Background: an optimization exercise with open tools, aiming at small area and a short achievable clock period. Do not read the settings as production practice.
RTL that was checked went through simulation tests only; none was proved equivalent to the original.
Not every run is shown, and edits may drop behaviour that the tests do not exercise.
The RTL of runs 3 to 6 was laid out without a check of its function.
Power and IR drop assume default switching activity.

==> flow/design.v <==
`timescale 1ns / 1ns
module MAC #(parameter bit_width=8, acc_width=32)(
    clk,
    control,
    acc_in,     
    acc_out,    
    data_in,    
    wt_path_in,       
    data_out,  
    wt_path_out      
 );
   input clk;
   input control;  
   input [acc_width-1:0] acc_in;  
   input [bit_width-1:0] data_in;   
   input [bit_width-1:0] wt_path_in;    
   output reg [acc_width-1:0] acc_out;   
   output reg [bit_width-1:0] data_out;     
   output reg [bit_width-1:0] wt_path_out;       
   reg [bit_width-1:0] mac_weight;
   wire [acc_width-1:0] mlt;
   assign mlt = control ? 'h0 : data_in*mac_weight;
   always@(posedge clk) begin
      if (control) begin
         data_out    <= 'h0;
         acc_out     <= 'h0;
         mac_weight  <= wt_path_in;
         wt_path_out <= wt_path_in;
      end else begin
         data_out    <= data_in;
         acc_out     <= acc_in + mlt;
      end
   end
endmodule
`timescale 1ns / 1ns
module MMU#(parameter depth=4, bit_width=8, acc_width=32, size=4)
(
   clk,
   control,
   data_arr,
   wt_arr,
   acc_out
);
   input clk;
   input control; 
   input [(bit_width*depth)-1:0] data_arr;
   input [(bit_width*depth)-1:0] wt_arr;
   output reg [acc_width*size-1:0] acc_out;
   wire [(bit_width*depth)-1:0] mac_wt_in0, mac_wt_in1, mac_wt_in2, mac_wt_in3;
   wire [(bit_width*depth)-1:0] mac_wt_out0, mac_wt_out1, mac_wt_out2, mac_wt_out3;
   wire [(bit_width*depth)-1:0] mac_data_in0, mac_data_in1, mac_data_in2, mac_data_in3;
   wire [(bit_width*depth)-1:0] mac_data_out0, mac_data_out1, mac_data_out2, mac_data_out3;
   wire [acc_width*size-1:0] mac_acc_in0, mac_acc_in1, mac_acc_in2, mac_acc_in3;
   wire [acc_width*size-1:0] mac_acc_out0, mac_acc_out1, mac_acc_out2, mac_acc_out3;
   assign mac_acc_in0 = 'h0;
   assign mac_acc_in1 = mac_acc_out0;
   assign mac_acc_in2 = mac_acc_out1;
   assign mac_acc_in3 = mac_acc_out2;
   assign mac_data_in0 = control ? 'h0 : data_arr;  
   assign mac_data_in1 = mac_data_out0;
   assign mac_data_in2 = mac_data_out1;
   assign mac_data_in3 = mac_data_out2;
   assign mac_wt_in0 = control ? wt_arr : 'h0;
   assign mac_wt_in1 = control ? mac_wt_out0 : 'h0;
   assign mac_wt_in2 = control ? mac_wt_out1 : 'h0;
   assign mac_wt_in3 = control ? mac_wt_out2 : 'h0;
   MAC u_MAC11 (
      .clk         (clk),
      .control     (control),
      .data_in     (mac_data_in0[7:0]),
      .wt_path_in  (mac_wt_in0[7:0]),
      .acc_in      (mac_acc_in0[acc_width-1:0]),
      .data_out    (mac_data_out0[7:0]),
      .wt_path_out (mac_wt_out0[7:0]),
      .acc_out     (mac_acc_out0[acc_width-1:0])
   );
   MAC u_MAC12 (
      .clk         (clk),
      .control     (control),
      .data_in     (mac_data_in0[15:8]),
      .wt_path_in  (mac_wt_in1[7:0]),
      .acc_in      (mac_acc_in1[acc_width-1:0]),
      .data_out    (mac_data_out0[15:8]),
      .wt_path_out (mac_wt_out1[7:0]),
      .acc_out     (mac_acc_out1[acc_width-1:0])
   );
   MAC u_MAC13 (
      .clk         (clk),
      .control     (control),
      .data_in     (mac_data_in0[23:16]),
      .wt_path_in  (mac_wt_in2[7:0]),
      .acc_in      (mac_acc_in2[acc_width-1:0]),
      .data_out    (mac_data_out0[23:16]),
      .wt_path_out (mac_wt_out2[7:0]),
      .acc_out     (mac_acc_out2[acc_width-1:0])
   );
   MAC u_MAC14 (
      .clk         (clk),
      .control     (control),
      .data_in     (mac_data_in0[31:24]),
      .wt_path_in  (mac_wt_in3[7:0]),
      .acc_in      (mac_acc_in3[acc_width-1:0]),
      .data_out    (mac_data_out0[31:24]),
      .wt_path_out (mac_wt_out3[7:0]),
      .acc_out     (mac_acc_out3[acc_width-1:0])
   );
   MAC u_MAC21 (
      .clk         (clk),
      .control     (control),
      .data_in     (mac_data_in1[7:0]),
      .wt_path_in  (mac_wt_in0[15:8]),
      .acc_in      (mac_acc_in0[2*acc_width-1:acc_width]),
      .data_out    (mac_data_out1[7:0]),
      .wt_path_out (mac_wt_out0[15:8]),
      .acc_out     (mac_acc_out0[2*acc_width-1:acc_width])
   );
   MAC u_MAC22 (
      .clk         (clk),
      .control     (control),
      .data_in     (mac_data_in1[15:8]),
      .wt_path_in  (mac_wt_in1[15:8]),
      .acc_in      (mac_acc_in1[2*acc_width-1:acc_width]),
      .data_out    (mac_data_out1[15:8]),
      .wt_path_out (mac_wt_out1[15:8]),
      .acc_out     (mac_acc_out1[2*acc_width-1:acc_width])
   );
   MAC u_MAC23 (
      .clk         (clk),
      .control     (control),
      .data_in     (mac_data_in1[23:16]),
      .wt_path_in  (mac_wt_in2[15:8]),
      .acc_in      (mac_acc_in2[2*acc_width-1:acc_width]),
      .data_out    (mac_data_out1[23:16]),
      .wt_path_out (mac_wt_out2[15:8]),
      .acc_out     (mac_acc_out2[2*acc_width-1:acc_width])
   );
   MAC u_MAC24 (
      .clk         (clk),
      .control     (control),
      .data_in     (mac_data_in1[31:24]),
      .wt_path_in  (mac_wt_in3[15:8]),
      .acc_in      (mac_acc_in3[2*acc_width-1:acc_width]),
      .data_out    (mac_data_out1[31:24]),
      .wt_path_out (mac_wt_out3[15:8]),
      .acc_out     (mac_acc_out3[2*acc_width-1:acc_width])
   );
   MAC u_MAC31 (
      .clk         (clk),
      .control     (control),
      .data_in     (mac_data_in2[7:0]),
      .wt_path_in  (mac_wt_in0[23:16]),
      .acc_in      (mac_acc_in0[3*acc_width-1:2*acc_width]),
      .data_out    (mac_data_out2[7:0]),
      .wt_path_out (mac_wt_out0[23:16]),
      .acc_out     (mac_acc_out0[3*acc_width-1:2*acc_width])
   );
   MAC u_MAC32 (
      .clk         (clk),
      .control     (control),
      .data_in     (mac_data_in2[15:8]),
      .wt_path_in  (mac_wt_in1[23:16]),
      .acc_in      (mac_acc_in1[3*acc_width-1:2*acc_width]),
      .data_out    (mac_data_out2[15:8]),
      .wt_path_out (mac_wt_out1[23:16]),
      .acc_out     (mac_acc_out1[3*acc_width-1:2*acc_width])
   );
   MAC u_MAC33 (
      .clk         (clk),
      .control     (control),
      .data_in     (mac_data_in2[23:16]),
      .wt_path_in  (mac_wt_in2[23:16]),
      .acc_in      (mac_acc_in2[3*acc_width-1:2*acc_width]),
      .data_out    (mac_data_out2[23:16]),
      .wt_path_out (mac_wt_out2[23:16]),
      .acc_out     (mac_acc_out2[3*acc_width-1:2*acc_width])
   );
   MAC u_MAC34 (
      .clk         (clk),
      .control     (control),
      .data_in     (mac_data_in2[31:24]),
      .wt_path_in  (mac_wt_in3[23:16]),
      .acc_in      (mac_acc_in3[3*acc_width-1:2*acc_width]),
      .data_out    (mac_data_out2[31:24]),
      .wt_path_out (mac_wt_out3[23:16]),
      .acc_out     (mac_acc_out3[3*acc_width-1:2*acc_width])
   );
   MAC u_MAC41 (
      .clk         (clk),
      .control     (control),
      .data_in     (mac_data_in3[7:0]),
      .wt_path_in  (mac_wt_in0[31:24]),
      .acc_in      (mac_acc_in0[4*acc_width-1:3*acc_width]),
      .data_out    (mac_data_out3[7:0]),
      .wt_path_out (mac_wt_out0[31:24]),
      .acc_out     (mac_acc_out0[4*acc_width-1:3*acc_width])
   );
   MAC u_MAC42 (
      .clk         (clk),
      .control     (control),
      .data_in     (mac_data_in3[15:8]),
      .wt_path_in  (mac_wt_in1[31:24]),
      .acc_in      (mac_acc_in1[4*acc_width-1:3*acc_width]),
      .data_out    (mac_data_out3[15:8]),
      .wt_path_out (mac_wt_out1[31:24]),
      .acc_out     (mac_acc_out1[4*acc_width-1:3*acc_width])
   );
   MAC u_MAC43 (
      .clk         (clk),
      .control     (control),
      .data_in     (mac_data_in3[23:16]),
      .wt_path_in  (mac_wt_in2[31:24]),
      .acc_in      (mac_acc_in2[4*acc_width-1:3*acc_width]),
      .data_out    (mac_data_out3[23:16]),
      .wt_path_out (mac_wt_out2[31:24]),
      .acc_out     (mac_acc_out2[4*acc_width-1:3*acc_width])
   );
   MAC u_MAC44 (
      .clk         (clk),
      .control     (control),
      .data_in     (mac_data_in3[31:24]),
      .wt_path_in  (mac_wt_in3[31:24]),
      .acc_in      (mac_acc_in3[4*acc_width-1:3*acc_width]),
      .data_out    (mac_data_out3[31:24]),
      .wt_path_out (mac_wt_out3[31:24]),
      .acc_out     (mac_acc_out3[4*acc_width-1:3*acc_width])
   );
   always@(posedge clk) begin
      acc_out <= mac_acc_out3;
   end
endmodule
==> flow/run.sh <==
#!/bin/bash
# synth_recipe.tcl (not shown) runs the flow's synth.tcl, then flattens the netlist and writes it again
# the make line also repeats each setting of config.mk as NAME=value (left out here)
make -C /OpenROAD-flow-scripts/flow DESIGN_CONFIG=/design/flow/config.mk WORK_HOME=/design/flow/orfs CLKGATE_MAP_FILE= SYNTH_SCRIPT=/design/flow/synth_recipe.tcl finish
==> flow/config.mk <==
export PLATFORM = sky130hd
export DESIGN_NAME = MMU
export DESIGN_NICKNAME = MMU
export VERILOG_FILES = /design/flow/design.v
export SDC_FILE = /design/flow/constraint.sdc
export NUM_CORES = 4
export LEC_CHECK = 0
export CAP_MARGIN = 20
export CORE_MARGIN = 2
export CORE_UTILIZATION = 40
export SLEW_MARGIN = 20
==> flow/constraint.sdc <==
create_clock -name core_clock -period 7.0 [get_ports {clk}]
set_input_delay 1.4000 -clock core_clock [delete_from_list [all_inputs] [get_ports {clk}]]
set_output_delay 1.4000 -clock core_clock [all_outputs]
set_load 0.01 [all_outputs]
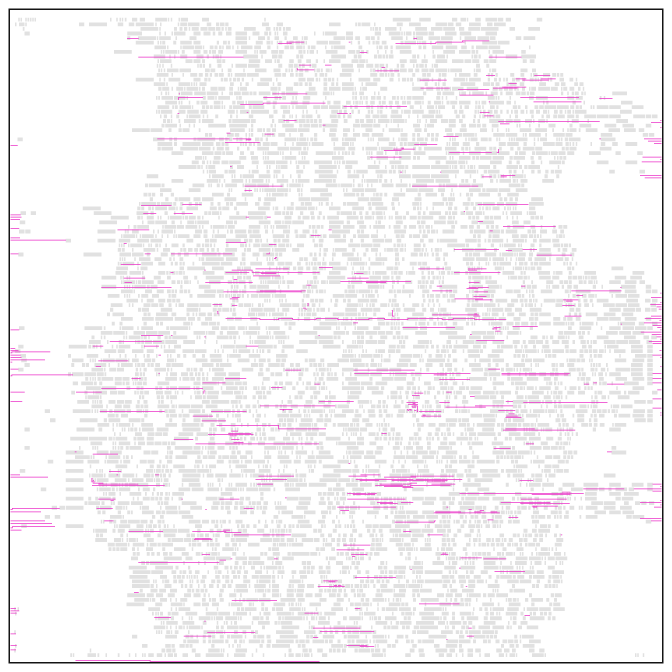
**Above:** run 1 (the metal 3 layer).
Cells faint in the background.
wire length on this layer = 5360 microns
main direction = horizontal
share of all routed wire = 4.0%
longest straight run = 99.8 microns
nets with wire on the layer = 314

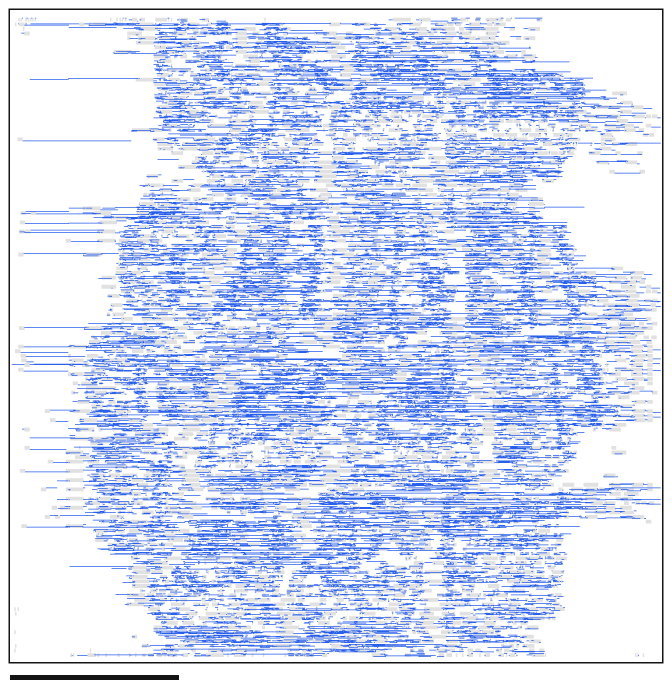
**Above:** run 1 (the metal 1 layer).
Bar = 100 microns. Cells faint in the background.
nets with wire on the layer = 7429
wire length on this layer = 65.4 mm
share of all routed wire = 49%
longest straight run = 63.9 microns

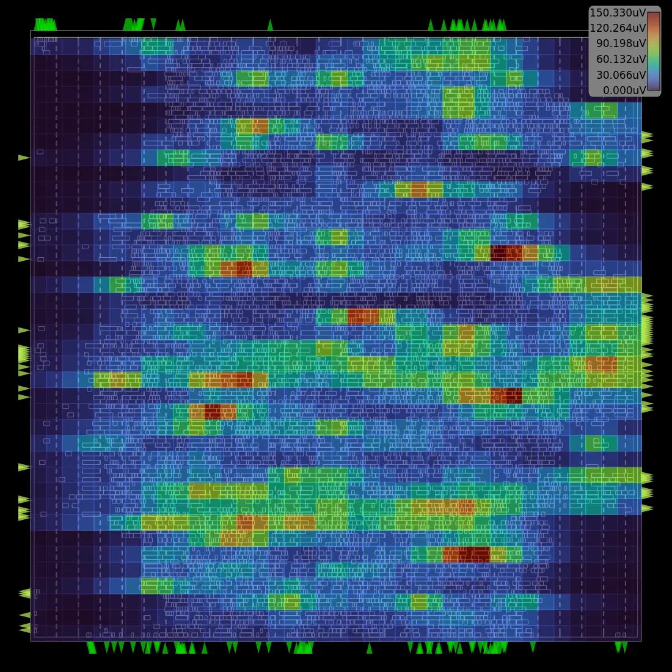
**Above:** run 1 (IR drop over the die).
P_int: 8.06 mW
overall power: 12.4 mW
NetSw: 4.39 mW
power per cell area: 192 nW/um^2

[run 1: stage by stage]
step                      util (%)  TNS, ns  instances  cell area (sq um)  setup slack (ns)
after floorplan                  -        0       6402              58300            0.0763
after global placement        43.4    -2.13       8419              62400            -0.425
after detailed placement      43.4    -2.78       8419              62400            -0.452
after CTS                     45.1        0       8549              64900             0.240
after global routing          45.1  -0.0527       8549              64900           -0.0527
final                         45.1        0       8550              64900             0.411
[run 1: power by group]
| group | switching, mW | total, mW | internal (mW) |
|---|---|---|---|
| Clock | 1.60 | 3.83 | 2.23 |
| Combinational | 2.43 | 4.43 | 2.00 |
| Sequential | 0.363 | 4.19 | 3.83 |
| Total | 4.39 | 12.4 | 8.06 |
[run 1: routing by layer]
layer	vias up	global-route usage [%]
li1	21300	-
met1	20800	25.9
met2	728	30.2
met3	139	1.99
met4	0	4.50
met5	-	0
[run 1: kinds of logic after synthesis]
kind of cell    after synthesis  synth area share [%]
buf+inv                    1059                  7.19
xor+xnor                    227                  3.42
mux                          37                 0.698
flops                       580                  22.2
compound gates              971                  11.1
other cells                   1               0.00645
fa+ha+maj                  1356                  36.8
simple gates               2120                  18.6
==> metrics.md, run 1 <==
| Metric | Value |
|---|---|
| Status | `complete, no violations` |
| End of the worst register-to-register path | `u_MAC34.acc_out[17]$_SDFF_PP0_` |
| Clock network area share | `approximately 3.7%` |
| Yosys warns | `2` |
| Net count, final | `around 8000` |
| #MultiIn Comb | `4763` |
| Commonest non-fill, non-tap cell in the layout | `inv_1` |
| Critical Path Start | `data_arr[28]` |
| Gpl congestion | `between 0.8 and 0.9` |
| Register area | `about 13000 sq um` |
| Avg WL per Cell | `about 16 microns` |
| CP max stage delay | `around 0.55 ns` |
| Highest metal used | `met4` |
| Final period util | `between 90% and 100%` |
| Reg-to-Reg Start | `u_MAC34.mac_weight[2]$_DFFE_PP_` |
| H-tree Lvls | `3` |
| Share of Yosys cell area claimed by the top area cell type | `20.3%` |
| Buf/Inv on CP | `4` |
| Leakage | `between 30 and 40 nW` |
| Total Die Area | `about 150000 sq um` |
| Worst slew margin relative to its limit | `47.1%` |
| Cts hold-fix bufs | `0` |
| Crit-path max FO | `5` |
| Fin crit period | `between 6 and 7 ns` |
| Worst Hold Class | `flip-flop to flip-flop` |
| TritonCTS clock tree | `yes` |
| Hold depth | `0` |
| Critical Path End Type | `flip-flop` |
| Avg Synthesized Cell Area | `between 9 and 10 sq um` |
| Chip Width | `385 microns` |
| Synthesized cell area | `about 58000 sq um` |
| Largest net degree at the start of global routing | `between 150 and 200` |
| Worst hold slack | `between 0.3 and 0.4 ns` |
| Top-Level Pins | `just under 200` |
| Starting DRT DRC Count | `about 2200` |
| Max FFs per register | `76` |
| Final ANT Viol Nets | `0` |
| Via count | `between 40000 and 50000` |
| Non-clk buf share | `around 4.1%` |
| Leading area contributor after synthesis | `fa_1` |
| GRT Overall Usage | `18.4%` |
| Seq/Total Area, Yosys | `roughly 22%` |
| Clock Skews | `approximately 0.021 ns` |
| Largest class | `multi-input combinational cells` |
| I/O Buffers | `between 100 and 150` |
| First-pass GRT wire length | `between 200000 and 250000 microns` |
| Final Hold Fails | `0` |
| Starting Density | `roughly two fifths` |
| Fraction of area in multi-input gates | `between 60% and 70%` |
| Inverters | `about 870` |
| Worst-path clk slew | `about 0.06 ns` |
| Max-Cap Viols | `0` |
| Root Driver | `clkbuf_16` |
| Layout cells sized above 1 | `slightly above 5%` |
| Worst Path Required | `approximately 7.6 ns` |
| Initial antenna violation count | `1` |
| Worst Hold End | `acc_out[108]$_DFF_P_` |
| FMAX | `152 MHz` |
| Detailed placement HPWL | `roughly 110000 microns` |
| Vias in the first global route | `~44000` |
| Cts repair resizes | `0` |
| # DRC | `0` |
| P&R area growth vs syn | `11.7%` |
| FF-to-FF setup slack | `about 0.7 ns` |
| Clock buffer depth | `3` |
| Synthesized instance count | `between 6000 and 7000` |
| Row count | `139` |
| Worst-Margin Slew | `about 0.79 ns` |
| Worst setup endpoint | `u_MAC14.acc_out[16]$_SDFF_PP0_` |
| Met3 WL | `around 5400 microns` |
| Hold Crit Start | `u_MAC44.acc_out[12]$_SDFF_PP0_` |
| Num tapcells | `around 1900` |
| Max Slew Vio Count | `0` |
| Crit-path cells | `clkdlybuf4s50_1 > nor2b_2 > nand2_1 > fa_1 > fa_1 > inv_1 > fa_1 > inv_1 > fa_1 > inv_1 > ha_1 > or3_1 > o21bai_1 > a21oi_1 > xor2_1 > nor2_1 > ha_1 > nand2_1 > nor2_1 > a211oi_1 > o21ai_1 > a311oi_2 > mux2_2` |
| CTS Buf Count | `approximately 70` |
| Count leader, synth | `inv_1` |
| Synth unique cells | `71` |
| Seq cells post-synth | `580` |
| Seq cells | `580` |
| Clk sinks | `580` |
| Die Height | `between 300 and 400 microns` |
| Crit-path most repeated cell | `fa_1` |
| Cells on worst reg2reg path | `22` |
| Crit path max-delay cell type | `fa_1` |
| Clock buffer count | `90` |
| Via density | `5.03` |
| Critical path's top delay family | `adder cells` |
| WP data arrival | `around 7.1 ns` |
| Core area | `144000 sq um` |
| Grt ovf | `0` |
| Seq/total area | `about a fifth` |
| Biggest register | `acc_out` |
| Peak supply drop | `0.169 mV` |
| Number of detailed-route iterations in the first pass | `5` |
| Post-synth EDFFs | `between 100 and 150` |
| Fillers | `around 14000` |
**Run 1: I/O pins on the die edge**

Bar = 100 microns. Pins as bars across the die edge, other pins in gray.
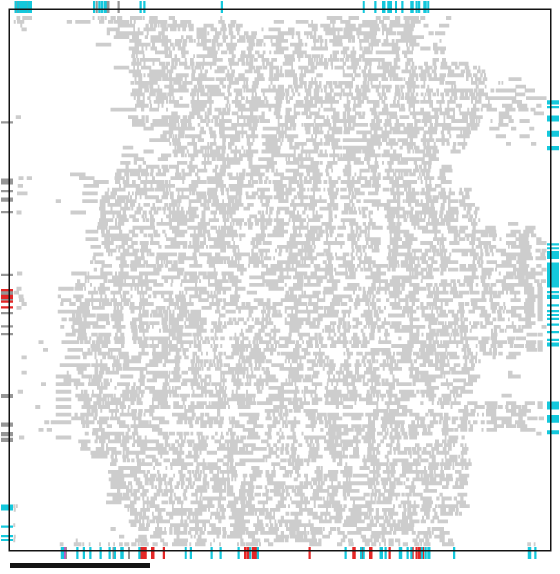

==> inputs of run 2 (changes only) <==
==> flow/design.v (replaced) <==
`timescale 1ns / 1ns
module MAC #(parameter IW = 16, OW = 16)(
   input               clk,
   input               ld,       
   input               clr,      
   input               en,       
   input      [7:0]    x,
   input      [7:0]    wt_in,
   input      [IW-1:0] acc_in,
   output reg [7:0]    wt_out,
   output reg [OW-1:0] acc_out
);
   wire [7:0]    xg = (en && !clr) ? x : 8'h00;
   wire [IW-1:0] sg = clr ? {IW{1'b0}} : acc_in;
   always @(posedge clk) begin
      if (ld) wt_out <= wt_in;
      acc_out <= sg + xg * wt_out;
   end
endmodule
`timescale 1ns / 1ns
module MMU #(parameter depth=4, bit_width=8, acc_width=32, size=4)
(
   input          clk,
   input          control,
   input  [31:0]  data_arr,
   input  [31:0]  wt_arr,
   output [127:0] acc_out
);
   reg        c1;           
   reg [31:0] d1;           
   reg [31:0] dn [0:2];     
   reg [2:0]  vn;           
   always @(posedge clk) begin
      c1    <= control;
      d1    <= data_arr;
      dn[0] <= d1;
      dn[1] <= dn[0];
      dn[2] <= dn[1];
      vn    <= {vn[1:0], 1'b1} & {3{~c1}};
   end
   wire [7:0]  w  [0:3][0:4];
   wire [17:0] a  [0:3][0:4];
   genvar r, c;
   generate
      for (r = 0; r < 4; r = r + 1) begin : row
         wire [31:0] xr = (r == 0) ? d1 : dn[r-1];
         wire        er = (r == 0) ? 1'b1 : vn[r-1];
         assign w[r][0] = wt_arr[8*r +: 8];
         assign a[r][0] = 18'd0;
         for (c = 0; c < 4; c = c + 1) begin : col
            localparam IW = (c == 0) ? 1 : (c == 1) ? 16 : (c == 2) ? 17 : 18;
            localparam OW = (c == 0) ? 16 : (c == 1) ? 17 : 18;
            wire [OW-1:0] ao;
            MAC #(.IW(IW), .OW(OW)) u_mac (
               .clk     (clk),
               .ld      (control),
               .clr     (c1),
               .en      (er),
               .x       (xr[8*c +: 8]),
               .wt_in   (w[r][c]),
               .acc_in  (a[r][c][IW-1:0]),
               .wt_out  (w[r][c+1]),
               .acc_out (ao)
            );
            assign a[r][c+1] = {{(18-OW){1'b0}}, ao};
         end
         assign acc_out[32*r +: 32] = {14'd0, a[r][4]};
      end
   endgenerate
endmodule
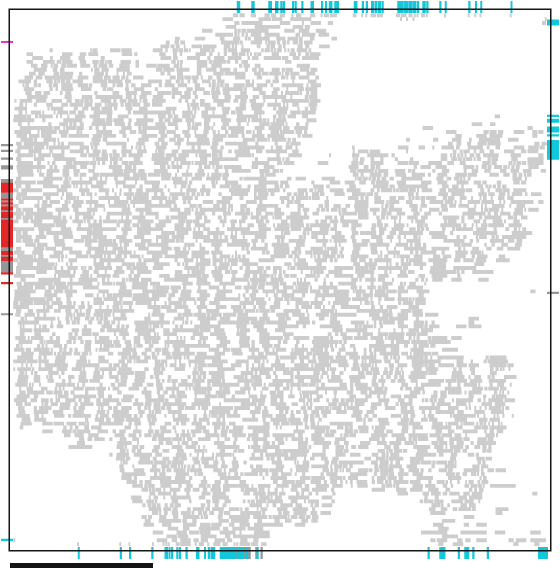
**Above:** run 2 (I/O pins on the die edge).
Bar = 100 microns. Pins as bars across the die edge, other pins in gray.
cyan -> acc_out  # pins 128, direction output, edge 54 south, 53 north, 20 east, 1 west
magenta -> clk  # pins 1, direction input, edge west
red -> data_arr  # pins 32, direction input, edge west
all pins by edge = 62 south, 58 west, 53 north, 21 east

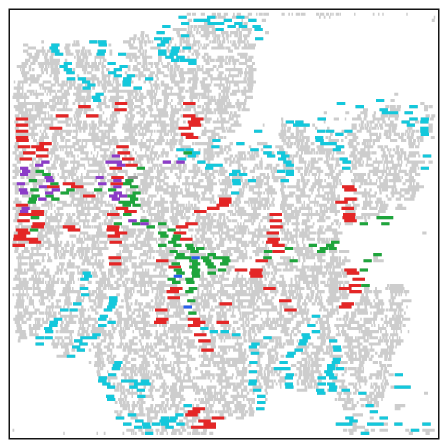
**Above:** run 2 (sequential cells grouped by signal name).
red -> row.col.u_mac.wt_out  # flops 128
green -> dn  # flops 96, where a band across the middle
purple -> d1  # flops 32, where west
blue -> vn  # flops 3
cyan -> row.col.u_mac.acc_out  # flops 276, where all over the die
not colored = 1

==> run 2 against run 1 <==
Still clean on timing, DRC and antenna; utilization fell by 0.80 points; clock power fell by 2%; clock skew rose by 0.0063 ns; critical path depth did not move; critical path type is now flip-flop to flip-flop; largest cell class unchanged.
==> metrics.md, run 2 <==
| Metric | Value |
|---|---|
| Status | `complete, no violations` |
| Crit-path most repeated cell | `fa_1` |
| Buf/Inv on CP | `5 (+1)` |
| Layout cells sized above 1 | `3.33% (-1.7 points)` |
| Row count | `137 (-1.4%)` |
| Clk network pwr share | `32.6% (+1.9 points)` |
| Worst hold slack | `0.338 ns (+0.0143 ns)` |
| Overall power | `11.5 mW (-7.6%)` |
| Max-Cap Viols | `0 (unchanged)` |
| P_int | `7.62 mW (-5.5%)` |
| Reg-to-Reg Start | `c1$_DFF_P_` |
| Chip Width | `378 microns (-1.9%)` |
| Worst-path clk slew | `0.06 ns (about the same)` |
| Biggest register | `row.col.u_mac.acc_out` |
| Root Driver | `clkbuf_16` |
| H-tree Lvls | `3 (unchanged)` |
| P&R area growth vs syn | `10.3%` |
| Net count, final | `7466 (-6.8%)` |
| Synthesized instance count | `5934 (-6.6%)` |
| Cells on worst reg2reg path | `23 (+4.5%)` |
| Worst slew margin relative to its limit | `37.4% (-9.7 points)` |
| Critical path's top delay family | `adder cells` |
| Net Sw Frac | `33.7% (-1.5 points)` |
| Adder-Cell Fraction of Synth Area | `38.3% (+1.5 points)` |
| Final std cells w/o fill | `7977 (-6.7%)` |
| GRT Overall Usage | `18.7% (+0.31 points)` |
| Peak supply drop | `0.188 mV (+12%)` |
| Largest family of logic cells by synthesized area | `adder cells` |
| Fillers | `13500 (-2.0%)` |
| WP data arrival | `7.09 ns (-0.05 ns)` |
| DP Area | `59200 sq um (-5.2%)` |
| Final ANT Viol Nets | `0 (unchanged)` |
| Seq power | `3.97 mW (-5.3%)` |
| # DRC | `0 (unchanged)` |
| CTS Buf Count | `68 (-4.2%)` |
| TritonCTS clock tree | `yes` |
| Worst-Margin Slew | `0.934 ns (+0.142 ns)` |
| Seq/Total Area, Yosys | `21.5% (-0.68 points)` |
| Worst Hold Class | `flip-flop to flip-flop` |
| Seq pwr share | `34.5% (+0.8 points)` |
| Starting Density | `40.2% (-0.23 points)` |
| Max Slew Vio Count | `0 (unchanged)` |
| Synthesized cell area | `55900 sq um (-3.9%)` |
| FF-to-FF setup slack | `0.45 ns (-0.24 ns)` |
| Critical Path Start | `c1$_DFF_P_` |
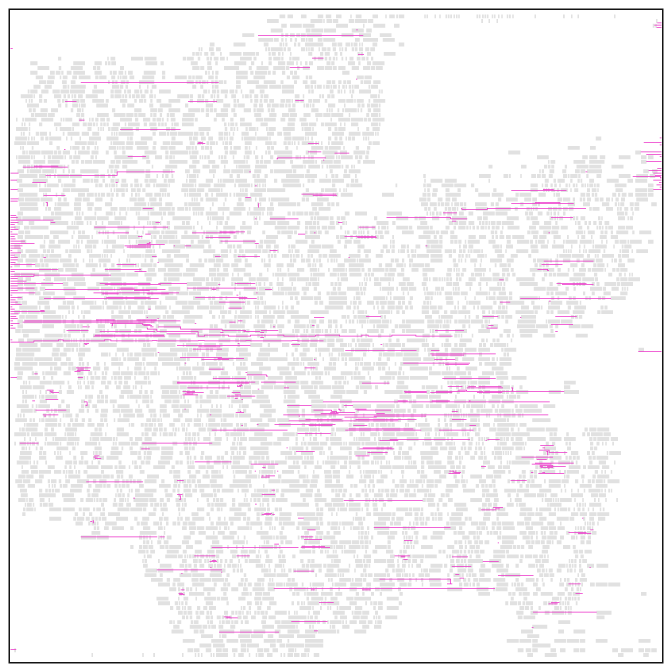
**Above:** run 2 (the metal 3 layer).
Cells faint in the background.
longest straight run = 153 microns
wire length on this layer = 5880 microns
share of all routed wire = 4.5%
nets with wire on the layer = 315

run 2: area by class of cell:
class / count / area share (%)
Clock inverter: 33 / 0.668
Inverter: 870 / 5.30
Clock buffer: 93 / 3.25
Timing Repair Buffer: 165 / 2.66
Tap cell: 1876 / 3.81
Antenna cell: 1 / 0.00406
Multi-Input combinational cell: 4403 / 64.8
Sequential cell: 536 / 19.5
run 2: routing by layer:
layer	track usage (%)	routed length, microns
met5	0	13
met4	5.12	2620
met3	2.43	5880
met2	32.8	64300
met1	24.2	58400
run 2: worst min-delay path by stage:
stage                         from                end  slack [ns]  cells after the start
floorplan            d1[0]$_DFF_P_   dn[0][0]$_DFF_P_        0.32                      0
global placement    d1[28]$_DFF_P_  dn[0][28]$_DFF_P_        0.33                      0
finish              d1[13]$_DFF_P_  dn[0][13]$_DFF_P_        0.34                      0
global route        d1[13]$_DFF_P_  dn[0][13]$_DFF_P_        0.34                      0
detailed placement  d1[13]$_DFF_P_  dn[0][13]$_DFF_P_        0.34                      0
CTS                 d1[13]$_DFF_P_  dn[0][13]$_DFF_P_        0.33                      0
run 2: what timing repair did:
action	4_1_cts	5_1_grt
gates resized for setup	0	2
hold buffers	0	0
setup endpoints to repair	0	7
buffers inserted	0	0
**Run 2: the metal 1 layer**

Bar = 100 microns. Cells faint in the background.
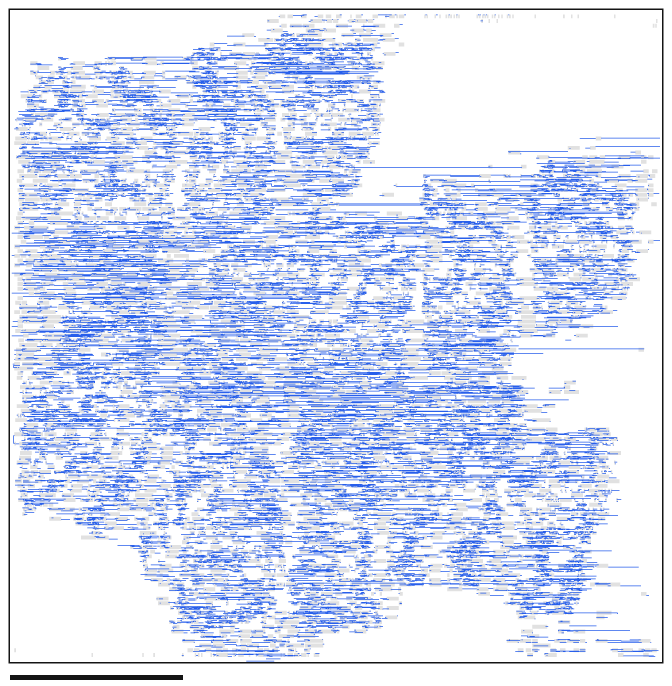

## Run 3: files that changed since run 2, shown whole
==> flow/design.v <==
`timescale 1ns / 1ns
module MAC_0_16 (
   input              clk,
   input              ld,
   input              clr,
   input      [7:0]   x,
   input      [7:0]   wt_in,
   output reg [7:0]   wt_out,
   output reg [15:0]  acc_out
);
   wire [63:0] pp;
   genvar i;
   generate for (i = 0; i < 64; i = i + 1) begin : g_pp
      assign pp[i] = x[i/8] & wt_out[i%8];
   end endgenerate
   wire t_s1;
   wire t_c2;
   wire t_s3;
   wire t_c4;
   wire t_s5;
   wire t_c6;
   wire t_s7;
   wire t_c8;
   wire t_s9;
   wire t_c10;
   wire t_s11;
   wire t_c12;
   wire t_s13;
   wire t_c14;
   wire t_s15;
   wire t_c16;
   wire t_s17;
   wire t_c18;
   wire t_s19;
   wire t_c20;
   wire t_s21;
   wire t_c22;
   wire t_s23;
   wire t_c24;
   wire t_s25;
   wire t_c26;
   wire t_s27;
   wire t_c28;
   wire t_s29;
   wire t_c30;
   wire t_s31;
   wire t_c32;
   wire t_s33;
   wire t_c34;
   wire t_s35;
   wire t_c36;
   wire t_s37;
   wire t_c38;
   wire t_s39;
   wire t_c40;
   wire t_s41;
   wire t_c42;
   wire t_s43;
   wire t_c44;
   wire t_s45;
   wire t_c46;
   wire t_s47;
   wire t_c48;
   wire t_s49;
   wire t_c50;
   wire t_s51;
   wire t_c52;
   wire t_s53;
   wire t_c54;
   wire t_s55;
   wire t_c56;
   wire t_s57;
   wire t_c58;
   wire t_s59;
   wire t_c60;
   wire t_s61;
   wire t_c62;
   wire t_s63;
   wire t_c64;
   wire t_s65;
   wire t_c66;
   wire t_s67;
   wire t_c68;
   wire t_s69;
   wire t_c70;
   wire t_s71;
   wire t_c72;
   wire t_s73;
   wire t_c74;
   wire t_s75;
   wire t_c76;
   wire t_s77;
   wire t_c78;
   wire t_s79;
   wire t_c80;
   wire t_s81;
   wire t_c82;
   wire t_s83;
   wire t_c84;
   assign t_s1 = pp[6] ^ pp[13];
   assign t_c2 = pp[6] & pp[13];
   assign t_s3 = pp[7] ^ pp[14] ^ pp[21];
   assign t_c4 = (pp[7] & pp[14]) | (pp[7] & pp[21]) | (pp[14] & pp[21]);
   assign t_s5 = pp[28] ^ pp[35];
   assign t_c6 = pp[28] & pp[35];
   assign t_s7 = pp[15] ^ pp[22] ^ pp[29];
   assign t_c8 = (pp[15] & pp[22]) | (pp[15] & pp[29]) | (pp[22] & pp[29]);
   assign t_s9 = pp[36] ^ pp[43];
   assign t_c10 = pp[36] & pp[43];
   assign t_s11 = pp[23] ^ pp[30] ^ pp[37];
   assign t_c12 = (pp[23] & pp[30]) | (pp[23] & pp[37]) | (pp[30] & pp[37]);
   assign t_s13 = pp[4] ^ pp[11];
   assign t_c14 = pp[4] & pp[11];
   assign t_s15 = pp[5] ^ pp[12] ^ pp[19];
   assign t_c16 = (pp[5] & pp[12]) | (pp[5] & pp[19]) | (pp[12] & pp[19]);
   assign t_s17 = pp[26] ^ pp[33];
   assign t_c18 = pp[26] & pp[33];
   assign t_s19 = t_s1 ^ pp[20] ^ pp[27];
   assign t_c20 = (t_s1 & pp[20]) | (t_s1 & pp[27]) | (pp[20] & pp[27]);
   assign t_s21 = pp[34] ^ pp[41] ^ pp[48];
   assign t_c22 = (pp[34] & pp[41]) | (pp[34] & pp[48]) | (pp[41] & pp[48]);
   assign t_s23 = t_c2 ^ t_s3 ^ t_s5;
   assign t_c24 = (t_c2 & t_s3) | (t_c2 & t_s5) | (t_s3 & t_s5);
   assign t_s25 = pp[42] ^ pp[49] ^ pp[56];
   assign t_c26 = (pp[42] & pp[49]) | (pp[42] & pp[56]) | (pp[49] & pp[56]);
   assign t_s27 = t_c4 ^ t_c6 ^ t_s7;
   assign t_c28 = (t_c4 & t_c6) | (t_c4 & t_s7) | (t_c6 & t_s7);
   assign t_s29 = t_s9 ^ pp[50] ^ pp[57];
   assign t_c30 = (t_s9 & pp[50]) | (t_s9 & pp[57]) | (pp[50] & pp[57]);
   assign t_s31 = t_c8 ^ t_c10 ^ t_s11;
   assign t_c32 = (t_c8 & t_c10) | (t_c8 & t_s11) | (t_c10 & t_s11);
   assign t_s33 = pp[44] ^ pp[51] ^ pp[58];
   assign t_c34 = (pp[44] & pp[51]) | (pp[44] & pp[58]) | (pp[51] & pp[58]);
   assign t_s35 = t_c12 ^ pp[31] ^ pp[38];
   assign t_c36 = (t_c12 & pp[31]) | (t_c12 & pp[38]) | (pp[31] & pp[38]);
   assign t_s37 = pp[45] ^ pp[52] ^ pp[59];
   assign t_c38 = (pp[45] & pp[52]) | (pp[45] & pp[59]) | (pp[52] & pp[59]);
   assign t_s39 = pp[39] ^ pp[46] ^ pp[53];
   assign t_c40 = (pp[39] & pp[46]) | (pp[39] & pp[53]) | (pp[46] & pp[53]);
   assign t_s41 = pp[3] ^ pp[10];
   assign t_c42 = pp[3] & pp[10];
   assign t_s43 = t_s13 ^ pp[18] ^ pp[25];
   assign t_c44 = (t_s13 & pp[18]) | (t_s13 & pp[25]) | (pp[18] & pp[25]);
   assign t_s45 = t_c14 ^ t_s15 ^ t_s17;
   assign t_c46 = (t_c14 & t_s15) | (t_c14 & t_s17) | (t_s15 & t_s17);
   assign t_s47 = t_c16 ^ t_c18 ^ t_s19;
   assign t_c48 = (t_c16 & t_c18) | (t_c16 & t_s19) | (t_c18 & t_s19);
   assign t_s49 = t_c20 ^ t_c22 ^ t_s23;
   assign t_c50 = (t_c20 & t_c22) | (t_c20 & t_s23) | (t_c22 & t_s23);
   assign t_s51 = t_c24 ^ t_c26 ^ t_s27;
   assign t_c52 = (t_c24 & t_c26) | (t_c24 & t_s27) | (t_c26 & t_s27);
   assign t_s53 = t_c28 ^ t_c30 ^ t_s31;
   assign t_c54 = (t_c28 & t_c30) | (t_c28 & t_s31) | (t_c30 & t_s31);
   assign t_s55 = t_c32 ^ t_c34 ^ t_s35;
   assign t_c56 = (t_c32 & t_c34) | (t_c32 & t_s35) | (t_c34 & t_s35);
   assign t_s57 = t_c36 ^ t_c38 ^ t_s39;
   assign t_c58 = (t_c36 & t_c38) | (t_c36 & t_s39) | (t_c38 & t_s39);
   assign t_s59 = t_c40 ^ pp[47] ^ pp[54];
   assign t_c60 = (t_c40 & pp[47]) | (t_c40 & pp[54]) | (pp[47] & pp[54]);
   assign t_s61 = pp[2] ^ pp[9];
   assign t_c62 = pp[2] & pp[9];
   assign t_s63 = t_s41 ^ pp[17] ^ pp[24];
   assign t_c64 = (t_s41 & pp[17]) | (t_s41 & pp[24]) | (pp[17] & pp[24]);
   assign t_s65 = t_c42 ^ t_s43 ^ pp[32];
   assign t_c66 = (t_c42 & t_s43) | (t_c42 & pp[32]) | (t_s43 & pp[32]);
   assign t_s67 = t_c44 ^ t_s45 ^ pp[40];
   assign t_c68 = (t_c44 & t_s45) | (t_c44 & pp[40]) | (t_s45 & pp[40]);
   assign t_s69 = t_c46 ^ t_s47 ^ t_s21;
   assign t_c70 = (t_c46 & t_s47) | (t_c46 & t_s21) | (t_s47 & t_s21);
   assign t_s71 = t_c48 ^ t_s49 ^ t_s25;
   assign t_c72 = (t_c48 & t_s49) | (t_c48 & t_s25) | (t_s49 & t_s25);
   assign t_s73 = t_c50 ^ t_s51 ^ t_s29;
   assign t_c74 = (t_c50 & t_s51) | (t_c50 & t_s29) | (t_s51 & t_s29);
   assign t_s75 = t_c52 ^ t_s53 ^ t_s33;
   assign t_c76 = (t_c52 & t_s53) | (t_c52 & t_s33) | (t_s53 & t_s33);
   assign t_s77 = t_c54 ^ t_s55 ^ t_s37;
   assign t_c78 = (t_c54 & t_s55) | (t_c54 & t_s37) | (t_s55 & t_s37);
   assign t_s79 = t_c56 ^ t_s57 ^ pp[60];
   assign t_c80 = (t_c56 & t_s57) | (t_c56 & pp[60]) | (t_s57 & pp[60]);
   assign t_s81 = t_c58 ^ t_s59 ^ pp[61];
   assign t_c82 = (t_c58 & t_s59) | (t_c58 & pp[61]) | (t_s59 & pp[61]);
   assign t_s83 = t_c60 ^ pp[55] ^ pp[62];
   assign t_c84 = (t_c60 & pp[55]) | (t_c60 & pp[62]) | (pp[55] & pp[62]);
   wire [15:0] ra = {1'b0, t_c84, t_c82, t_c80, t_c78, t_c76, t_c74, t_c72, t_c70, t_c68, t_c66, t_c64, t_c62, t_s61, pp[1], pp[0]};
   wire [15:0] rb = {1'b0, pp[63], t_s83, t_s81, t_s79, t_s77, t_s75, t_s73, t_s71, t_s69, t_s67, t_s65, t_s63, pp[16], pp[8], 1'b0};
   always @(posedge clk) begin
      if (ld) wt_out <= wt_in;
      acc_out <= clr ? 16'd0 : ra + rb;
   end
endmodule
module MAC_16_17 (
   input              clk,
   input              ld,
   input              clr,
   input      [7:0]   x,
   input      [7:0]   wt_in,
   input      [15:0]  acc_in,
   output reg [7:0]   wt_out,
   output reg [16:0]  acc_out
);
   wire [63:0] pp;
   genvar i;
   generate for (i = 0; i < 64; i = i + 1) begin : g_pp
      assign pp[i] = x[i/8] & wt_out[i%8];
   end endgenerate
   wire t_s1;
   wire t_c2;
   wire t_s3;
   wire t_c4;
   wire t_s5;
   wire t_c6;
   wire t_s7;
   wire t_c8;
   wire t_s9;
   wire t_c10;
   wire t_s11;
   wire t_c12;
   wire t_s13;
   wire t_c14;
   wire t_s15;
   wire t_c16;
   wire t_s17;
   wire t_c18;
   wire t_s19;
   wire t_c20;
   wire t_s21;
   wire t_c22;
   wire t_s23;
   wire t_c24;
   wire t_s25;
   wire t_c26;
   wire t_s27;
   wire t_c28;
   wire t_s29;
   wire t_c30;
   wire t_s31;
   wire t_c32;
   wire t_s33;
   wire t_c34;
   wire t_s35;
   wire t_c36;
   wire t_s37;
   wire t_c38;
   wire t_s39;
   wire t_c40;
   wire t_s41;
   wire t_c42;
   wire t_s43;
   wire t_c44;
   wire t_s45;
   wire t_c46;
   wire t_s47;
   wire t_c48;
   wire t_s49;
   wire t_c50;
   wire t_s51;
   wire t_c52;
   wire t_s53;
   wire t_c54;
   wire t_s55;
   wire t_c56;
   wire t_s57;
   wire t_c58;
   wire t_s59;
   wire t_c60;
   wire t_s61;
   wire t_c62;
   wire t_s63;
   wire t_c64;
   wire t_s65;
   wire t_c66;
   wire t_s67;
   wire t_c68;
   wire t_s69;
   wire t_c70;
   wire t_s71;
   wire t_c72;
   wire t_s73;
   wire t_c74;
   wire t_s75;
   wire t_c76;
   wire t_s77;
   wire t_c78;
   wire t_s79;
   wire t_c80;
   wire t_s81;
   wire t_c82;
   wire t_s83;
   wire t_c84;
   wire t_s85;
   wire t_c86;
   wire t_s87;
   wire t_c88;
   wire t_s89;
   wire t_c90;
   wire t_s91;
   wire t_c92;
   wire t_s93;
   wire t_c94;
   wire t_s95;
   wire t_c96;
   wire t_s97;
   wire t_c98;
   wire t_s99;
   wire t_c100;
   wire t_s101;
   wire t_c102;
   wire t_s103;
   wire t_c104;
   wire t_s105;
   wire t_c106;
   wire t_s107;
   wire t_c108;
   wire t_s109;
   wire t_c110;
   wire t_s111;
   wire t_c112;
   assign t_s1 = pp[5] ^ pp[12];
   assign t_c2 = pp[5] & pp[12];
   assign t_s3 = pp[6] ^ pp[13] ^ pp[20];
   assign t_c4 = (pp[6] & pp[13]) | (pp[6] & pp[20]) | (pp[13] & pp[20]);
   assign t_s5 = pp[27] ^ pp[34];
   assign t_c6 = pp[27] & pp[34];
   assign t_s7 = pp[7] ^ pp[14] ^ pp[21];
   assign t_c8 = (pp[7] & pp[14]) | (pp[7] & pp[21]) | (pp[14] & pp[21]);
   assign t_s9 = pp[28] ^ pp[35] ^ pp[42];
   assign t_c10 = (pp[28] & pp[35]) | (pp[28] & pp[42]) | (pp[35] & pp[42]);
   assign t_s11 = pp[49] ^ pp[56];
   assign t_c12 = pp[49] & pp[56];
   assign t_s13 = pp[15] ^ pp[22] ^ pp[29];
   assign t_c14 = (pp[15] & pp[22]) | (pp[15] & pp[29]) | (pp[22] & pp[29]);
   assign t_s15 = pp[36] ^ pp[43] ^ pp[50];
   assign t_c16 = (pp[36] & pp[43]) | (pp[36] & pp[50]) | (pp[43] & pp[50]);
   assign t_s17 = pp[57] ^ acc_in[8];
   assign t_c18 = pp[57] & acc_in[8];
   assign t_s19 = pp[23] ^ pp[30] ^ pp[37];
   assign t_c20 = (pp[23] & pp[30]) | (pp[23] & pp[37]) | (pp[30] & pp[37]);
   assign t_s21 = pp[44] ^ pp[51] ^ pp[58];
   assign t_c22 = (pp[44] & pp[51]) | (pp[44] & pp[58]) | (pp[51] & pp[58]);
   assign t_s23 = pp[31] ^ pp[38] ^ pp[45];
   assign t_c24 = (pp[31] & pp[38]) | (pp[31] & pp[45]) | (pp[38] & pp[45]);
   assign t_s25 = pp[3] ^ pp[10];
   assign t_c26 = pp[3] & pp[10];
   assign t_s27 = pp[4] ^ pp[11] ^ pp[18];
   assign t_c28 = (pp[4] & pp[11]) | (pp[4] & pp[18]) | (pp[11] & pp[18]);
   assign t_s29 = pp[25] ^ pp[32];
   assign t_c30 = pp[25] & pp[32];
   assign t_s31 = t_s1 ^ pp[19] ^ pp[26];
   assign t_c32 = (t_s1 & pp[19]) | (t_s1 & pp[26]) | (pp[19] & pp[26]);
   assign t_s33 = pp[33] ^ pp[40] ^ acc_in[5];
   assign t_c34 = (pp[33] & pp[40]) | (pp[33] & acc_in[5]) | (pp[40] & acc_in[5]);
   assign t_s35 = t_c2 ^ t_s3 ^ t_s5;
   assign t_c36 = (t_c2 & t_s3) | (t_c2 & t_s5) | (t_s3 & t_s5);
   assign t_s37 = pp[41] ^ pp[48] ^ acc_in[6];
   assign t_c38 = (pp[41] & pp[48]) | (pp[41] & acc_in[6]) | (pp[48] & acc_in[6]);
   assign t_s39 = t_c4 ^ t_c6 ^ t_s7;
   assign t_c40 = (t_c4 & t_c6) | (t_c4 & t_s7) | (t_c6 & t_s7);
   assign t_s41 = t_s9 ^ t_s11 ^ acc_in[7];
   assign t_c42 = (t_s9 & t_s11) | (t_s9 & acc_in[7]) | (t_s11 & acc_in[7]);
   assign t_s43 = t_c8 ^ t_c10 ^ t_c12;
   assign t_c44 = (t_c8 & t_c10) | (t_c8 & t_c12) | (t_c10 & t_c12);
   assign t_s45 = t_s13 ^ t_s15 ^ t_s17;
   assign t_c46 = (t_s13 & t_s15) | (t_s13 & t_s17) | (t_s15 & t_s17);
   assign t_s47 = t_c14 ^ t_c16 ^ t_c18;
   assign t_c48 = (t_c14 & t_c16) | (t_c14 & t_c18) | (t_c16 & t_c18);
   assign t_s49 = t_s19 ^ t_s21 ^ acc_in[9];
   assign t_c50 = (t_s19 & t_s21) | (t_s19 & acc_in[9]) | (t_s21 & acc_in[9]);
   assign t_s51 = t_c20 ^ t_c22 ^ t_s23;
   assign t_c52 = (t_c20 & t_c22) | (t_c20 & t_s23) | (t_c22 & t_s23);
   assign t_s53 = pp[52] ^ pp[59] ^ acc_in[10];
   assign t_c54 = (pp[52] & pp[59]) | (pp[52] & acc_in[10]) | (pp[59] & acc_in[10]);
   assign t_s55 = t_c24 ^ pp[39] ^ pp[46];
   assign t_c56 = (t_c24 & pp[39]) | (t_c24 & pp[46]) | (pp[39] & pp[46]);
   assign t_s57 = pp[53] ^ pp[60] ^ acc_in[11];
   assign t_c58 = (pp[53] & pp[60]) | (pp[53] & acc_in[11]) | (pp[60] & acc_in[11]);
   assign t_s59 = pp[47] ^ pp[54] ^ pp[61];
   assign t_c60 = (pp[47] & pp[54]) | (pp[47] & pp[61]) | (pp[54] & pp[61]);
   assign t_s61 = pp[2] ^ pp[9];
   assign t_c62 = pp[2] & pp[9];
   assign t_s63 = t_s25 ^ pp[17] ^ pp[24];
   assign t_c64 = (t_s25 & pp[17]) | (t_s25 & pp[24]) | (pp[17] & pp[24]);
   assign t_s65 = t_c26 ^ t_s27 ^ t_s29;
   assign t_c66 = (t_c26 & t_s27) | (t_c26 & t_s29) | (t_s27 & t_s29);
   assign t_s67 = t_c28 ^ t_c30 ^ t_s31;
   assign t_c68 = (t_c28 & t_c30) | (t_c28 & t_s31) | (t_c30 & t_s31);
   assign t_s69 = t_c32 ^ t_c34 ^ t_s35;
   assign t_c70 = (t_c32 & t_c34) | (t_c32 & t_s35) | (t_c34 & t_s35);
   assign t_s71 = t_c36 ^ t_c38 ^ t_s39;
   assign t_c72 = (t_c36 & t_c38) | (t_c36 & t_s39) | (t_c38 & t_s39);
   assign t_s73 = t_c40 ^ t_c42 ^ t_s43;
   assign t_c74 = (t_c40 & t_c42) | (t_c40 & t_s43) | (t_c42 & t_s43);
   assign t_s75 = t_c44 ^ t_c46 ^ t_s47;
   assign t_c76 = (t_c44 & t_c46) | (t_c44 & t_s47) | (t_c46 & t_s47);
   assign t_s77 = t_c48 ^ t_c50 ^ t_s51;
   assign t_c78 = (t_c48 & t_c50) | (t_c48 & t_s51) | (t_c50 & t_s51);
   assign t_s79 = t_c52 ^ t_c54 ^ t_s55;
   assign t_c80 = (t_c52 & t_c54) | (t_c52 & t_s55) | (t_c54 & t_s55);
   assign t_s81 = t_c56 ^ t_c58 ^ t_s59;
   assign t_c82 = (t_c56 & t_c58) | (t_c56 & t_s59) | (t_c58 & t_s59);
   assign t_s83 = t_c60 ^ pp[55] ^ pp[62];
   assign t_c84 = (t_c60 & pp[55]) | (t_c60 & pp[62]) | (pp[55] & pp[62]);
   assign t_s85 = pp[1] ^ pp[8];
   assign t_c86 = pp[1] & pp[8];
   assign t_s87 = t_s61 ^ pp[16] ^ acc_in[2];
   assign t_c88 = (t_s61 & pp[16]) | (t_s61 & acc_in[2]) | (pp[16] & acc_in[2]);
   assign t_s89 = t_c62 ^ t_s63 ^ acc_in[3];
   assign t_c90 = (t_c62 & t_s63) | (t_c62 & acc_in[3]) | (t_s63 & acc_in[3]);
   assign t_s91 = t_c64 ^ t_s65 ^ acc_in[4];
   assign t_c92 = (t_c64 & t_s65) | (t_c64 & acc_in[4]) | (t_s65 & acc_in[4]);
   assign t_s93 = t_c66 ^ t_s67 ^ t_s33;
   assign t_c94 = (t_c66 & t_s67) | (t_c66 & t_s33) | (t_s67 & t_s33);
   assign t_s95 = t_c68 ^ t_s69 ^ t_s37;
   assign t_c96 = (t_c68 & t_s69) | (t_c68 & t_s37) | (t_s69 & t_s37);
   assign t_s97 = t_c70 ^ t_s71 ^ t_s41;
   assign t_c98 = (t_c70 & t_s71) | (t_c70 & t_s41) | (t_s71 & t_s41);
   assign t_s99 = t_c72 ^ t_s73 ^ t_s45;
   assign t_c100 = (t_c72 & t_s73) | (t_c72 & t_s45) | (t_s73 & t_s45);
   assign t_s101 = t_c74 ^ t_s75 ^ t_s49;
   assign t_c102 = (t_c74 & t_s75) | (t_c74 & t_s49) | (t_s75 & t_s49);
   assign t_s103 = t_c76 ^ t_s77 ^ t_s53;
   assign t_c104 = (t_c76 & t_s77) | (t_c76 & t_s53) | (t_s77 & t_s53);
   assign t_s105 = t_c78 ^ t_s79 ^ t_s57;
   assign t_c106 = (t_c78 & t_s79) | (t_c78 & t_s57) | (t_s79 & t_s57);
   assign t_s107 = t_c80 ^ t_s81 ^ acc_in[12];
   assign t_c108 = (t_c80 & t_s81) | (t_c80 & acc_in[12]) | (t_s81 & acc_in[12]);
   assign t_s109 = t_c82 ^ t_s83 ^ acc_in[13];
   assign t_c110 = (t_c82 & t_s83) | (t_c82 & acc_in[13]) | (t_s83 & acc_in[13]);
   assign t_s111 = t_c84 ^ pp[63] ^ acc_in[14];
   assign t_c112 = (t_c84 & pp[63]) | (t_c84 & acc_in[14]) | (pp[63] & acc_in[14]);
   wire [16:0] ra = {1'b0, t_c112, t_c110, t_c108, t_c106, t_c104, t_c102, t_c100, t_c98, t_c96, t_c94, t_c92, t_c90, t_c88, t_c86, t_s85, pp[0]};
   wire [16:0] rb = {1'b0, acc_in[15], t_s111, t_s109, t_s107, t_s105, t_s103, t_s101, t_s99, t_s97, t_s95, t_s93, t_s91, t_s89, t_s87, acc_in[1], acc_in[0]};
   always @(posedge clk) begin
      if (ld) wt_out <= wt_in;
      acc_out <= clr ? 17'd0 : ra + rb;
   end
endmodule
module MAC_17_18 (
   input              clk,
   input              ld,
   input              clr,
   input      [7:0]   x,
   input      [7:0]   wt_in,
   input      [16:0]  acc_in,
   output reg [7:0]   wt_out,
   output reg [17:0]  acc_out
);
   wire [63:0] pp;
   genvar i;
   generate for (i = 0; i < 64; i = i + 1) begin : g_pp
      assign pp[i] = x[i/8] & wt_out[i%8];
   end endgenerate
   wire t_s1;
   wire t_c2;
   wire t_s3;
   wire t_c4;
   wire t_s5;
   wire t_c6;
   wire t_s7;
   wire t_c8;
   wire t_s9;
   wire t_c10;
   wire t_s11;
   wire t_c12;
   wire t_s13;
   wire t_c14;
   wire t_s15;
   wire t_c16;
   wire t_s17;
   wire t_c18;
   wire t_s19;
   wire t_c20;
   wire t_s21;
   wire t_c22;
   wire t_s23;
   wire t_c24;
   wire t_s25;
   wire t_c26;
   wire t_s27;
   wire t_c28;
   wire t_s29;
   wire t_c30;
   wire t_s31;
   wire t_c32;
   wire t_s33;
   wire t_c34;
   wire t_s35;
   wire t_c36;
   wire t_s37;
   wire t_c38;
   wire t_s39;
   wire t_c40;
   wire t_s41;
   wire t_c42;
   wire t_s43;
   wire t_c44;
   wire t_s45;
   wire t_c46;
   wire t_s47;
   wire t_c48;
   wire t_s49;
   wire t_c50;
   wire t_s51;
   wire t_c52;
   wire t_s53;
   wire t_c54;
   wire t_s55;
   wire t_c56;
   wire t_s57;
   wire t_c58;
   wire t_s59;
   wire t_c60;
   wire t_s61;
   wire t_c62;
   wire t_s63;
   wire t_c64;
   wire t_s65;
   wire t_c66;
   wire t_s67;
   wire t_c68;
   wire t_s69;
   wire t_c70;
   wire t_s71;
   wire t_c72;
   wire t_s73;
   wire t_c74;
   wire t_s75;
   wire t_c76;
   wire t_s77;
   wire t_c78;
   wire t_s79;
   wire t_c80;
   wire t_s81;
   wire t_c82;
   wire t_s83;
   wire t_c84;
   wire t_s85;
   wire t_c86;
   wire t_s87;
   wire t_c88;
   wire t_s89;
   wire t_c90;
   wire t_s91;
   wire t_c92;
   wire t_s93;
   wire t_c94;
   wire t_s95;
   wire t_c96;
   wire t_s97;
   wire t_c98;
   wire t_s99;
   wire t_c100;
   wire t_s101;
   wire t_c102;
   wire t_s103;
   wire t_c104;
   wire t_s105;
   wire t_c106;
   wire t_s107;
   wire t_c108;
   wire t_s109;
   wire t_c110;
   wire t_s111;
   wire t_c112;
   assign t_s1 = pp[5] ^ pp[12];
   assign t_c2 = pp[5] & pp[12];
   assign t_s3 = pp[6] ^ pp[13] ^ pp[20];
   assign t_c4 = (pp[6] & pp[13]) | (pp[6] & pp[20]) | (pp[13] & pp[20]);
   assign t_s5 = pp[27] ^ pp[34];
   assign t_c6 = pp[27] & pp[34];
   assign t_s7 = pp[7] ^ pp[14] ^ pp[21];
   assign t_c8 = (pp[7] & pp[14]) | (pp[7] & pp[21]) | (pp[14] & pp[21]);
   assign t_s9 = pp[28] ^ pp[35] ^ pp[42];
   assign t_c10 = (pp[28] & pp[35]) | (pp[28] & pp[42]) | (pp[35] & pp[42]);
   assign t_s11 = pp[49] ^ pp[56];
   assign t_c12 = pp[49] & pp[56];
   assign t_s13 = pp[15] ^ pp[22] ^ pp[29];
   assign t_c14 = (pp[15] & pp[22]) | (pp[15] & pp[29]) | (pp[22] & pp[29]);
   assign t_s15 = pp[36] ^ pp[43] ^ pp[50];
   assign t_c16 = (pp[36] & pp[43]) | (pp[36] & pp[50]) | (pp[43] & pp[50]);
   assign t_s17 = pp[57] ^ acc_in[8];
   assign t_c18 = pp[57] & acc_in[8];
   assign t_s19 = pp[23] ^ pp[30] ^ pp[37];
   assign t_c20 = (pp[23] & pp[30]) | (pp[23] & pp[37]) | (pp[30] & pp[37]);
   assign t_s21 = pp[44] ^ pp[51] ^ pp[58];
   assign t_c22 = (pp[44] & pp[51]) | (pp[44] & pp[58]) | (pp[51] & pp[58]);
   assign t_s23 = pp[31] ^ pp[38] ^ pp[45];
   assign t_c24 = (pp[31] & pp[38]) | (pp[31] & pp[45]) | (pp[38] & pp[45]);
   assign t_s25 = pp[3] ^ pp[10];
   assign t_c26 = pp[3] & pp[10];
   assign t_s27 = pp[4] ^ pp[11] ^ pp[18];
   assign t_c28 = (pp[4] & pp[11]) | (pp[4] & pp[18]) | (pp[11] & pp[18]);
   assign t_s29 = pp[25] ^ pp[32];
   assign t_c30 = pp[25] & pp[32];
   assign t_s31 = t_s1 ^ pp[19] ^ pp[26];
   assign t_c32 = (t_s1 & pp[19]) | (t_s1 & pp[26]) | (pp[19] & pp[26]);
   assign t_s33 = pp[33] ^ pp[40] ^ acc_in[5];
   assign t_c34 = (pp[33] & pp[40]) | (pp[33] & acc_in[5]) | (pp[40] & acc_in[5]);
   assign t_s35 = t_c2 ^ t_s3 ^ t_s5;
   assign t_c36 = (t_c2 & t_s3) | (t_c2 & t_s5) | (t_s3 & t_s5);
   assign t_s37 = pp[41] ^ pp[48] ^ acc_in[6];
   assign t_c38 = (pp[41] & pp[48]) | (pp[41] & acc_in[6]) | (pp[48] & acc_in[6]);
   assign t_s39 = t_c4 ^ t_c6 ^ t_s7;
   assign t_c40 = (t_c4 & t_c6) | (t_c4 & t_s7) | (t_c6 & t_s7);
   assign t_s41 = t_s9 ^ t_s11 ^ acc_in[7];
   assign t_c42 = (t_s9 & t_s11) | (t_s9 & acc_in[7]) | (t_s11 & acc_in[7]);
   assign t_s43 = t_c8 ^ t_c10 ^ t_c12;
   assign t_c44 = (t_c8 & t_c10) | (t_c8 & t_c12) | (t_c10 & t_c12);
   assign t_s45 = t_s13 ^ t_s15 ^ t_s17;
   assign t_c46 = (t_s13 & t_s15) | (t_s13 & t_s17) | (t_s15 & t_s17);
   assign t_s47 = t_c14 ^ t_c16 ^ t_c18;
   assign t_c48 = (t_c14 & t_c16) | (t_c14 & t_c18) | (t_c16 & t_c18);
   assign t_s49 = t_s19 ^ t_s21 ^ acc_in[9];
   assign t_c50 = (t_s19 & t_s21) | (t_s19 & acc_in[9]) | (t_s21 & acc_in[9]);
   assign t_s51 = t_c20 ^ t_c22 ^ t_s23;
   assign t_c52 = (t_c20 & t_c22) | (t_c20 & t_s23) | (t_c22 & t_s23);
   assign t_s53 = pp[52] ^ pp[59] ^ acc_in[10];
   assign t_c54 = (pp[52] & pp[59]) | (pp[52] & acc_in[10]) | (pp[59] & acc_in[10]);
   assign t_s55 = t_c24 ^ pp[39] ^ pp[46];
   assign t_c56 = (t_c24 & pp[39]) | (t_c24 & pp[46]) | (pp[39] & pp[46]);
   assign t_s57 = pp[53] ^ pp[60] ^ acc_in[11];
   assign t_c58 = (pp[53] & pp[60]) | (pp[53] & acc_in[11]) | (pp[60] & acc_in[11]);
   assign t_s59 = pp[47] ^ pp[54] ^ pp[61];
   assign t_c60 = (pp[47] & pp[54]) | (pp[47] & pp[61]) | (pp[54] & pp[61]);
   assign t_s61 = pp[2] ^ pp[9];
   assign t_c62 = pp[2] & pp[9];
   assign t_s63 = t_s25 ^ pp[17] ^ pp[24];
   assign t_c64 = (t_s25 & pp[17]) | (t_s25 & pp[24]) | (pp[17] & pp[24]);
   assign t_s65 = t_c26 ^ t_s27 ^ t_s29;
   assign t_c66 = (t_c26 & t_s27) | (t_c26 & t_s29) | (t_s27 & t_s29);
   assign t_s67 = t_c28 ^ t_c30 ^ t_s31;
   assign t_c68 = (t_c28 & t_c30) | (t_c28 & t_s31) | (t_c30 & t_s31);
   assign t_s69 = t_c32 ^ t_c34 ^ t_s35;
   assign t_c70 = (t_c32 & t_c34) | (t_c32 & t_s35) | (t_c34 & t_s35);
   assign t_s71 = t_c36 ^ t_c38 ^ t_s39;
   assign t_c72 = (t_c36 & t_c38) | (t_c36 & t_s39) | (t_c38 & t_s39);
   assign t_s73 = t_c40 ^ t_c42 ^ t_s43;
   assign t_c74 = (t_c40 & t_c42) | (t_c40 & t_s43) | (t_c42 & t_s43);
   assign t_s75 = t_c44 ^ t_c46 ^ t_s47;
   assign t_c76 = (t_c44 & t_c46) | (t_c44 & t_s47) | (t_c46 & t_s47);
   assign t_s77 = t_c48 ^ t_c50 ^ t_s51;
   assign t_c78 = (t_c48 & t_c50) | (t_c48 & t_s51) | (t_c50 & t_s51);
   assign t_s79 = t_c52 ^ t_c54 ^ t_s55;
   assign t_c80 = (t_c52 & t_c54) | (t_c52 & t_s55) | (t_c54 & t_s55);
   assign t_s81 = t_c56 ^ t_c58 ^ t_s59;
   assign t_c82 = (t_c56 & t_c58) | (t_c56 & t_s59) | (t_c58 & t_s59);
   assign t_s83 = t_c60 ^ pp[55] ^ pp[62];
   assign t_c84 = (t_c60 & pp[55]) | (t_c60 & pp[62]) | (pp[55] & pp[62]);
   assign t_s85 = pp[1] ^ pp[8];
   assign t_c86 = pp[1] & pp[8];
   assign t_s87 = t_s61 ^ pp[16] ^ acc_in[2];
   assign t_c88 = (t_s61 & pp[16]) | (t_s61 & acc_in[2]) | (pp[16] & acc_in[2]);
   assign t_s89 = t_c62 ^ t_s63 ^ acc_in[3];
   assign t_c90 = (t_c62 & t_s63) | (t_c62 & acc_in[3]) | (t_s63 & acc_in[3]);
   assign t_s91 = t_c64 ^ t_s65 ^ acc_in[4];
   assign t_c92 = (t_c64 & t_s65) | (t_c64 & acc_in[4]) | (t_s65 & acc_in[4]);
   assign t_s93 = t_c66 ^ t_s67 ^ t_s33;
   assign t_c94 = (t_c66 & t_s67) | (t_c66 & t_s33) | (t_s67 & t_s33);
   assign t_s95 = t_c68 ^ t_s69 ^ t_s37;
   assign t_c96 = (t_c68 & t_s69) | (t_c68 & t_s37) | (t_s69 & t_s37);
   assign t_s97 = t_c70 ^ t_s71 ^ t_s41;
   assign t_c98 = (t_c70 & t_s71) | (t_c70 & t_s41) | (t_s71 & t_s41);
   assign t_s99 = t_c72 ^ t_s73 ^ t_s45;
   assign t_c100 = (t_c72 & t_s73) | (t_c72 & t_s45) | (t_s73 & t_s45);
   assign t_s101 = t_c74 ^ t_s75 ^ t_s49;
   assign t_c102 = (t_c74 & t_s75) | (t_c74 & t_s49) | (t_s75 & t_s49);
   assign t_s103 = t_c76 ^ t_s77 ^ t_s53;
   assign t_c104 = (t_c76 & t_s77) | (t_c76 & t_s53) | (t_s77 & t_s53);
   assign t_s105 = t_c78 ^ t_s79 ^ t_s57;
   assign t_c106 = (t_c78 & t_s79) | (t_c78 & t_s57) | (t_s79 & t_s57);
   assign t_s107 = t_c80 ^ t_s81 ^ acc_in[12];
   assign t_c108 = (t_c80 & t_s81) | (t_c80 & acc_in[12]) | (t_s81 & acc_in[12]);
   assign t_s109 = t_c82 ^ t_s83 ^ acc_in[13];
   assign t_c110 = (t_c82 & t_s83) | (t_c82 & acc_in[13]) | (t_s83 & acc_in[13]);
   assign t_s111 = t_c84 ^ pp[63] ^ acc_in[14];
   assign t_c112 = (t_c84 & pp[63]) | (t_c84 & acc_in[14]) | (pp[63] & acc_in[14]);
   wire [17:0] ra = {1'b0, acc_in[16], t_c112, t_c110, t_c108, t_c106, t_c104, t_c102, t_c100, t_c98, t_c96, t_c94, t_c92, t_c90, t_c88, t_c86, t_s85, pp[0]};
   wire [17:0] rb = {1'b0, 1'b0, acc_in[15], t_s111, t_s109, t_s107, t_s105, t_s103, t_s101, t_s99, t_s97, t_s95, t_s93, t_s91, t_s89, t_s87, acc_in[1], acc_in[0]};
   always @(posedge clk) begin
      if (ld) wt_out <= wt_in;
      acc_out <= clr ? 18'd0 : ra + rb;
   end
endmodule
module MAC_18_18 (
   input              clk,
   input              ld,
   input              clr,
   input      [7:0]   x,
   input      [7:0]   wt_in,
   input      [17:0]  acc_in,
   output reg [7:0]   wt_out,
   output reg [17:0]  acc_out
);
   wire [63:0] pp;
   genvar i;
   generate for (i = 0; i < 64; i = i + 1) begin : g_pp
      assign pp[i] = x[i/8] & wt_out[i%8];
   end endgenerate
   wire t_s1;
   wire t_c2;
   wire t_s3;
   wire t_c4;
   wire t_s5;
   wire t_c6;
   wire t_s7;
   wire t_c8;
   wire t_s9;
   wire t_c10;
   wire t_s11;
   wire t_c12;
   wire t_s13;
   wire t_c14;
   wire t_s15;
   wire t_c16;
   wire t_s17;
   wire t_c18;
   wire t_s19;
   wire t_c20;
   wire t_s21;
   wire t_c22;
   wire t_s23;
   wire t_c24;
   wire t_s25;
   wire t_c26;
   wire t_s27;
   wire t_c28;
   wire t_s29;
   wire t_c30;
   wire t_s31;
   wire t_c32;
   wire t_s33;
   wire t_c34;
   wire t_s35;
   wire t_c36;
   wire t_s37;
   wire t_c38;
   wire t_s39;
   wire t_c40;
   wire t_s41;
   wire t_c42;
   wire t_s43;
   wire t_c44;
   wire t_s45;
   wire t_c46;
   wire t_s47;
   wire t_c48;
   wire t_s49;
   wire t_c50;
   wire t_s51;
   wire t_c52;
   wire t_s53;
   wire t_c54;
   wire t_s55;
   wire t_c56;
   wire t_s57;
   wire t_c58;
   wire t_s59;
   wire t_c60;
   wire t_s61;
   wire t_c62;
   wire t_s63;
   wire t_c64;
   wire t_s65;
   wire t_c66;
   wire t_s67;
   wire t_c68;
   wire t_s69;
   wire t_c70;
   wire t_s71;
   wire t_c72;
   wire t_s73;
   wire t_c74;
   wire t_s75;
   wire t_c76;
   wire t_s77;
   wire t_c78;
   wire t_s79;
   wire t_c80;
   wire t_s81;
   wire t_c82;
   wire t_s83;
   wire t_c84;
   wire t_s85;
   wire t_c86;
   wire t_s87;
   wire t_c88;
   wire t_s89;
   wire t_c90;
   wire t_s91;
   wire t_c92;
   wire t_s93;
   wire t_c94;
   wire t_s95;
   wire t_c96;
   wire t_s97;
   wire t_c98;
   wire t_s99;
   wire t_c100;
   wire t_s101;
   wire t_c102;
   wire t_s103;
   wire t_c104;
   wire t_s105;
   wire t_c106;
   wire t_s107;
   wire t_c108;
   wire t_s109;
   wire t_c110;
   wire t_s111;
   wire t_c112;
   assign t_s1 = pp[5] ^ pp[12];
   assign t_c2 = pp[5] & pp[12];
   assign t_s3 = pp[6] ^ pp[13] ^ pp[20];
   assign t_c4 = (pp[6] & pp[13]) | (pp[6] & pp[20]) | (pp[13] & pp[20]);
   assign t_s5 = pp[27] ^ pp[34];
   assign t_c6 = pp[27] & pp[34];
   assign t_s7 = pp[7] ^ pp[14] ^ pp[21];
   assign t_c8 = (pp[7] & pp[14]) | (pp[7] & pp[21]) | (pp[14] & pp[21]);
   assign t_s9 = pp[28] ^ pp[35] ^ pp[42];
   assign t_c10 = (pp[28] & pp[35]) | (pp[28] & pp[42]) | (pp[35] & pp[42]);
   assign t_s11 = pp[49] ^ pp[56];
   assign t_c12 = pp[49] & pp[56];
   assign t_s13 = pp[15] ^ pp[22] ^ pp[29];
   assign t_c14 = (pp[15] & pp[22]) | (pp[15] & pp[29]) | (pp[22] & pp[29]);
   assign t_s15 = pp[36] ^ pp[43] ^ pp[50];
   assign t_c16 = (pp[36] & pp[43]) | (pp[36] & pp[50]) | (pp[43] & pp[50]);
   assign t_s17 = pp[57] ^ acc_in[8];
   assign t_c18 = pp[57] & acc_in[8];
   assign t_s19 = pp[23] ^ pp[30] ^ pp[37];
   assign t_c20 = (pp[23] & pp[30]) | (pp[23] & pp[37]) | (pp[30] & pp[37]);
   assign t_s21 = pp[44] ^ pp[51] ^ pp[58];
   assign t_c22 = (pp[44] & pp[51]) | (pp[44] & pp[58]) | (pp[51] & pp[58]);
   assign t_s23 = pp[31] ^ pp[38] ^ pp[45];
   assign t_c24 = (pp[31] & pp[38]) | (pp[31] & pp[45]) | (pp[38] & pp[45]);
   assign t_s25 = pp[3] ^ pp[10];
   assign t_c26 = pp[3] & pp[10];
   assign t_s27 = pp[4] ^ pp[11] ^ pp[18];
   assign t_c28 = (pp[4] & pp[11]) | (pp[4] & pp[18]) | (pp[11] & pp[18]);
   assign t_s29 = pp[25] ^ pp[32];
   assign t_c30 = pp[25] & pp[32];
   assign t_s31 = t_s1 ^ pp[19] ^ pp[26];
   assign t_c32 = (t_s1 & pp[19]) | (t_s1 & pp[26]) | (pp[19] & pp[26]);
   assign t_s33 = pp[33] ^ pp[40] ^ acc_in[5];
   assign t_c34 = (pp[33] & pp[40]) | (pp[33] & acc_in[5]) | (pp[40] & acc_in[5]);
   assign t_s35 = t_c2 ^ t_s3 ^ t_s5;
   assign t_c36 = (t_c2 & t_s3) | (t_c2 & t_s5) | (t_s3 & t_s5);
   assign t_s37 = pp[41] ^ pp[48] ^ acc_in[6];
   assign t_c38 = (pp[41] & pp[48]) | (pp[41] & acc_in[6]) | (pp[48] & acc_in[6]);
   assign t_s39 = t_c4 ^ t_c6 ^ t_s7;
   assign t_c40 = (t_c4 & t_c6) | (t_c4 & t_s7) | (t_c6 & t_s7);
   assign t_s41 = t_s9 ^ t_s11 ^ acc_in[7];
   assign t_c42 = (t_s9 & t_s11) | (t_s9 & acc_in[7]) | (t_s11 & acc_in[7]);
   assign t_s43 = t_c8 ^ t_c10 ^ t_c12;
   assign t_c44 = (t_c8 & t_c10) | (t_c8 & t_c12) | (t_c10 & t_c12);
   assign t_s45 = t_s13 ^ t_s15 ^ t_s17;
   assign t_c46 = (t_s13 & t_s15) | (t_s13 & t_s17) | (t_s15 & t_s17);
   assign t_s47 = t_c14 ^ t_c16 ^ t_c18;
   assign t_c48 = (t_c14 & t_c16) | (t_c14 & t_c18) | (t_c16 & t_c18);
   assign t_s49 = t_s19 ^ t_s21 ^ acc_in[9];
   assign t_c50 = (t_s19 & t_s21) | (t_s19 & acc_in[9]) | (t_s21 & acc_in[9]);
   assign t_s51 = t_c20 ^ t_c22 ^ t_s23;
   assign t_c52 = (t_c20 & t_c22) | (t_c20 & t_s23) | (t_c22 & t_s23);
   assign t_s53 = pp[52] ^ pp[59] ^ acc_in[10];
   assign t_c54 = (pp[52] & pp[59]) | (pp[52] & acc_in[10]) | (pp[59] & acc_in[10]);
   assign t_s55 = t_c24 ^ pp[39] ^ pp[46];
   assign t_c56 = (t_c24 & pp[39]) | (t_c24 & pp[46]) | (pp[39] & pp[46]);
   assign t_s57 = pp[53] ^ pp[60] ^ acc_in[11];
   assign t_c58 = (pp[53] & pp[60]) | (pp[53] & acc_in[11]) | (pp[60] & acc_in[11]);
   assign t_s59 = pp[47] ^ pp[54] ^ pp[61];
   assign t_c60 = (pp[47] & pp[54]) | (pp[47] & pp[61]) | (pp[54] & pp[61]);
   assign t_s61 = pp[2] ^ pp[9];
   assign t_c62 = pp[2] & pp[9];
   assign t_s63 = t_s25 ^ pp[17] ^ pp[24];
   assign t_c64 = (t_s25 & pp[17]) | (t_s25 & pp[24]) | (pp[17] & pp[24]);
   assign t_s65 = t_c26 ^ t_s27 ^ t_s29;
   assign t_c66 = (t_c26 & t_s27) | (t_c26 & t_s29) | (t_s27 & t_s29);
   assign t_s67 = t_c28 ^ t_c30 ^ t_s31;
   assign t_c68 = (t_c28 & t_c30) | (t_c28 & t_s31) | (t_c30 & t_s31);
   assign t_s69 = t_c32 ^ t_c34 ^ t_s35;
   assign t_c70 = (t_c32 & t_c34) | (t_c32 & t_s35) | (t_c34 & t_s35);
   assign t_s71 = t_c36 ^ t_c38 ^ t_s39;
   assign t_c72 = (t_c36 & t_c38) | (t_c36 & t_s39) | (t_c38 & t_s39);
   assign t_s73 = t_c40 ^ t_c42 ^ t_s43;
   assign t_c74 = (t_c40 & t_c42) | (t_c40 & t_s43) | (t_c42 & t_s43);
   assign t_s75 = t_c44 ^ t_c46 ^ t_s47;
   assign t_c76 = (t_c44 & t_c46) | (t_c44 & t_s47) | (t_c46 & t_s47);
   assign t_s77 = t_c48 ^ t_c50 ^ t_s51;
   assign t_c78 = (t_c48 & t_c50) | (t_c48 & t_s51) | (t_c50 & t_s51);
   assign t_s79 = t_c52 ^ t_c54 ^ t_s55;
   assign t_c80 = (t_c52 & t_c54) | (t_c52 & t_s55) | (t_c54 & t_s55);
   assign t_s81 = t_c56 ^ t_c58 ^ t_s59;
   assign t_c82 = (t_c56 & t_c58) | (t_c56 & t_s59) | (t_c58 & t_s59);
   assign t_s83 = t_c60 ^ pp[55] ^ pp[62];
   assign t_c84 = (t_c60 & pp[55]) | (t_c60 & pp[62]) | (pp[55] & pp[62]);
   assign t_s85 = pp[1] ^ pp[8];
   assign t_c86 = pp[1] & pp[8];
   assign t_s87 = t_s61 ^ pp[16] ^ acc_in[2];
   assign t_c88 = (t_s61 & pp[16]) | (t_s61 & acc_in[2]) | (pp[16] & acc_in[2]);
   assign t_s89 = t_c62 ^ t_s63 ^ acc_in[3];
   assign t_c90 = (t_c62 & t_s63) | (t_c62 & acc_in[3]) | (t_s63 & acc_in[3]);
   assign t_s91 = t_c64 ^ t_s65 ^ acc_in[4];
   assign t_c92 = (t_c64 & t_s65) | (t_c64 & acc_in[4]) | (t_s65 & acc_in[4]);
   assign t_s93 = t_c66 ^ t_s67 ^ t_s33;
   assign t_c94 = (t_c66 & t_s67) | (t_c66 & t_s33) | (t_s67 & t_s33);
   assign t_s95 = t_c68 ^ t_s69 ^ t_s37;
   assign t_c96 = (t_c68 & t_s69) | (t_c68 & t_s37) | (t_s69 & t_s37);
   assign t_s97 = t_c70 ^ t_s71 ^ t_s41;
   assign t_c98 = (t_c70 & t_s71) | (t_c70 & t_s41) | (t_s71 & t_s41);
   assign t_s99 = t_c72 ^ t_s73 ^ t_s45;
   assign t_c100 = (t_c72 & t_s73) | (t_c72 & t_s45) | (t_s73 & t_s45);
   assign t_s101 = t_c74 ^ t_s75 ^ t_s49;
   assign t_c102 = (t_c74 & t_s75) | (t_c74 & t_s49) | (t_s75 & t_s49);
   assign t_s103 = t_c76 ^ t_s77 ^ t_s53;
   assign t_c104 = (t_c76 & t_s77) | (t_c76 & t_s53) | (t_s77 & t_s53);
   assign t_s105 = t_c78 ^ t_s79 ^ t_s57;
   assign t_c106 = (t_c78 & t_s79) | (t_c78 & t_s57) | (t_s79 & t_s57);
   assign t_s107 = t_c80 ^ t_s81 ^ acc_in[12];
   assign t_c108 = (t_c80 & t_s81) | (t_c80 & acc_in[12]) | (t_s81 & acc_in[12]);
   assign t_s109 = t_c82 ^ t_s83 ^ acc_in[13];
   assign t_c110 = (t_c82 & t_s83) | (t_c82 & acc_in[13]) | (t_s83 & acc_in[13]);
   assign t_s111 = t_c84 ^ pp[63] ^ acc_in[14];
   assign t_c112 = (t_c84 & pp[63]) | (t_c84 & acc_in[14]) | (pp[63] & acc_in[14]);
   wire [17:0] ra = {acc_in[17], acc_in[16], t_c112, t_c110, t_c108, t_c106, t_c104, t_c102, t_c100, t_c98, t_c96, t_c94, t_c92, t_c90, t_c88, t_c86, t_s85, pp[0]};
   wire [17:0] rb = {1'b0, 1'b0, acc_in[15], t_s111, t_s109, t_s107, t_s105, t_s103, t_s101, t_s99, t_s97, t_s95, t_s93, t_s91, t_s89, t_s87, acc_in[1], acc_in[0]};
   always @(posedge clk) begin
      if (ld) wt_out <= wt_in;
      acc_out <= clr ? 18'd0 : ra + rb;
   end
endmodule
`timescale 1ns / 1ns
module MMU #(parameter depth=4, bit_width=8, acc_width=32, size=4)
(
   input          clk,
   input          control,
   input  [31:0]  data_arr,
   input  [31:0]  wt_arr,
   output [127:0] acc_out
);
   reg        c1;           
   reg [31:0] d1;           
   reg [31:0] dn [0:2];     
   always @(posedge clk) begin
      c1    <= control;
      d1    <= data_arr;
      dn[0] <= c1 ? 32'd0 : d1;
      dn[1] <= c1 ? 32'd0 : dn[0];
      dn[2] <= c1 ? 32'd0 : dn[1];
   end
   genvar r;
   generate
      for (r = 0; r < 4; r = r + 1) begin : row
         wire [31:0] xr = (r == 0) ? d1 : dn[r-1];
         wire [7:0]  w1, w2, w3, w4;
         wire [15:0] a1;
         wire [16:0] a2;
         wire [17:0] a3, a4;
         MAC_0_16 u_c0 (.clk(clk), .ld(control), .clr(c1), .x(xr[7:0]),
            .wt_in(wt_arr[8*r +: 8]), .wt_out(w1), .acc_out(a1));
         MAC_16_17 u_c1 (.clk(clk), .ld(control), .clr(c1), .x(xr[15:8]),
            .wt_in(w1), .acc_in(a1), .wt_out(w2), .acc_out(a2));
         MAC_17_18 u_c2 (.clk(clk), .ld(control), .clr(c1), .x(xr[23:16]),
            .wt_in(w2), .acc_in(a2), .wt_out(w3), .acc_out(a3));
         MAC_18_18 u_c3 (.clk(clk), .ld(control), .clr(c1), .x(xr[31:24]),
            .wt_in(w3), .acc_in(a3), .wt_out(w4), .acc_out(a4));
         assign acc_out[32*r +: 32] = {14'd0, a4};
      end
   endgenerate
endmodule
==> flow/config.mk <==
export PLATFORM = sky130hd
export DESIGN_NAME = MMU
export DESIGN_NICKNAME = MMU
export VERILOG_FILES = /design/flow/design.v
export SDC_FILE = /design/flow/constraint.sdc
export NUM_CORES = 4
export LEC_CHECK = 0
export ABC_CLOCK_PERIOD_IN_PS = 3000
export CAP_MARGIN = 20
export CORE_MARGIN = 2
export CORE_UTILIZATION = 40
export SETUP_SLACK_MARGIN = 2.5
export SLEW_MARGIN = 20
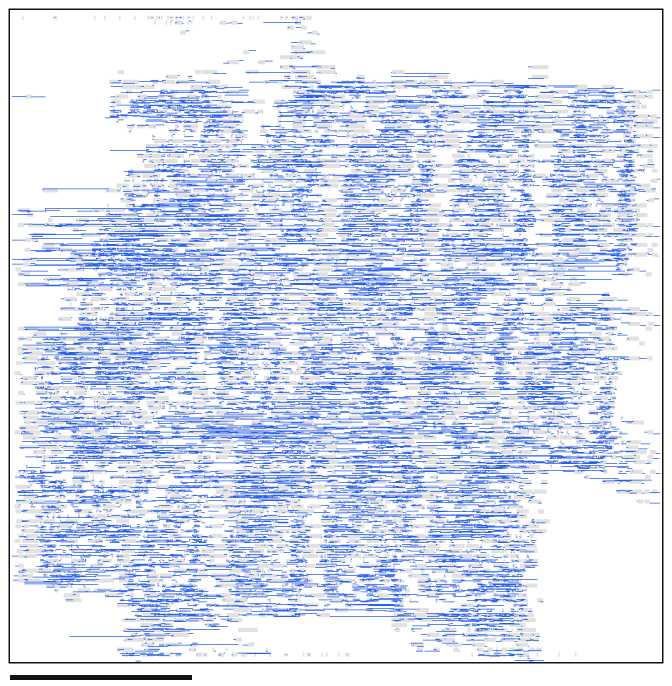
**Above:** run 3 (the metal 1 layer).
Bar = 100 microns. Cells faint in the background.
nets with wire on the layer = 6377
main direction = horizontal
share of all routed wire = 44%
longest straight run = 61.6 microns
wire length on this layer = 51.9 mm

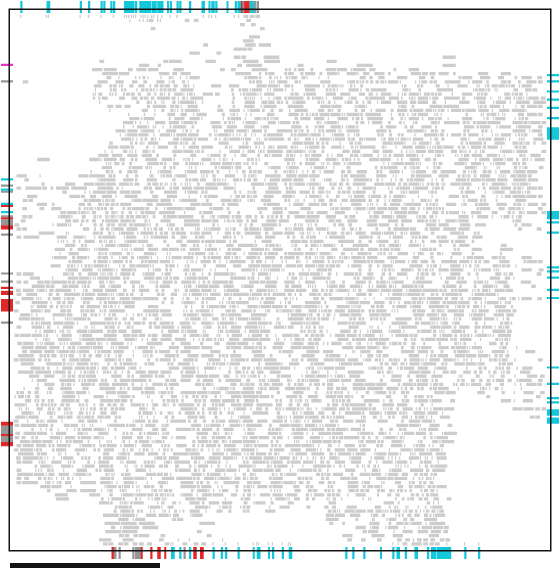
**Above:** run 3 (I/O pins on the die edge).
Bar = 100 microns. Pins as bars across the die edge, other pins in gray.
cyan -> acc_out  # pins 128, direction output, edge 49 north, 42 south, 33 east, 4 west
magenta -> clk  # pins 1, direction input, edge west
red -> data_arr  # pins 32, direction input, edge 18 west, 10 south, 4 north
all pins by edge = 61 south, 59 north, 41 west, 33 east

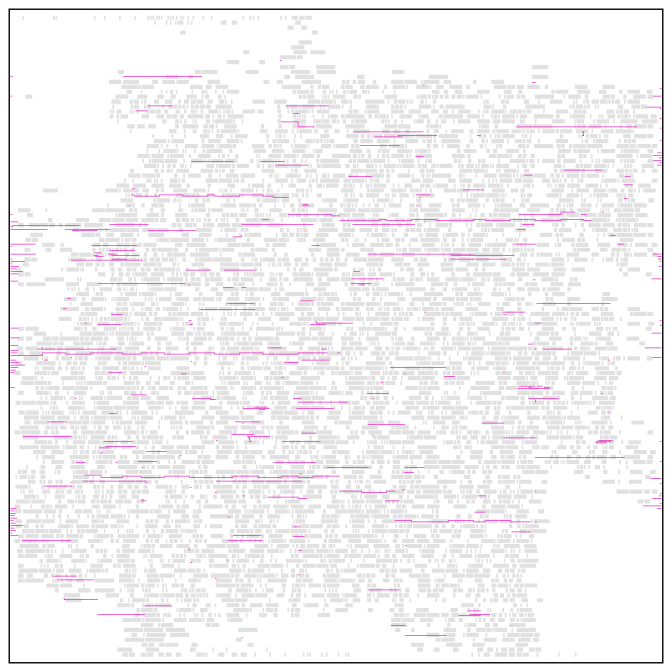
**Above:** run 3 (the metal 3 layer).
Cells faint in the background.
longest straight run = 66.2 microns
wire length on this layer = 3250 microns
main direction = horizontal
nets with wire on the layer = 202
share of all routed wire = 2.8%

==> run 3 against run 2 <==
Still clean on timing, DRC and antenna; cell area is 2.7% lower; synthesized area is 9.6% lower; sequential power is 1% higher; non-clock buffer count is 235 higher; clock skew is 0.0039 ns lower; via count is 15% lower; first-iteration DRC count is 33% lower; clock power hardly changed; cell count is 7.0% lower; routed wire length is 11% lower; largest power group is now combinational logic; highest routed layer is now met4.
==> metrics.md, run 3 <==
| Metric | Value |
|---|---|
| Met3 WL | `3250 microns (-45%)` |
| GRT Overall Usage | `18.2% (-0.53 points)` |
| Peak supply drop | `0.236 mV (+26%)` |
| #MultiIn Comb | `3595 (-18%)` |
| Status | `complete, no violations` |
| P_int | `10.3 mW (+35%)` |
| P&R area growth vs syn | `18.8%` |
| Non-clock buffers | `400 (+140%)` |
| DR WL met2 | `59900 microns (-6.8%)` |
| Num tapcells | `1650 (-12%)` |
| Largest family of logic cells by synthesized area | `adder cells` |
| Worst-path clk slew | `0.06 ns (about the same)` |
| Met1 Track Usage GR | `23.2% (-0.97 points)` |
| Clock buffer count | `87 (-6.5%)` |
| Overall power | `17.1 mW (+49%)` |
| Row count | `130 (-5.1%)` |
| # DRC | `0 (unchanged)` |
| Seq power | `4.01 mW (+1%)` |
| Fillers | `11900 (-12%)` |
| H-tree Lvls | `3 (unchanged)` |
| Inverters | `1115 (+28%)` |
| Cts repair resizes | `171 (+171)` |
| Seq/total area | `20.2% (+0.70 points)` |
| WP data arrival | `5.18 ns (-1.91 ns)` |
| Adder-Cell Fraction of Synth Area | `38.3% (about the same)` |
| DP Area | `53600 sq um (-9.5%)` |
| Cells on worst reg2reg path | `17 (-26%)` |
| Global routing's busiest layer | `met2` |
| Max Slew Vio Count | `0 (unchanged)` |
| Highest metal used | `met4` |
| Synthesized cell area | `50500 sq um (-9.6%)` |
| Non-clk buf share | `5.80% (+3.1 points)` |
| Reg-to-Reg Start | `row[3].u_c2.wt_out[6]$_DFFE_PP_` |
| Met2 usage | `32.8% (+0.059 points)` |
| Seq/Total Area, Yosys | `23.7% (+2.2 points)` |
| Hold depth | `2 (+2)` |
| Synthesized instance count | `5301 (-11%)` |
| Worst Hold Class | `flip-flop to flip-flop` |
| Worst slew margin relative to its limit | `36.0% (-1.4 points)` |
| Worst-Margin Slew | `0.960 ns (+0.0257 ns)` |
| CTS Buf Count | `69 (+1.5%)` |
| Net Sw Frac | `39.9% (+6.2 points)` |
| Clk network pwr share | `22.0% (-11 points)` |
==> run 3: changes by cell type after synthesis, moves of 35 or more <==
cell | before | now
clkbuf_1 | 123 | 51
fa_1 | 588 | 732
and3_1 | 590 | 9
nand3_1 | 200 | 22
and2_1 | 175 | 710
nand2_1 | 292 | 391
xnor2_1 | 242 | 122
inv_1 | 870 | 1115
a21oi_1 | 267 | 159
ha_1 | 768 | 372
nor2b_1 | 272 | 158
a21o_1 | 80 | 115
nor2_1 | 185 | 257
o21a_1 | 68 | 15
==> run 3: cell families after synthesis <==
group                    Yosys count
AND/OR/NAND/NOR                 1673
buffers and inverters           1228
adder cells (fa/ha/maj)         1104
AO/OA/AOI/OAI                    556
flip-flops                       533
XOR/XNOR                         196
multiplexers                      10
other                              1
==> run 3: worst max-delay path, stage by stage, from the launching register on <==
cell and delay, ns:
edfxtp_1 0.49, and2_4 0.19, fa_1 0.52, inv_1 0.05
fa_1 0.47, inv_1 0.05, fa_1 0.47, inv_1 0.04
fa_1 0.49, inv_2 0.05, ha_4 0.23, a2111o_1 0.37
a21oi_2 0.17, o311a_1 0.23, o31ai_2 0.09, a21o_1 0.18
a21oi_2 0.15, mux2_4 0.30
**Run 3: IR drop over the die**

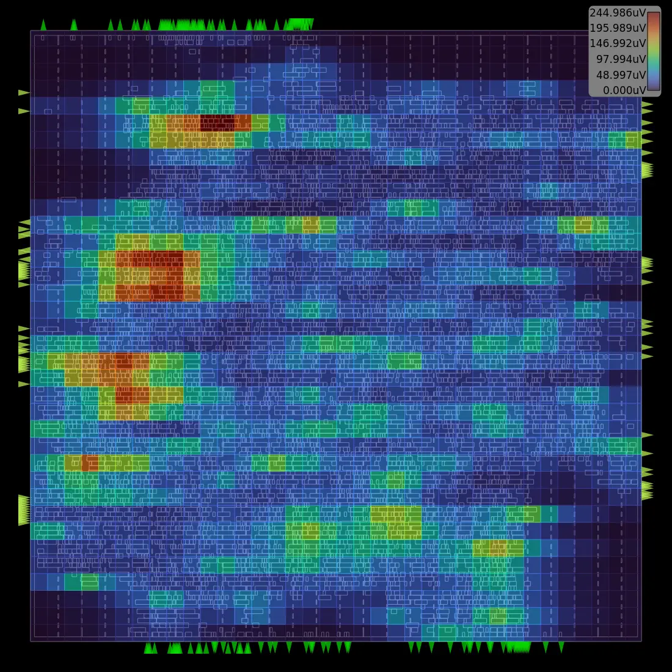

==> inputs of run 4 (changes only) <==
==> flow/config.mk (replaced) <==
export PLATFORM = sky130hd
export DESIGN_NAME = MMU
export DESIGN_NICKNAME = MMU
export VERILOG_FILES = /design/flow/design.v
export SDC_FILE = /design/flow/constraint.sdc
export NUM_CORES = 4
export LEC_CHECK = 0
export CAP_MARGIN = 20
export CORE_MARGIN = 2
export CORE_UTILIZATION = 40
export SLEW_MARGIN = 20
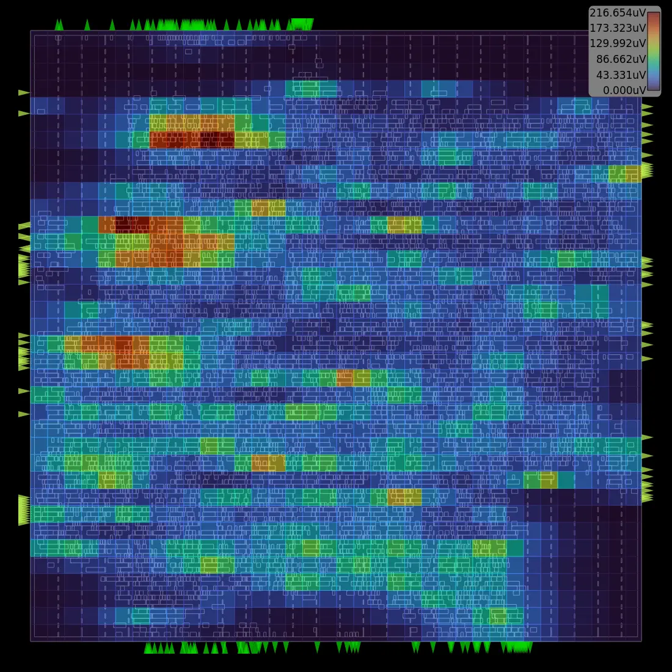
**Above:** run 4 (IR drop over the die).
P_int: 9.03 mW
overall power: 15.0 mW
NetSw: 5.96 mW
power per cell area: 268 nW/um^2

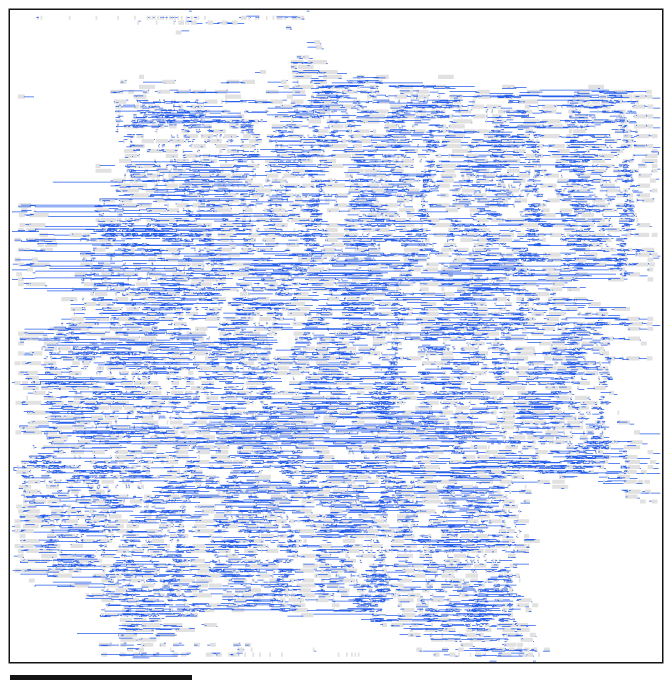
**Above:** run 4 (the metal 1 layer).
Bar = 100 microns. Cells faint in the background.
nets with wire on the layer = 6117
wire length on this layer = 49.8 mm
longest straight run = 111 microns
main direction = horizontal
share of all routed wire = 45%

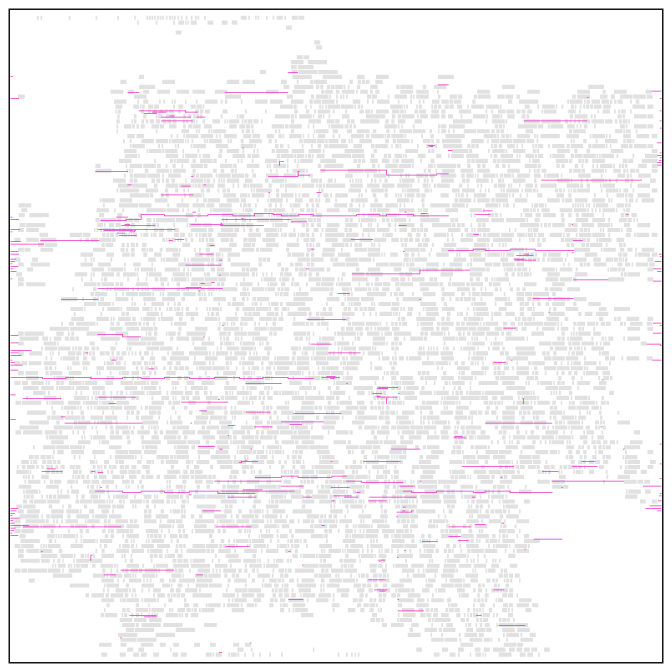
**Above:** run 4 (the metal 3 layer).
Cells faint in the background.
wire length on this layer = 2990 microns
main direction = horizontal
nets with wire on the layer = 194
longest straight run = 55.7 microns
share of all routed wire = 2.7%

==> run 4 against run 3 <==
Flip-flop and latch count stayed put; critical path type unchanged; routed wire length is 5.4% lower; utilization is 3.2 points lower; global-route usage is 0.58 points lower; die area stayed put; first-iteration DRC count is 0.93% higher.
==> metrics.md, run 4 <==
| Metric | Value |
|---|---|
| Status | `complete, no violations` |
| Die Height | `around 360 microns` |
| RSZ-0062 raised after global routing | `no` |
| Clk network pwr share | `24.6% (+2.6 points)` |
| Worst slew margin relative to its limit | `32.7% (-3.4 points)` |
| Peak supply drop | `0.188 mV (-20%)` |
| Max FFs per register | `96` |
| Buf/Inv on CP | `4 (unchanged)` |
| Seq power | `4.05 mW (+1%)` |
| Highest metal used | `met4` |
| P&R area growth vs syn | `10.8%` |
| Clock buffer count | `98 (+13%)` |
| I/O Buffers | `between 100 and 150` |
| Synth area leaders | `fa_1 29%, dfxtp_1 16%, ha_1 9.2%` |
| Clock Skews | `0.0372 ns` |
| Largest family of logic cells by synthesized area | `adder cells` |
| Row count | `130 (unchanged)` |
| Synthesized instance count | `5301 (unchanged)` |
| Core area | `125000 sq um` |
| Synthesized cell area | `50500 sq um (unchanged)` |
| Post-CTS setup buffer count | `0` |
| Seq cells post-synth | `533` |
| Clock buffer depth | `3` |
| Grt ovf | `0` |
| Post-Synth Simple-Gate Area | `around 18%` |
| Final setup viols | `0` |
| Critical path's top delay family | `adder cells` |
| Inverters | `1115 (unchanged)` |
| Initial antenna violation count | `3` |
| Seq/total area | `21.4% (+1.2 points)` |
| GRT Overall Usage | `17.6% (-0.58 points)` |
| Worst-Margin Slew | `1.01 ns (+0.0504 ns)` |
| Cts repair resizes | `0 (-100%)` |
| Root Driver | `clkbuf_16` |
| Fillers | `12100 (+2.4%)` |
| Layout cells sized above 1 | `about 2.8%` |
| Met2 usage | `31.6% (-1.3 points)` |
| Worst-path clk slew | `0.06 ns (about the same)` |
| Crit path max-delay cell type | `fa_1` |
| Fin crit period | `between 5 and 6 ns` |
| Non-clock buffers | `141 (-65%)` |
| Synth Area in Compound Gates | `7.37%` |
| #MultiIn Comb | `3595 (unchanged)` |
| Crit-path max FO | `9` |
| Crit-path cells | `and2_1 > fa_1 > inv_1 > fa_1 > inv_1 > fa_1 > inv_1 > fa_1 > inv_1 > ha_1 > a2111o_1 > a21oi_1 > o311a_1 > o31ai_2 > a21o_1 > a21oi_1 > mux2_2` |
| Non-clk buf share | `2.55% (-3.2 points)` |
| CTS Buf Count | `69 (unchanged)` |
| Max Slew Vio Count | `0 (unchanged)` |
| Clock network area share | `between 4 and 5%` |
| # DRC | `0 (unchanged)` |
| Seq/Total Area, Yosys | `23.7% (unchanged)` |
| Adder-Cell Fraction of Synth Area | `38.3% (unchanged)` |
| Met1 Track Usage GR | `22.5% (-0.68 points)` |
| First-pass GRT wire length | `about 190000 microns` |
| Net Sw Frac | `39.8% (-0.17 points)` |
| Avg WL per Cell | `about 16 microns` |
| WP data arrival | `5.58 ns (+0.40 ns)` |
| Avg Synthesized Cell Area | `approximately 9.5 sq um` |
| ANT cells | `1` |
| Total Die Area | `between 100000 and 150000 sq um` |
| Worst Hold Class | `flip-flop to flip-flop` |
| CP max stage delay | `0.54 ns (+0.02 ns)` |
| H-tree Lvls | `3 (unchanged)` |
| Met3 WL | `2990 microns (-8.1%)` |
| Global routing's busiest layer | `met2` |
| DR WL met2 | `56200 microns (-6.3%)` |
| DP Area | `53500 sq um (about the same)` |
| Async set or reset register ratio after synthesis | `0%` |
| Biggest register | `dn` |
| Num tapcells | `1650 (unchanged)` |
| Worst hold slack | `slightly below 0.5 ns` |
| Largest class | `multi-input combinational cells` |
## run 4: cell types whose count changed in the layout (fill, tap and decap cells not counted), sizes merged
cell	delta
clkbuf	+10
clkinv	-1
diode	-1
inv	-6
bufinv	-4
buf	-258
clkinvlp	+2
## run 4: worst paths after layout
| kind | from | to | slack, ns | cells past startpoint |
|---|---|---|---|---|
| worst min register to register | row[3].u_c2.acc_out[17]$_SDFF_PP0_ | row[3].u_c3.acc_out[17]$_SDFF_PP0_ | 0.48 | 2 |
| worst max register to register | row[3].u_c2.wt_out[7]$_DFFE_PP_ | row[3].u_c2.acc_out[16]$_SDFF_PP0_ | 1.96 | 17 |
| worst min-delay path | row[3].u_c2.acc_out[17]$_SDFF_PP0_ | row[3].u_c3.acc_out[17]$_SDFF_PP0_ | 0.48 | 2 |
| worst max-delay path | row[3].u_c2.wt_out[7]$_DFFE_PP_ | row[3].u_c2.acc_out[16]$_SDFF_PP0_ | 1.96 | 17 |
**Run 4: sequential cells grouped by signal name**

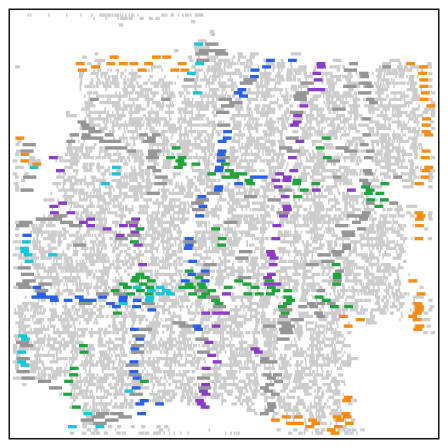

--- run 5: outline of the changes from run 4 ---
flow/design.v: 967 -> 1919 lines; modules unchanged: 0
  MAC_R0_0_16: new, 191 lines
  MAC_R0_16_17: new, 248 lines
  MAC_R0_17_18: new, 248 lines
  MAC_R0_18_18: new, 248 lines
  MAC_RN_0_16: new, 191 lines
  MAC_RN_16_17: new, 248 lines
  MAC_RN_17_18: new, 248 lines
  MAC_RN_18_18: new, 248 lines
  MMU: edited, 38 -> 47 lines
  removed: MAC_0_16, MAC_16_17, MAC_17_18, MAC_18_18
==> module MMU as of run 5 <==
module MMU #(parameter depth=4, bit_width=8, acc_width=32, size=4)
(
   input          clk,
   input          control,
   input  [31:0]  data_arr,
   input  [31:0]  wt_arr,
   output [127:0] acc_out
);
   reg        c1;           
   reg [31:0] d [0:2];      
   always @(posedge clk) begin
      c1   <= control;
      d[0] <= control ? 32'd0 : data_arr;
      d[1] <= control ? 32'd0 : d[0];
      d[2] <= control ? 32'd0 : d[1];
   end
   genvar r;
   generate
      for (r = 0; r < 4; r = r + 1) begin : row
         wire [31:0] xr = (r == 0) ? data_arr : d[r-1];
         wire [7:0]  w1, w2, w3, w4;
         wire [15:0] a1;
         wire [16:0] a2;
         wire [17:0] a3, a4;
         if (r == 0) begin : g0
            MAC_R0_0_16 u_c0 (.clk(clk), .ld(control), .clr(c1), .x(xr[7:0]),
               .wt_in(wt_arr[8*r +: 8]), .wt_out(w1), .acc_out(a1));
            MAC_R0_16_17 u_c1 (.clk(clk), .ld(control), .clr(c1), .x(xr[15:8]),
               .wt_in(w1), .acc_in(a1), .wt_out(w2), .acc_out(a2));
            MAC_R0_17_18 u_c2 (.clk(clk), .ld(control), .clr(c1), .x(xr[23:16]),
               .wt_in(w2), .acc_in(a2), .wt_out(w3), .acc_out(a3));
            MAC_R0_18_18 u_c3 (.clk(clk), .ld(control), .clr(c1), .x(xr[31:24]),
               .wt_in(w3), .acc_in(a3), .wt_out(w4), .acc_out(a4));
         end else begin : gn
            MAC_RN_0_16 u_c0 (.clk(clk), .ld(control), .clr(c1), .x(xr[7:0]),
               .wt_in(wt_arr[8*r +: 8]), .wt_out(w1), .acc_out(a1));
            MAC_RN_16_17 u_c1 (.clk(clk), .ld(control), .clr(c1), .x(xr[15:8]),
               .wt_in(w1), .acc_in(a1), .wt_out(w2), .acc_out(a2));
            MAC_RN_17_18 u_c2 (.clk(clk), .ld(control), .clr(c1), .x(xr[23:16]),
               .wt_in(w2), .acc_in(a2), .wt_out(w3), .acc_out(a3));
            MAC_RN_18_18 u_c3 (.clk(clk), .ld(control), .clr(c1), .x(xr[31:24]),
               .wt_in(w3), .acc_in(a3), .wt_out(w4), .acc_out(a4));
         end
         assign acc_out[32*r +: 32] = {14'd0, a4};
      end
   endgenerate
endmodule
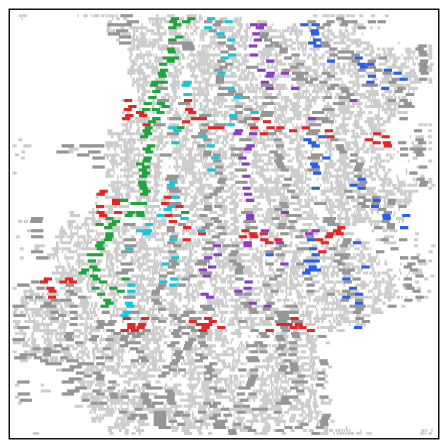
**Above:** run 5 (sequential cells grouped by signal name).
green -> row.gn.u_c0.m  # flops 87
blue -> row.gn.u_c2.acc_out  # flops 54
purple -> row.gn.u_c1.acc_out  # flops 51
red -> d  # flops 96
cyan -> row.gn.u_c0.acc_out  # flops 48

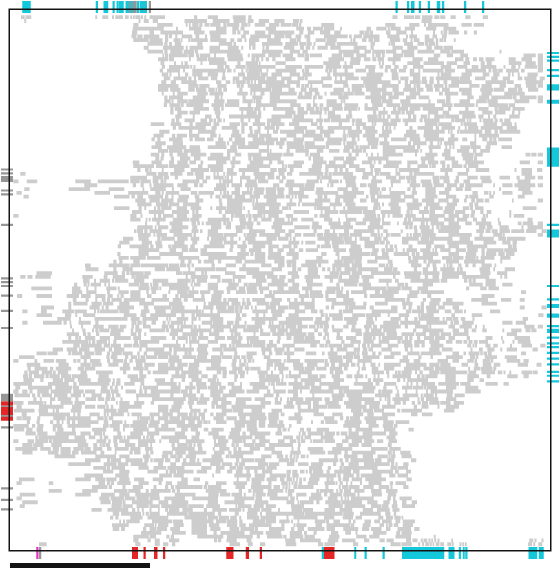
**Above:** run 5 (I/O pins on the die edge).
Bar = 100 microns. Pins as bars across the die edge, other pins in gray.
red -> data_arr  # pins 32, direction input, edge 24 south, 8 west
magenta -> clk  # pins 1, direction input, edge south
cyan -> acc_out  # pins 128, direction output, edge 52 south, 43 east, 33 north
all pins by edge = 78 south, 43 east, 41 north, 32 west

==> run 5 against run 4 <==
Clock skew grew 0.0063 ns; via count grew 2.3%; total power grew 34%; cell area grew 17%; combinational power shrank 12%; critical endpoint is now row[0].g0.u_c3.acc_out[16]$_SDFF_PP0_.
==> metrics.md, run 5 <==
| Metric | Value |
|---|---|
| I/O Buffers | `137 (unchanged)` |
| Total Die Area | `148000 sq um (+15%)` |
| Async set or reset register ratio after synthesis | `0% (unchanged)` |
| Biggest register | `d` |
| Final std cells w/o fill | `between 7000 and 8000` |
| P&R area growth vs syn | `13.0%` |
| Row count | `139 (+6.9%)` |
| FF-to-FF setup slack | `3.52 ns (+1.56 ns)` |
| ANT cells | `0 (-1)` |
| Synthesized instance count | `5193 (-2.0%)` |
| Crit path max-delay cell type | `fa_1` |
| Grt ovf | `0 (unchanged)` |
| Critical Path Start | `row[0].g0.u_c3.m[6]$_DFF_P_` |
| Final setup viols | `0 (unchanged)` |
| Cts repair resizes | `0 (unchanged)` |
| Met1 Track Usage GR | `23.3% (+0.77 points)` |
| Worst Hold End | `row[0].g0.u_c0.acc_out[0]$_SDFF_PP0_` |
| Initial antenna violation count | `0 (-3)` |
| Critical path's top delay family | `compound AO/OA/AOI/OAI gates` |
| Crit-path cells | `fa_1 > fa_1 > ha_1 > o21ai_0 > o21ai_0 > a31oi_2 > o21ai_1 > a211oi_2 > o21bai_1 > a21oi_1 > mux2_2` |
| CP max stage delay | `0.56 ns (+0.02 ns)` |
| Cells on worst reg2reg path | `11 (-6)` |
| Crit-path max FO | `5 (-4)` |
| Clock Skews | `0.0435 ns (+0.00628 ns)` |
| Status | `complete, no violations` |
| Buf/Inv on CP | `0 (-4)` |
| Post-CTS setup buffer count | `0 (unchanged)` |
| Peak supply drop | `0.229 mV (+22%)` |
| Max Slew Vio Count | `0 (unchanged)` |
| Hold depth | `1 (-1)` |
| Avg WL per Cell | `16.0 microns (+3.4%)` |
| Worst-Margin Slew | `0.860 ns (-0.150 ns)` |
| Most common flop cell mapped by yosys | `dfxtp_1` |
| Crit path depth | `11 (-6)` |
| DP Area | `61300 sq um (+15%)` |
| Hold Crit Start | `row[0].g0.u_c0.m[0]$_DFF_P_` |
| Power per cell area | `306 nW/um^2 (+14%)` |
| Worst setup endpoint | `row[0].g0.u_c3.acc_out[16]$_SDFF_PP0_` |
| Fin crit period | `3.48 ns (-1.56 ns)` |
| Global routing's busiest layer | `met2` |
| Die Height | `385 microns (+7.1%)` |
| Worst slew margin relative to its limit | `42.6% (+10 points)` |
| Seq cells post-synth | `1009 (+89%)` |
| H-tree Lvls | `3 (unchanged)` |
| Worst Hold Class | `flip-flop to flip-flop` |
| Layout cells sized above 1 | `4.15% (+1.4 points)` |
| Seq/Total Area, Yosys | `37.1% (+13 points)` |
| Gpl congestion | `about 0.85` |
| First-pass GRT wire length | `198000 microns (+7.0%)` |
| Worst-path clk slew | `0.06 ns (about the same)` |
| Root Driver | `clkbuf_16` |
| Reg-to-Reg Start | `row[0].g0.u_c3.m[6]$_DFF_P_` |
| WP data arrival | `4.09 ns (-1.49 ns)` |
| Max FFs per register | `96 (unchanged)` |
| Overall power | `20.0 mW (+34%)` |
| Core area | `144000 sq um (+15%)` |
| Met2 usage | `27.0% (-4.6 points)` |
| Worst hold slack | `0.463 ns (-0.0181 ns)` |
| Avg Synthesized Cell Area | `11.2 sq um (+17%)` |
| # DRC | `0 (unchanged)` |
| Synth area leaders | `dfxtp_1 30%, fa_1 25%, and2_1 9.1%` |
| CTS Buf Count | `114 (+65%)` |
| GRT Overall Usage | `16.6% (-1.0 points)` |
| End of the worst register-to-register path | `row[0].g0.u_c3.acc_out[16]$_SDFF_PP0_` |
| Clock buffer depth | `3 (unchanged)` |
| RSZ-0062 raised after global routing | `no` |
| Synthesized cell area | `57900 sq um (+15%)` |
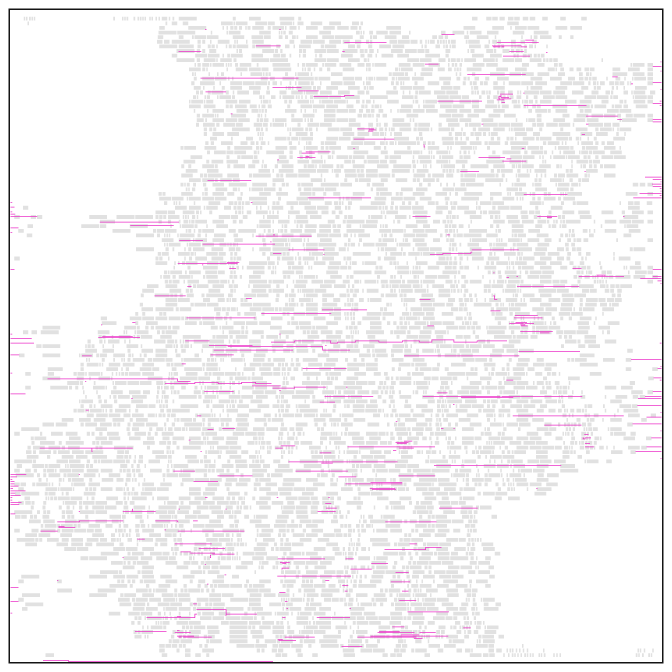
**Above:** run 5 (the metal 3 layer).
Cells faint in the background.
longest straight run = 121 microns
share of all routed wire = 3.5%

## run 5: report_power, final
group | switching, mW | internal [mW] | total, mW
Clock | 2.56 | 3.84 | 6.40
Combinational | 3.53 | 2.82 | 6.35
Sequential | 0.592 | 6.67 | 7.26
## run 5: final cells by class
type | instances | area, sq um
Tap cell | 1903 | 2380
Multi-Input combinational cell | 3635 | 34200
Clock buffer | 146 | 3180
Timing Repair Buffer | 140 | 1420
Inverter | 499 | 1870
Sequential cell | 1009 | 21500
Fill cell | 13400 | 78200
Clock inverter | 71 | 963
## run 5: metal layers
layer  vias up  share of wire (%)
li1      16900                  -
met2       510                 46
met3       154                3.5
met4         0                2.1
met1     17300                 48
met5         -                  0
## run 5: cell families after synthesis
logic type	Yosys count	share of synthesized area, %
XOR/XNOR	186	2.81
multiplexers	2	0.0389
buffers and inverters	604	4.28
flip-flops	1009	37.1
AND/OR/NAND/NOR	1740	16.1
adder cells (fa/ha/maj)	1104	33.3
AO/OA/AOI/OAI	547	6.31
other	1	0.00647
**Run 5: IR drop over the die**

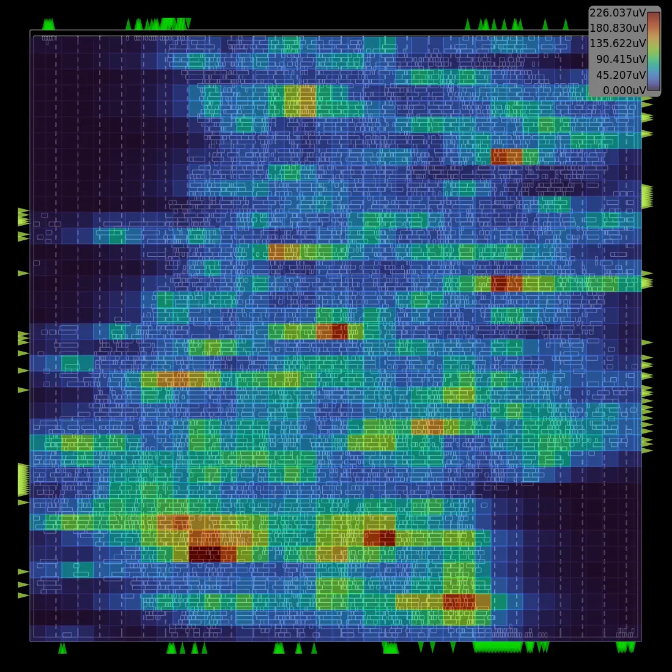

==> inputs of run 6 (changes only) <==
--- a/flow/config.mk
+++ b/flow/config.mk
@@ -8,4 +8,5 @@
 export CAP_MARGIN = 20
 export CORE_MARGIN = 2
 export CORE_UTILIZATION = 40
+export SETUP_SLACK_MARGIN = 4.0
 export SLEW_MARGIN = 20
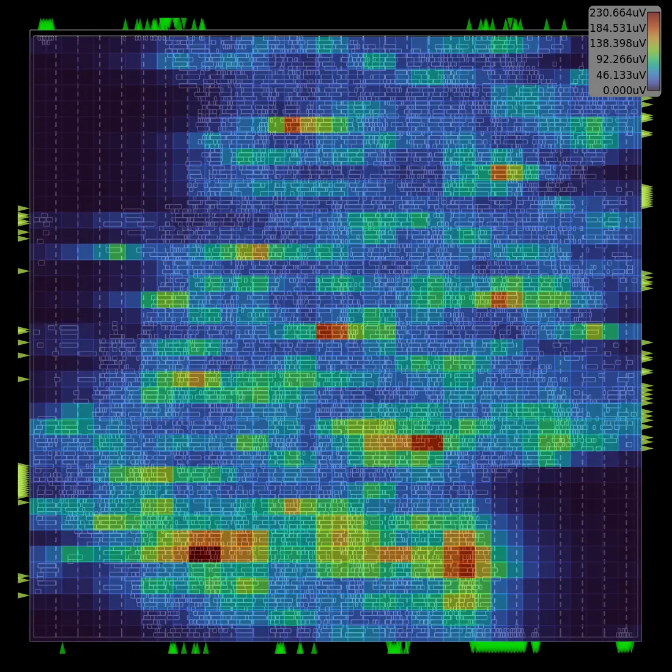
**Above:** run 6 (IR drop over the die).
overall power: 20.2 mW
NetSw: 6.83 mW
power per cell area: 305 nW/um^2

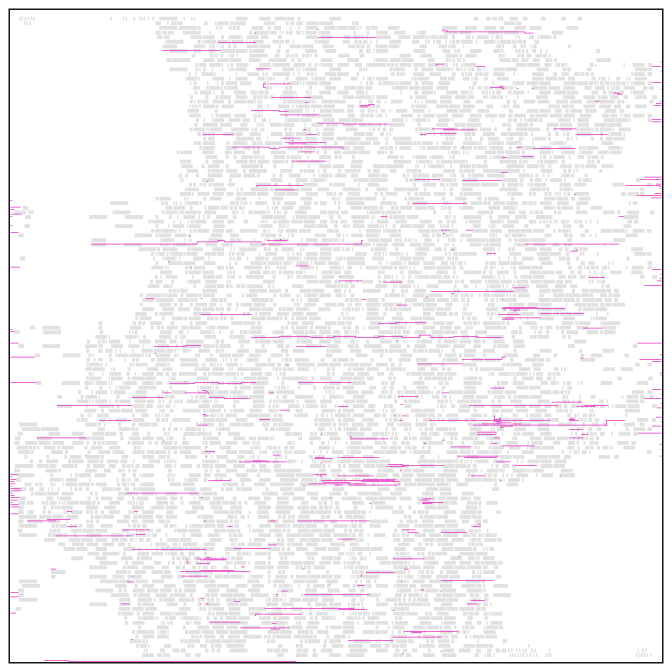
**Above:** run 6 (the metal 3 layer).
Cells faint in the background.
longest straight run = 134 microns
share of all routed wire = 3.4%

==> run 6 against run 5 <==
Clock-buffer cell count fell by 4; synthesized area unchanged; combinational power rose by 8.0%; routed wire length is 1.1% higher; sequential power about the same; hold slack worse by 0.0095 ns; utilization rose by 0.48 points; sequential share of layout area is 0.34 points lower; synthesized cell count is the same; clock power down 5.2%; cell area is 1.1% higher.
==> metrics.md, run 6 <==
| Metric | Value |
|---|---|
| H-tree Lvls | `3 (unchanged)` |
| Met1 Track Usage GR | `23.0% (-0.29 points)` |
| Total Die Area | `148000 sq um (unchanged)` |
| Fin crit period | `3.32 ns (-0.162 ns)` |
| Synth Area in Compound Gates | `6.31% (unchanged)` |
| Async set or reset register ratio after synthesis | `0% (unchanged)` |
| Met2 usage | `27.3% (+0.31 points)` |
| DR WL met2 | `55800 microns (+1.7%)` |
| Buf/Inv on CP | `0 (unchanged)` |
| Clk power | `6.07 mW (-5.2%)` |
| Crit-path cells | `fa_1 > fa_1 > ha_4 > a21oi_4 > o21ai_2 > a2111oi_4 > o31ai_2 > or3_1 > a31o_1 > a21oi_2 > nor2_1` |
| Final std cells w/o fill | `7453 (+0.68%)` |
| Seq power | `7.25 mW (about the same)` |
| GRT Overall Usage | `16.6% (about the same)` |
| P&R area growth vs syn | `14.2%` |
| Die Height | `385 microns (unchanged)` |
| Synth area leaders | `dfxtp_1 30%, fa_1 25%, and2_1 9.1%` |
| Global routing's busiest layer | `met2` |
| Xor/xnor share of the synthesized area | `2.81% (unchanged)` |
| # DRC | `0 (unchanged)` |
| WP data arrival | `3.91 ns (-0.18 ns)` |
| Post-Synth Simple-Gate Area | `16.1% (unchanged)` |
| Wire length on met1 | `57600 microns (+0.64%)` |
| DP Area | `61400 sq um (+0.16%)` |
| Biggest register | `d` |
| Cells on worst reg2reg path | `11 (unchanged)` |
| Status | `complete, no violations` |
| Synthesized cell area | `57900 sq um (unchanged)` |
| Avg WL per Cell | `16.1 microns (+0.44%)` |
| Root Driver | `clkbuf_16` |
| Adder-Cell Fraction of Synth Area | `33.3% (unchanged)` |
| P_int | `13.4 mW (+0.17%)` |
| Clock buffer depth | `3 (unchanged)` |
| Clock Skews | `0.0229 ns (-0.0206 ns)` |
| Worst-Margin Slew | `0.950 ns (+0.0892 ns)` |
| CTS Buf Count | `113 (-0.88%)` |
| Row count | `139 (unchanged)` |
| Avg Synthesized Cell Area | `11.2 sq um (unchanged)` |
| Largest family of logic cells by synthesized area | `adder cells` |
| Hold depth | `1 (unchanged)` |
| CP max stage delay | `0.59 ns (+0.03 ns)` |
| Crit-path max FO | `5 (unchanged)` |
| Most common flop cell mapped by yosys | `dfxtp_1` |
| Worst Hold Class | `flip-flop to flip-flop` |
| Initial antenna violation count | `1 (+1)` |
| Highest metal used | `met4` |
| Worst hold slack | `0.453 ns (-0.00952 ns)` |
| Core area | `144000 sq um (unchanged)` |
| Max Slew Vio Count | `0 (unchanged)` |
| Critical path's top delay family | `adder cells` |
| Seq cells post-synth | `1009 (unchanged)` |
| I/O Buffers | `137 (unchanged)` |
| Combinational power share | `34.0% (+2.3 points)` |
| Met3 WL | `4020 microns (-1.8%)` |
| Synthesized instance count | `5193 (unchanged)` |
| Worst-path clk slew | `0.06 ns (about the same)` |
| Crit path depth | `11 (unchanged)` |
| Peak supply drop | `0.255 mV (+11%)` |
| Max FFs per register | `96 (unchanged)` |
| Net Sw Frac | `33.9% (+0.47 points)` |
| Clk network pwr share | `30.1% (-1.9 points)` |
| ANT cells | `0 (unchanged)` |
| Layout cells sized above 1 | `6.77% (+2.6 points)` |
| Mux cell area share after synthesis | `0.0389% (unchanged)` |
| RSZ-0062 raised after global routing | `yes` |
| Gpl congestion | `0.842 (-1.3%)` |
| Crit path max-delay cell type | `fa_1` |
| Seq pwr share | `35.9% (-0.4 points)` |
| Worst slew margin relative to its limit | `36.7% (-5.9 points)` |
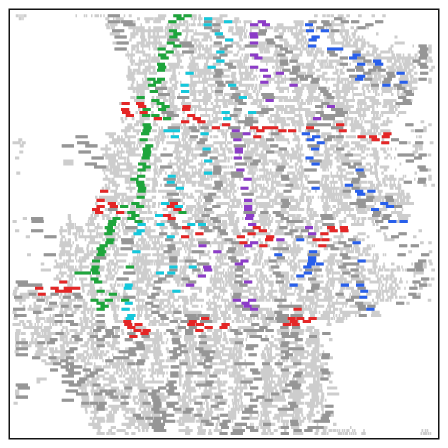
**Above:** run 6 (sequential cells grouped by signal name).
red -> d  # flops 96
purple -> row.gn.u_c1.acc_out  # flops 51
blue -> row.gn.u_c2.acc_out  # flops 54
cyan -> row.gn.u_c0.acc_out  # flops 48
green -> row.gn.u_c0.m  # flops 87

## run 6: area by class of cell
type	instances	area (sq um)	share of cell area [%]
multi-input cells	3635	34800	52.6
flip-flops and latches	1009	21500	32.5
clock buffers	142	3130	4.73
well taps	1903	2380	3.60
inverters	499	1870	2.83
repair buffers	193	1760	2.66
clock inverters	72	749	1.13
## run 6: what timing repair did
action,4_1_cts,5_1_grt
hold buffers,0,0
gates resized for setup,120,73
setup endpoints to repair,105,87
pin swaps,25,52
setup buffers,5,48
## run 6: final timing paths
kind              slack, ns                                     to                        start
setup reg to reg       3.68  row[0].g0.u_c1.acc_out[16]$_SDFF_PP0_  row[0].g0.u_c1.m[9]$_DFF_P_
hold / removal         0.45   row[0].g0.u_c0.acc_out[0]$_SDFF_PP0_  row[0].g0.u_c0.m[0]$_DFF_P_
hold reg to reg        0.45   row[0].g0.u_c0.acc_out[0]$_SDFF_PP0_  row[0].g0.u_c0.m[0]$_DFF_P_
setup / recovery       3.68  row[0].g0.u_c1.acc_out[16]$_SDFF_PP0_  row[0].g0.u_c1.m[9]$_DFF_P_

port drivers added, routing unchanged:
In the flow no input, the clock included, has a driving cell. The finished layouts below were timed again as built, in two steps.
Step 1 (the two cells are an assumption about what drives the block):
set clk [get_ports {clk}]
set_driving_cell -lib_cell sky130_fd_sc_hd__clkbuf_16 $clk
set_driving_cell -lib_cell sky130_fd_sc_hd__buf_2 [delete_from_list [all_inputs] $clk]
Step 2, shift: input delay + t, output delay - t, t = (earliest + latest rising clock arrival at the registers) / 2. This alone moves slack from input paths to output paths.
Slacks: no drivers / after step 1 / after step 2; pairs: no drivers / after step 1.
| run | t, ns | setup WS [ns] | worst setup path after step 2 | pins driven straight from the clock port |
|---|---|---|---|---|
| run 1 | 0.732 | 0.411 / 0.463 / -0.268 | input to register | 1 |
| run 2 | 0.738 | 0.448 / 0.448 / 0.448 | register to register | 1 |
| run 3 | 0.720 | 2.359 / 2.359 / 2.359 | register to register | 1 |
| run 4 | 0.722 | 1.957 / 1.957 / 1.957 | register to register | 1 |
| run 5 | 0.808 | 3.519 / 3.519 / 3.051 | input to register | 1 |
| run 6 | 0.786 | 3.681 / 3.681 / 3.289 | input to register | 1 |
With both steps, setup timing fails in run 1, where it was met with ideal ports. For run 1, which loses most, drivers alone change the setup slack by +0.052 ns; drivers and shift together by -0.679 ns.
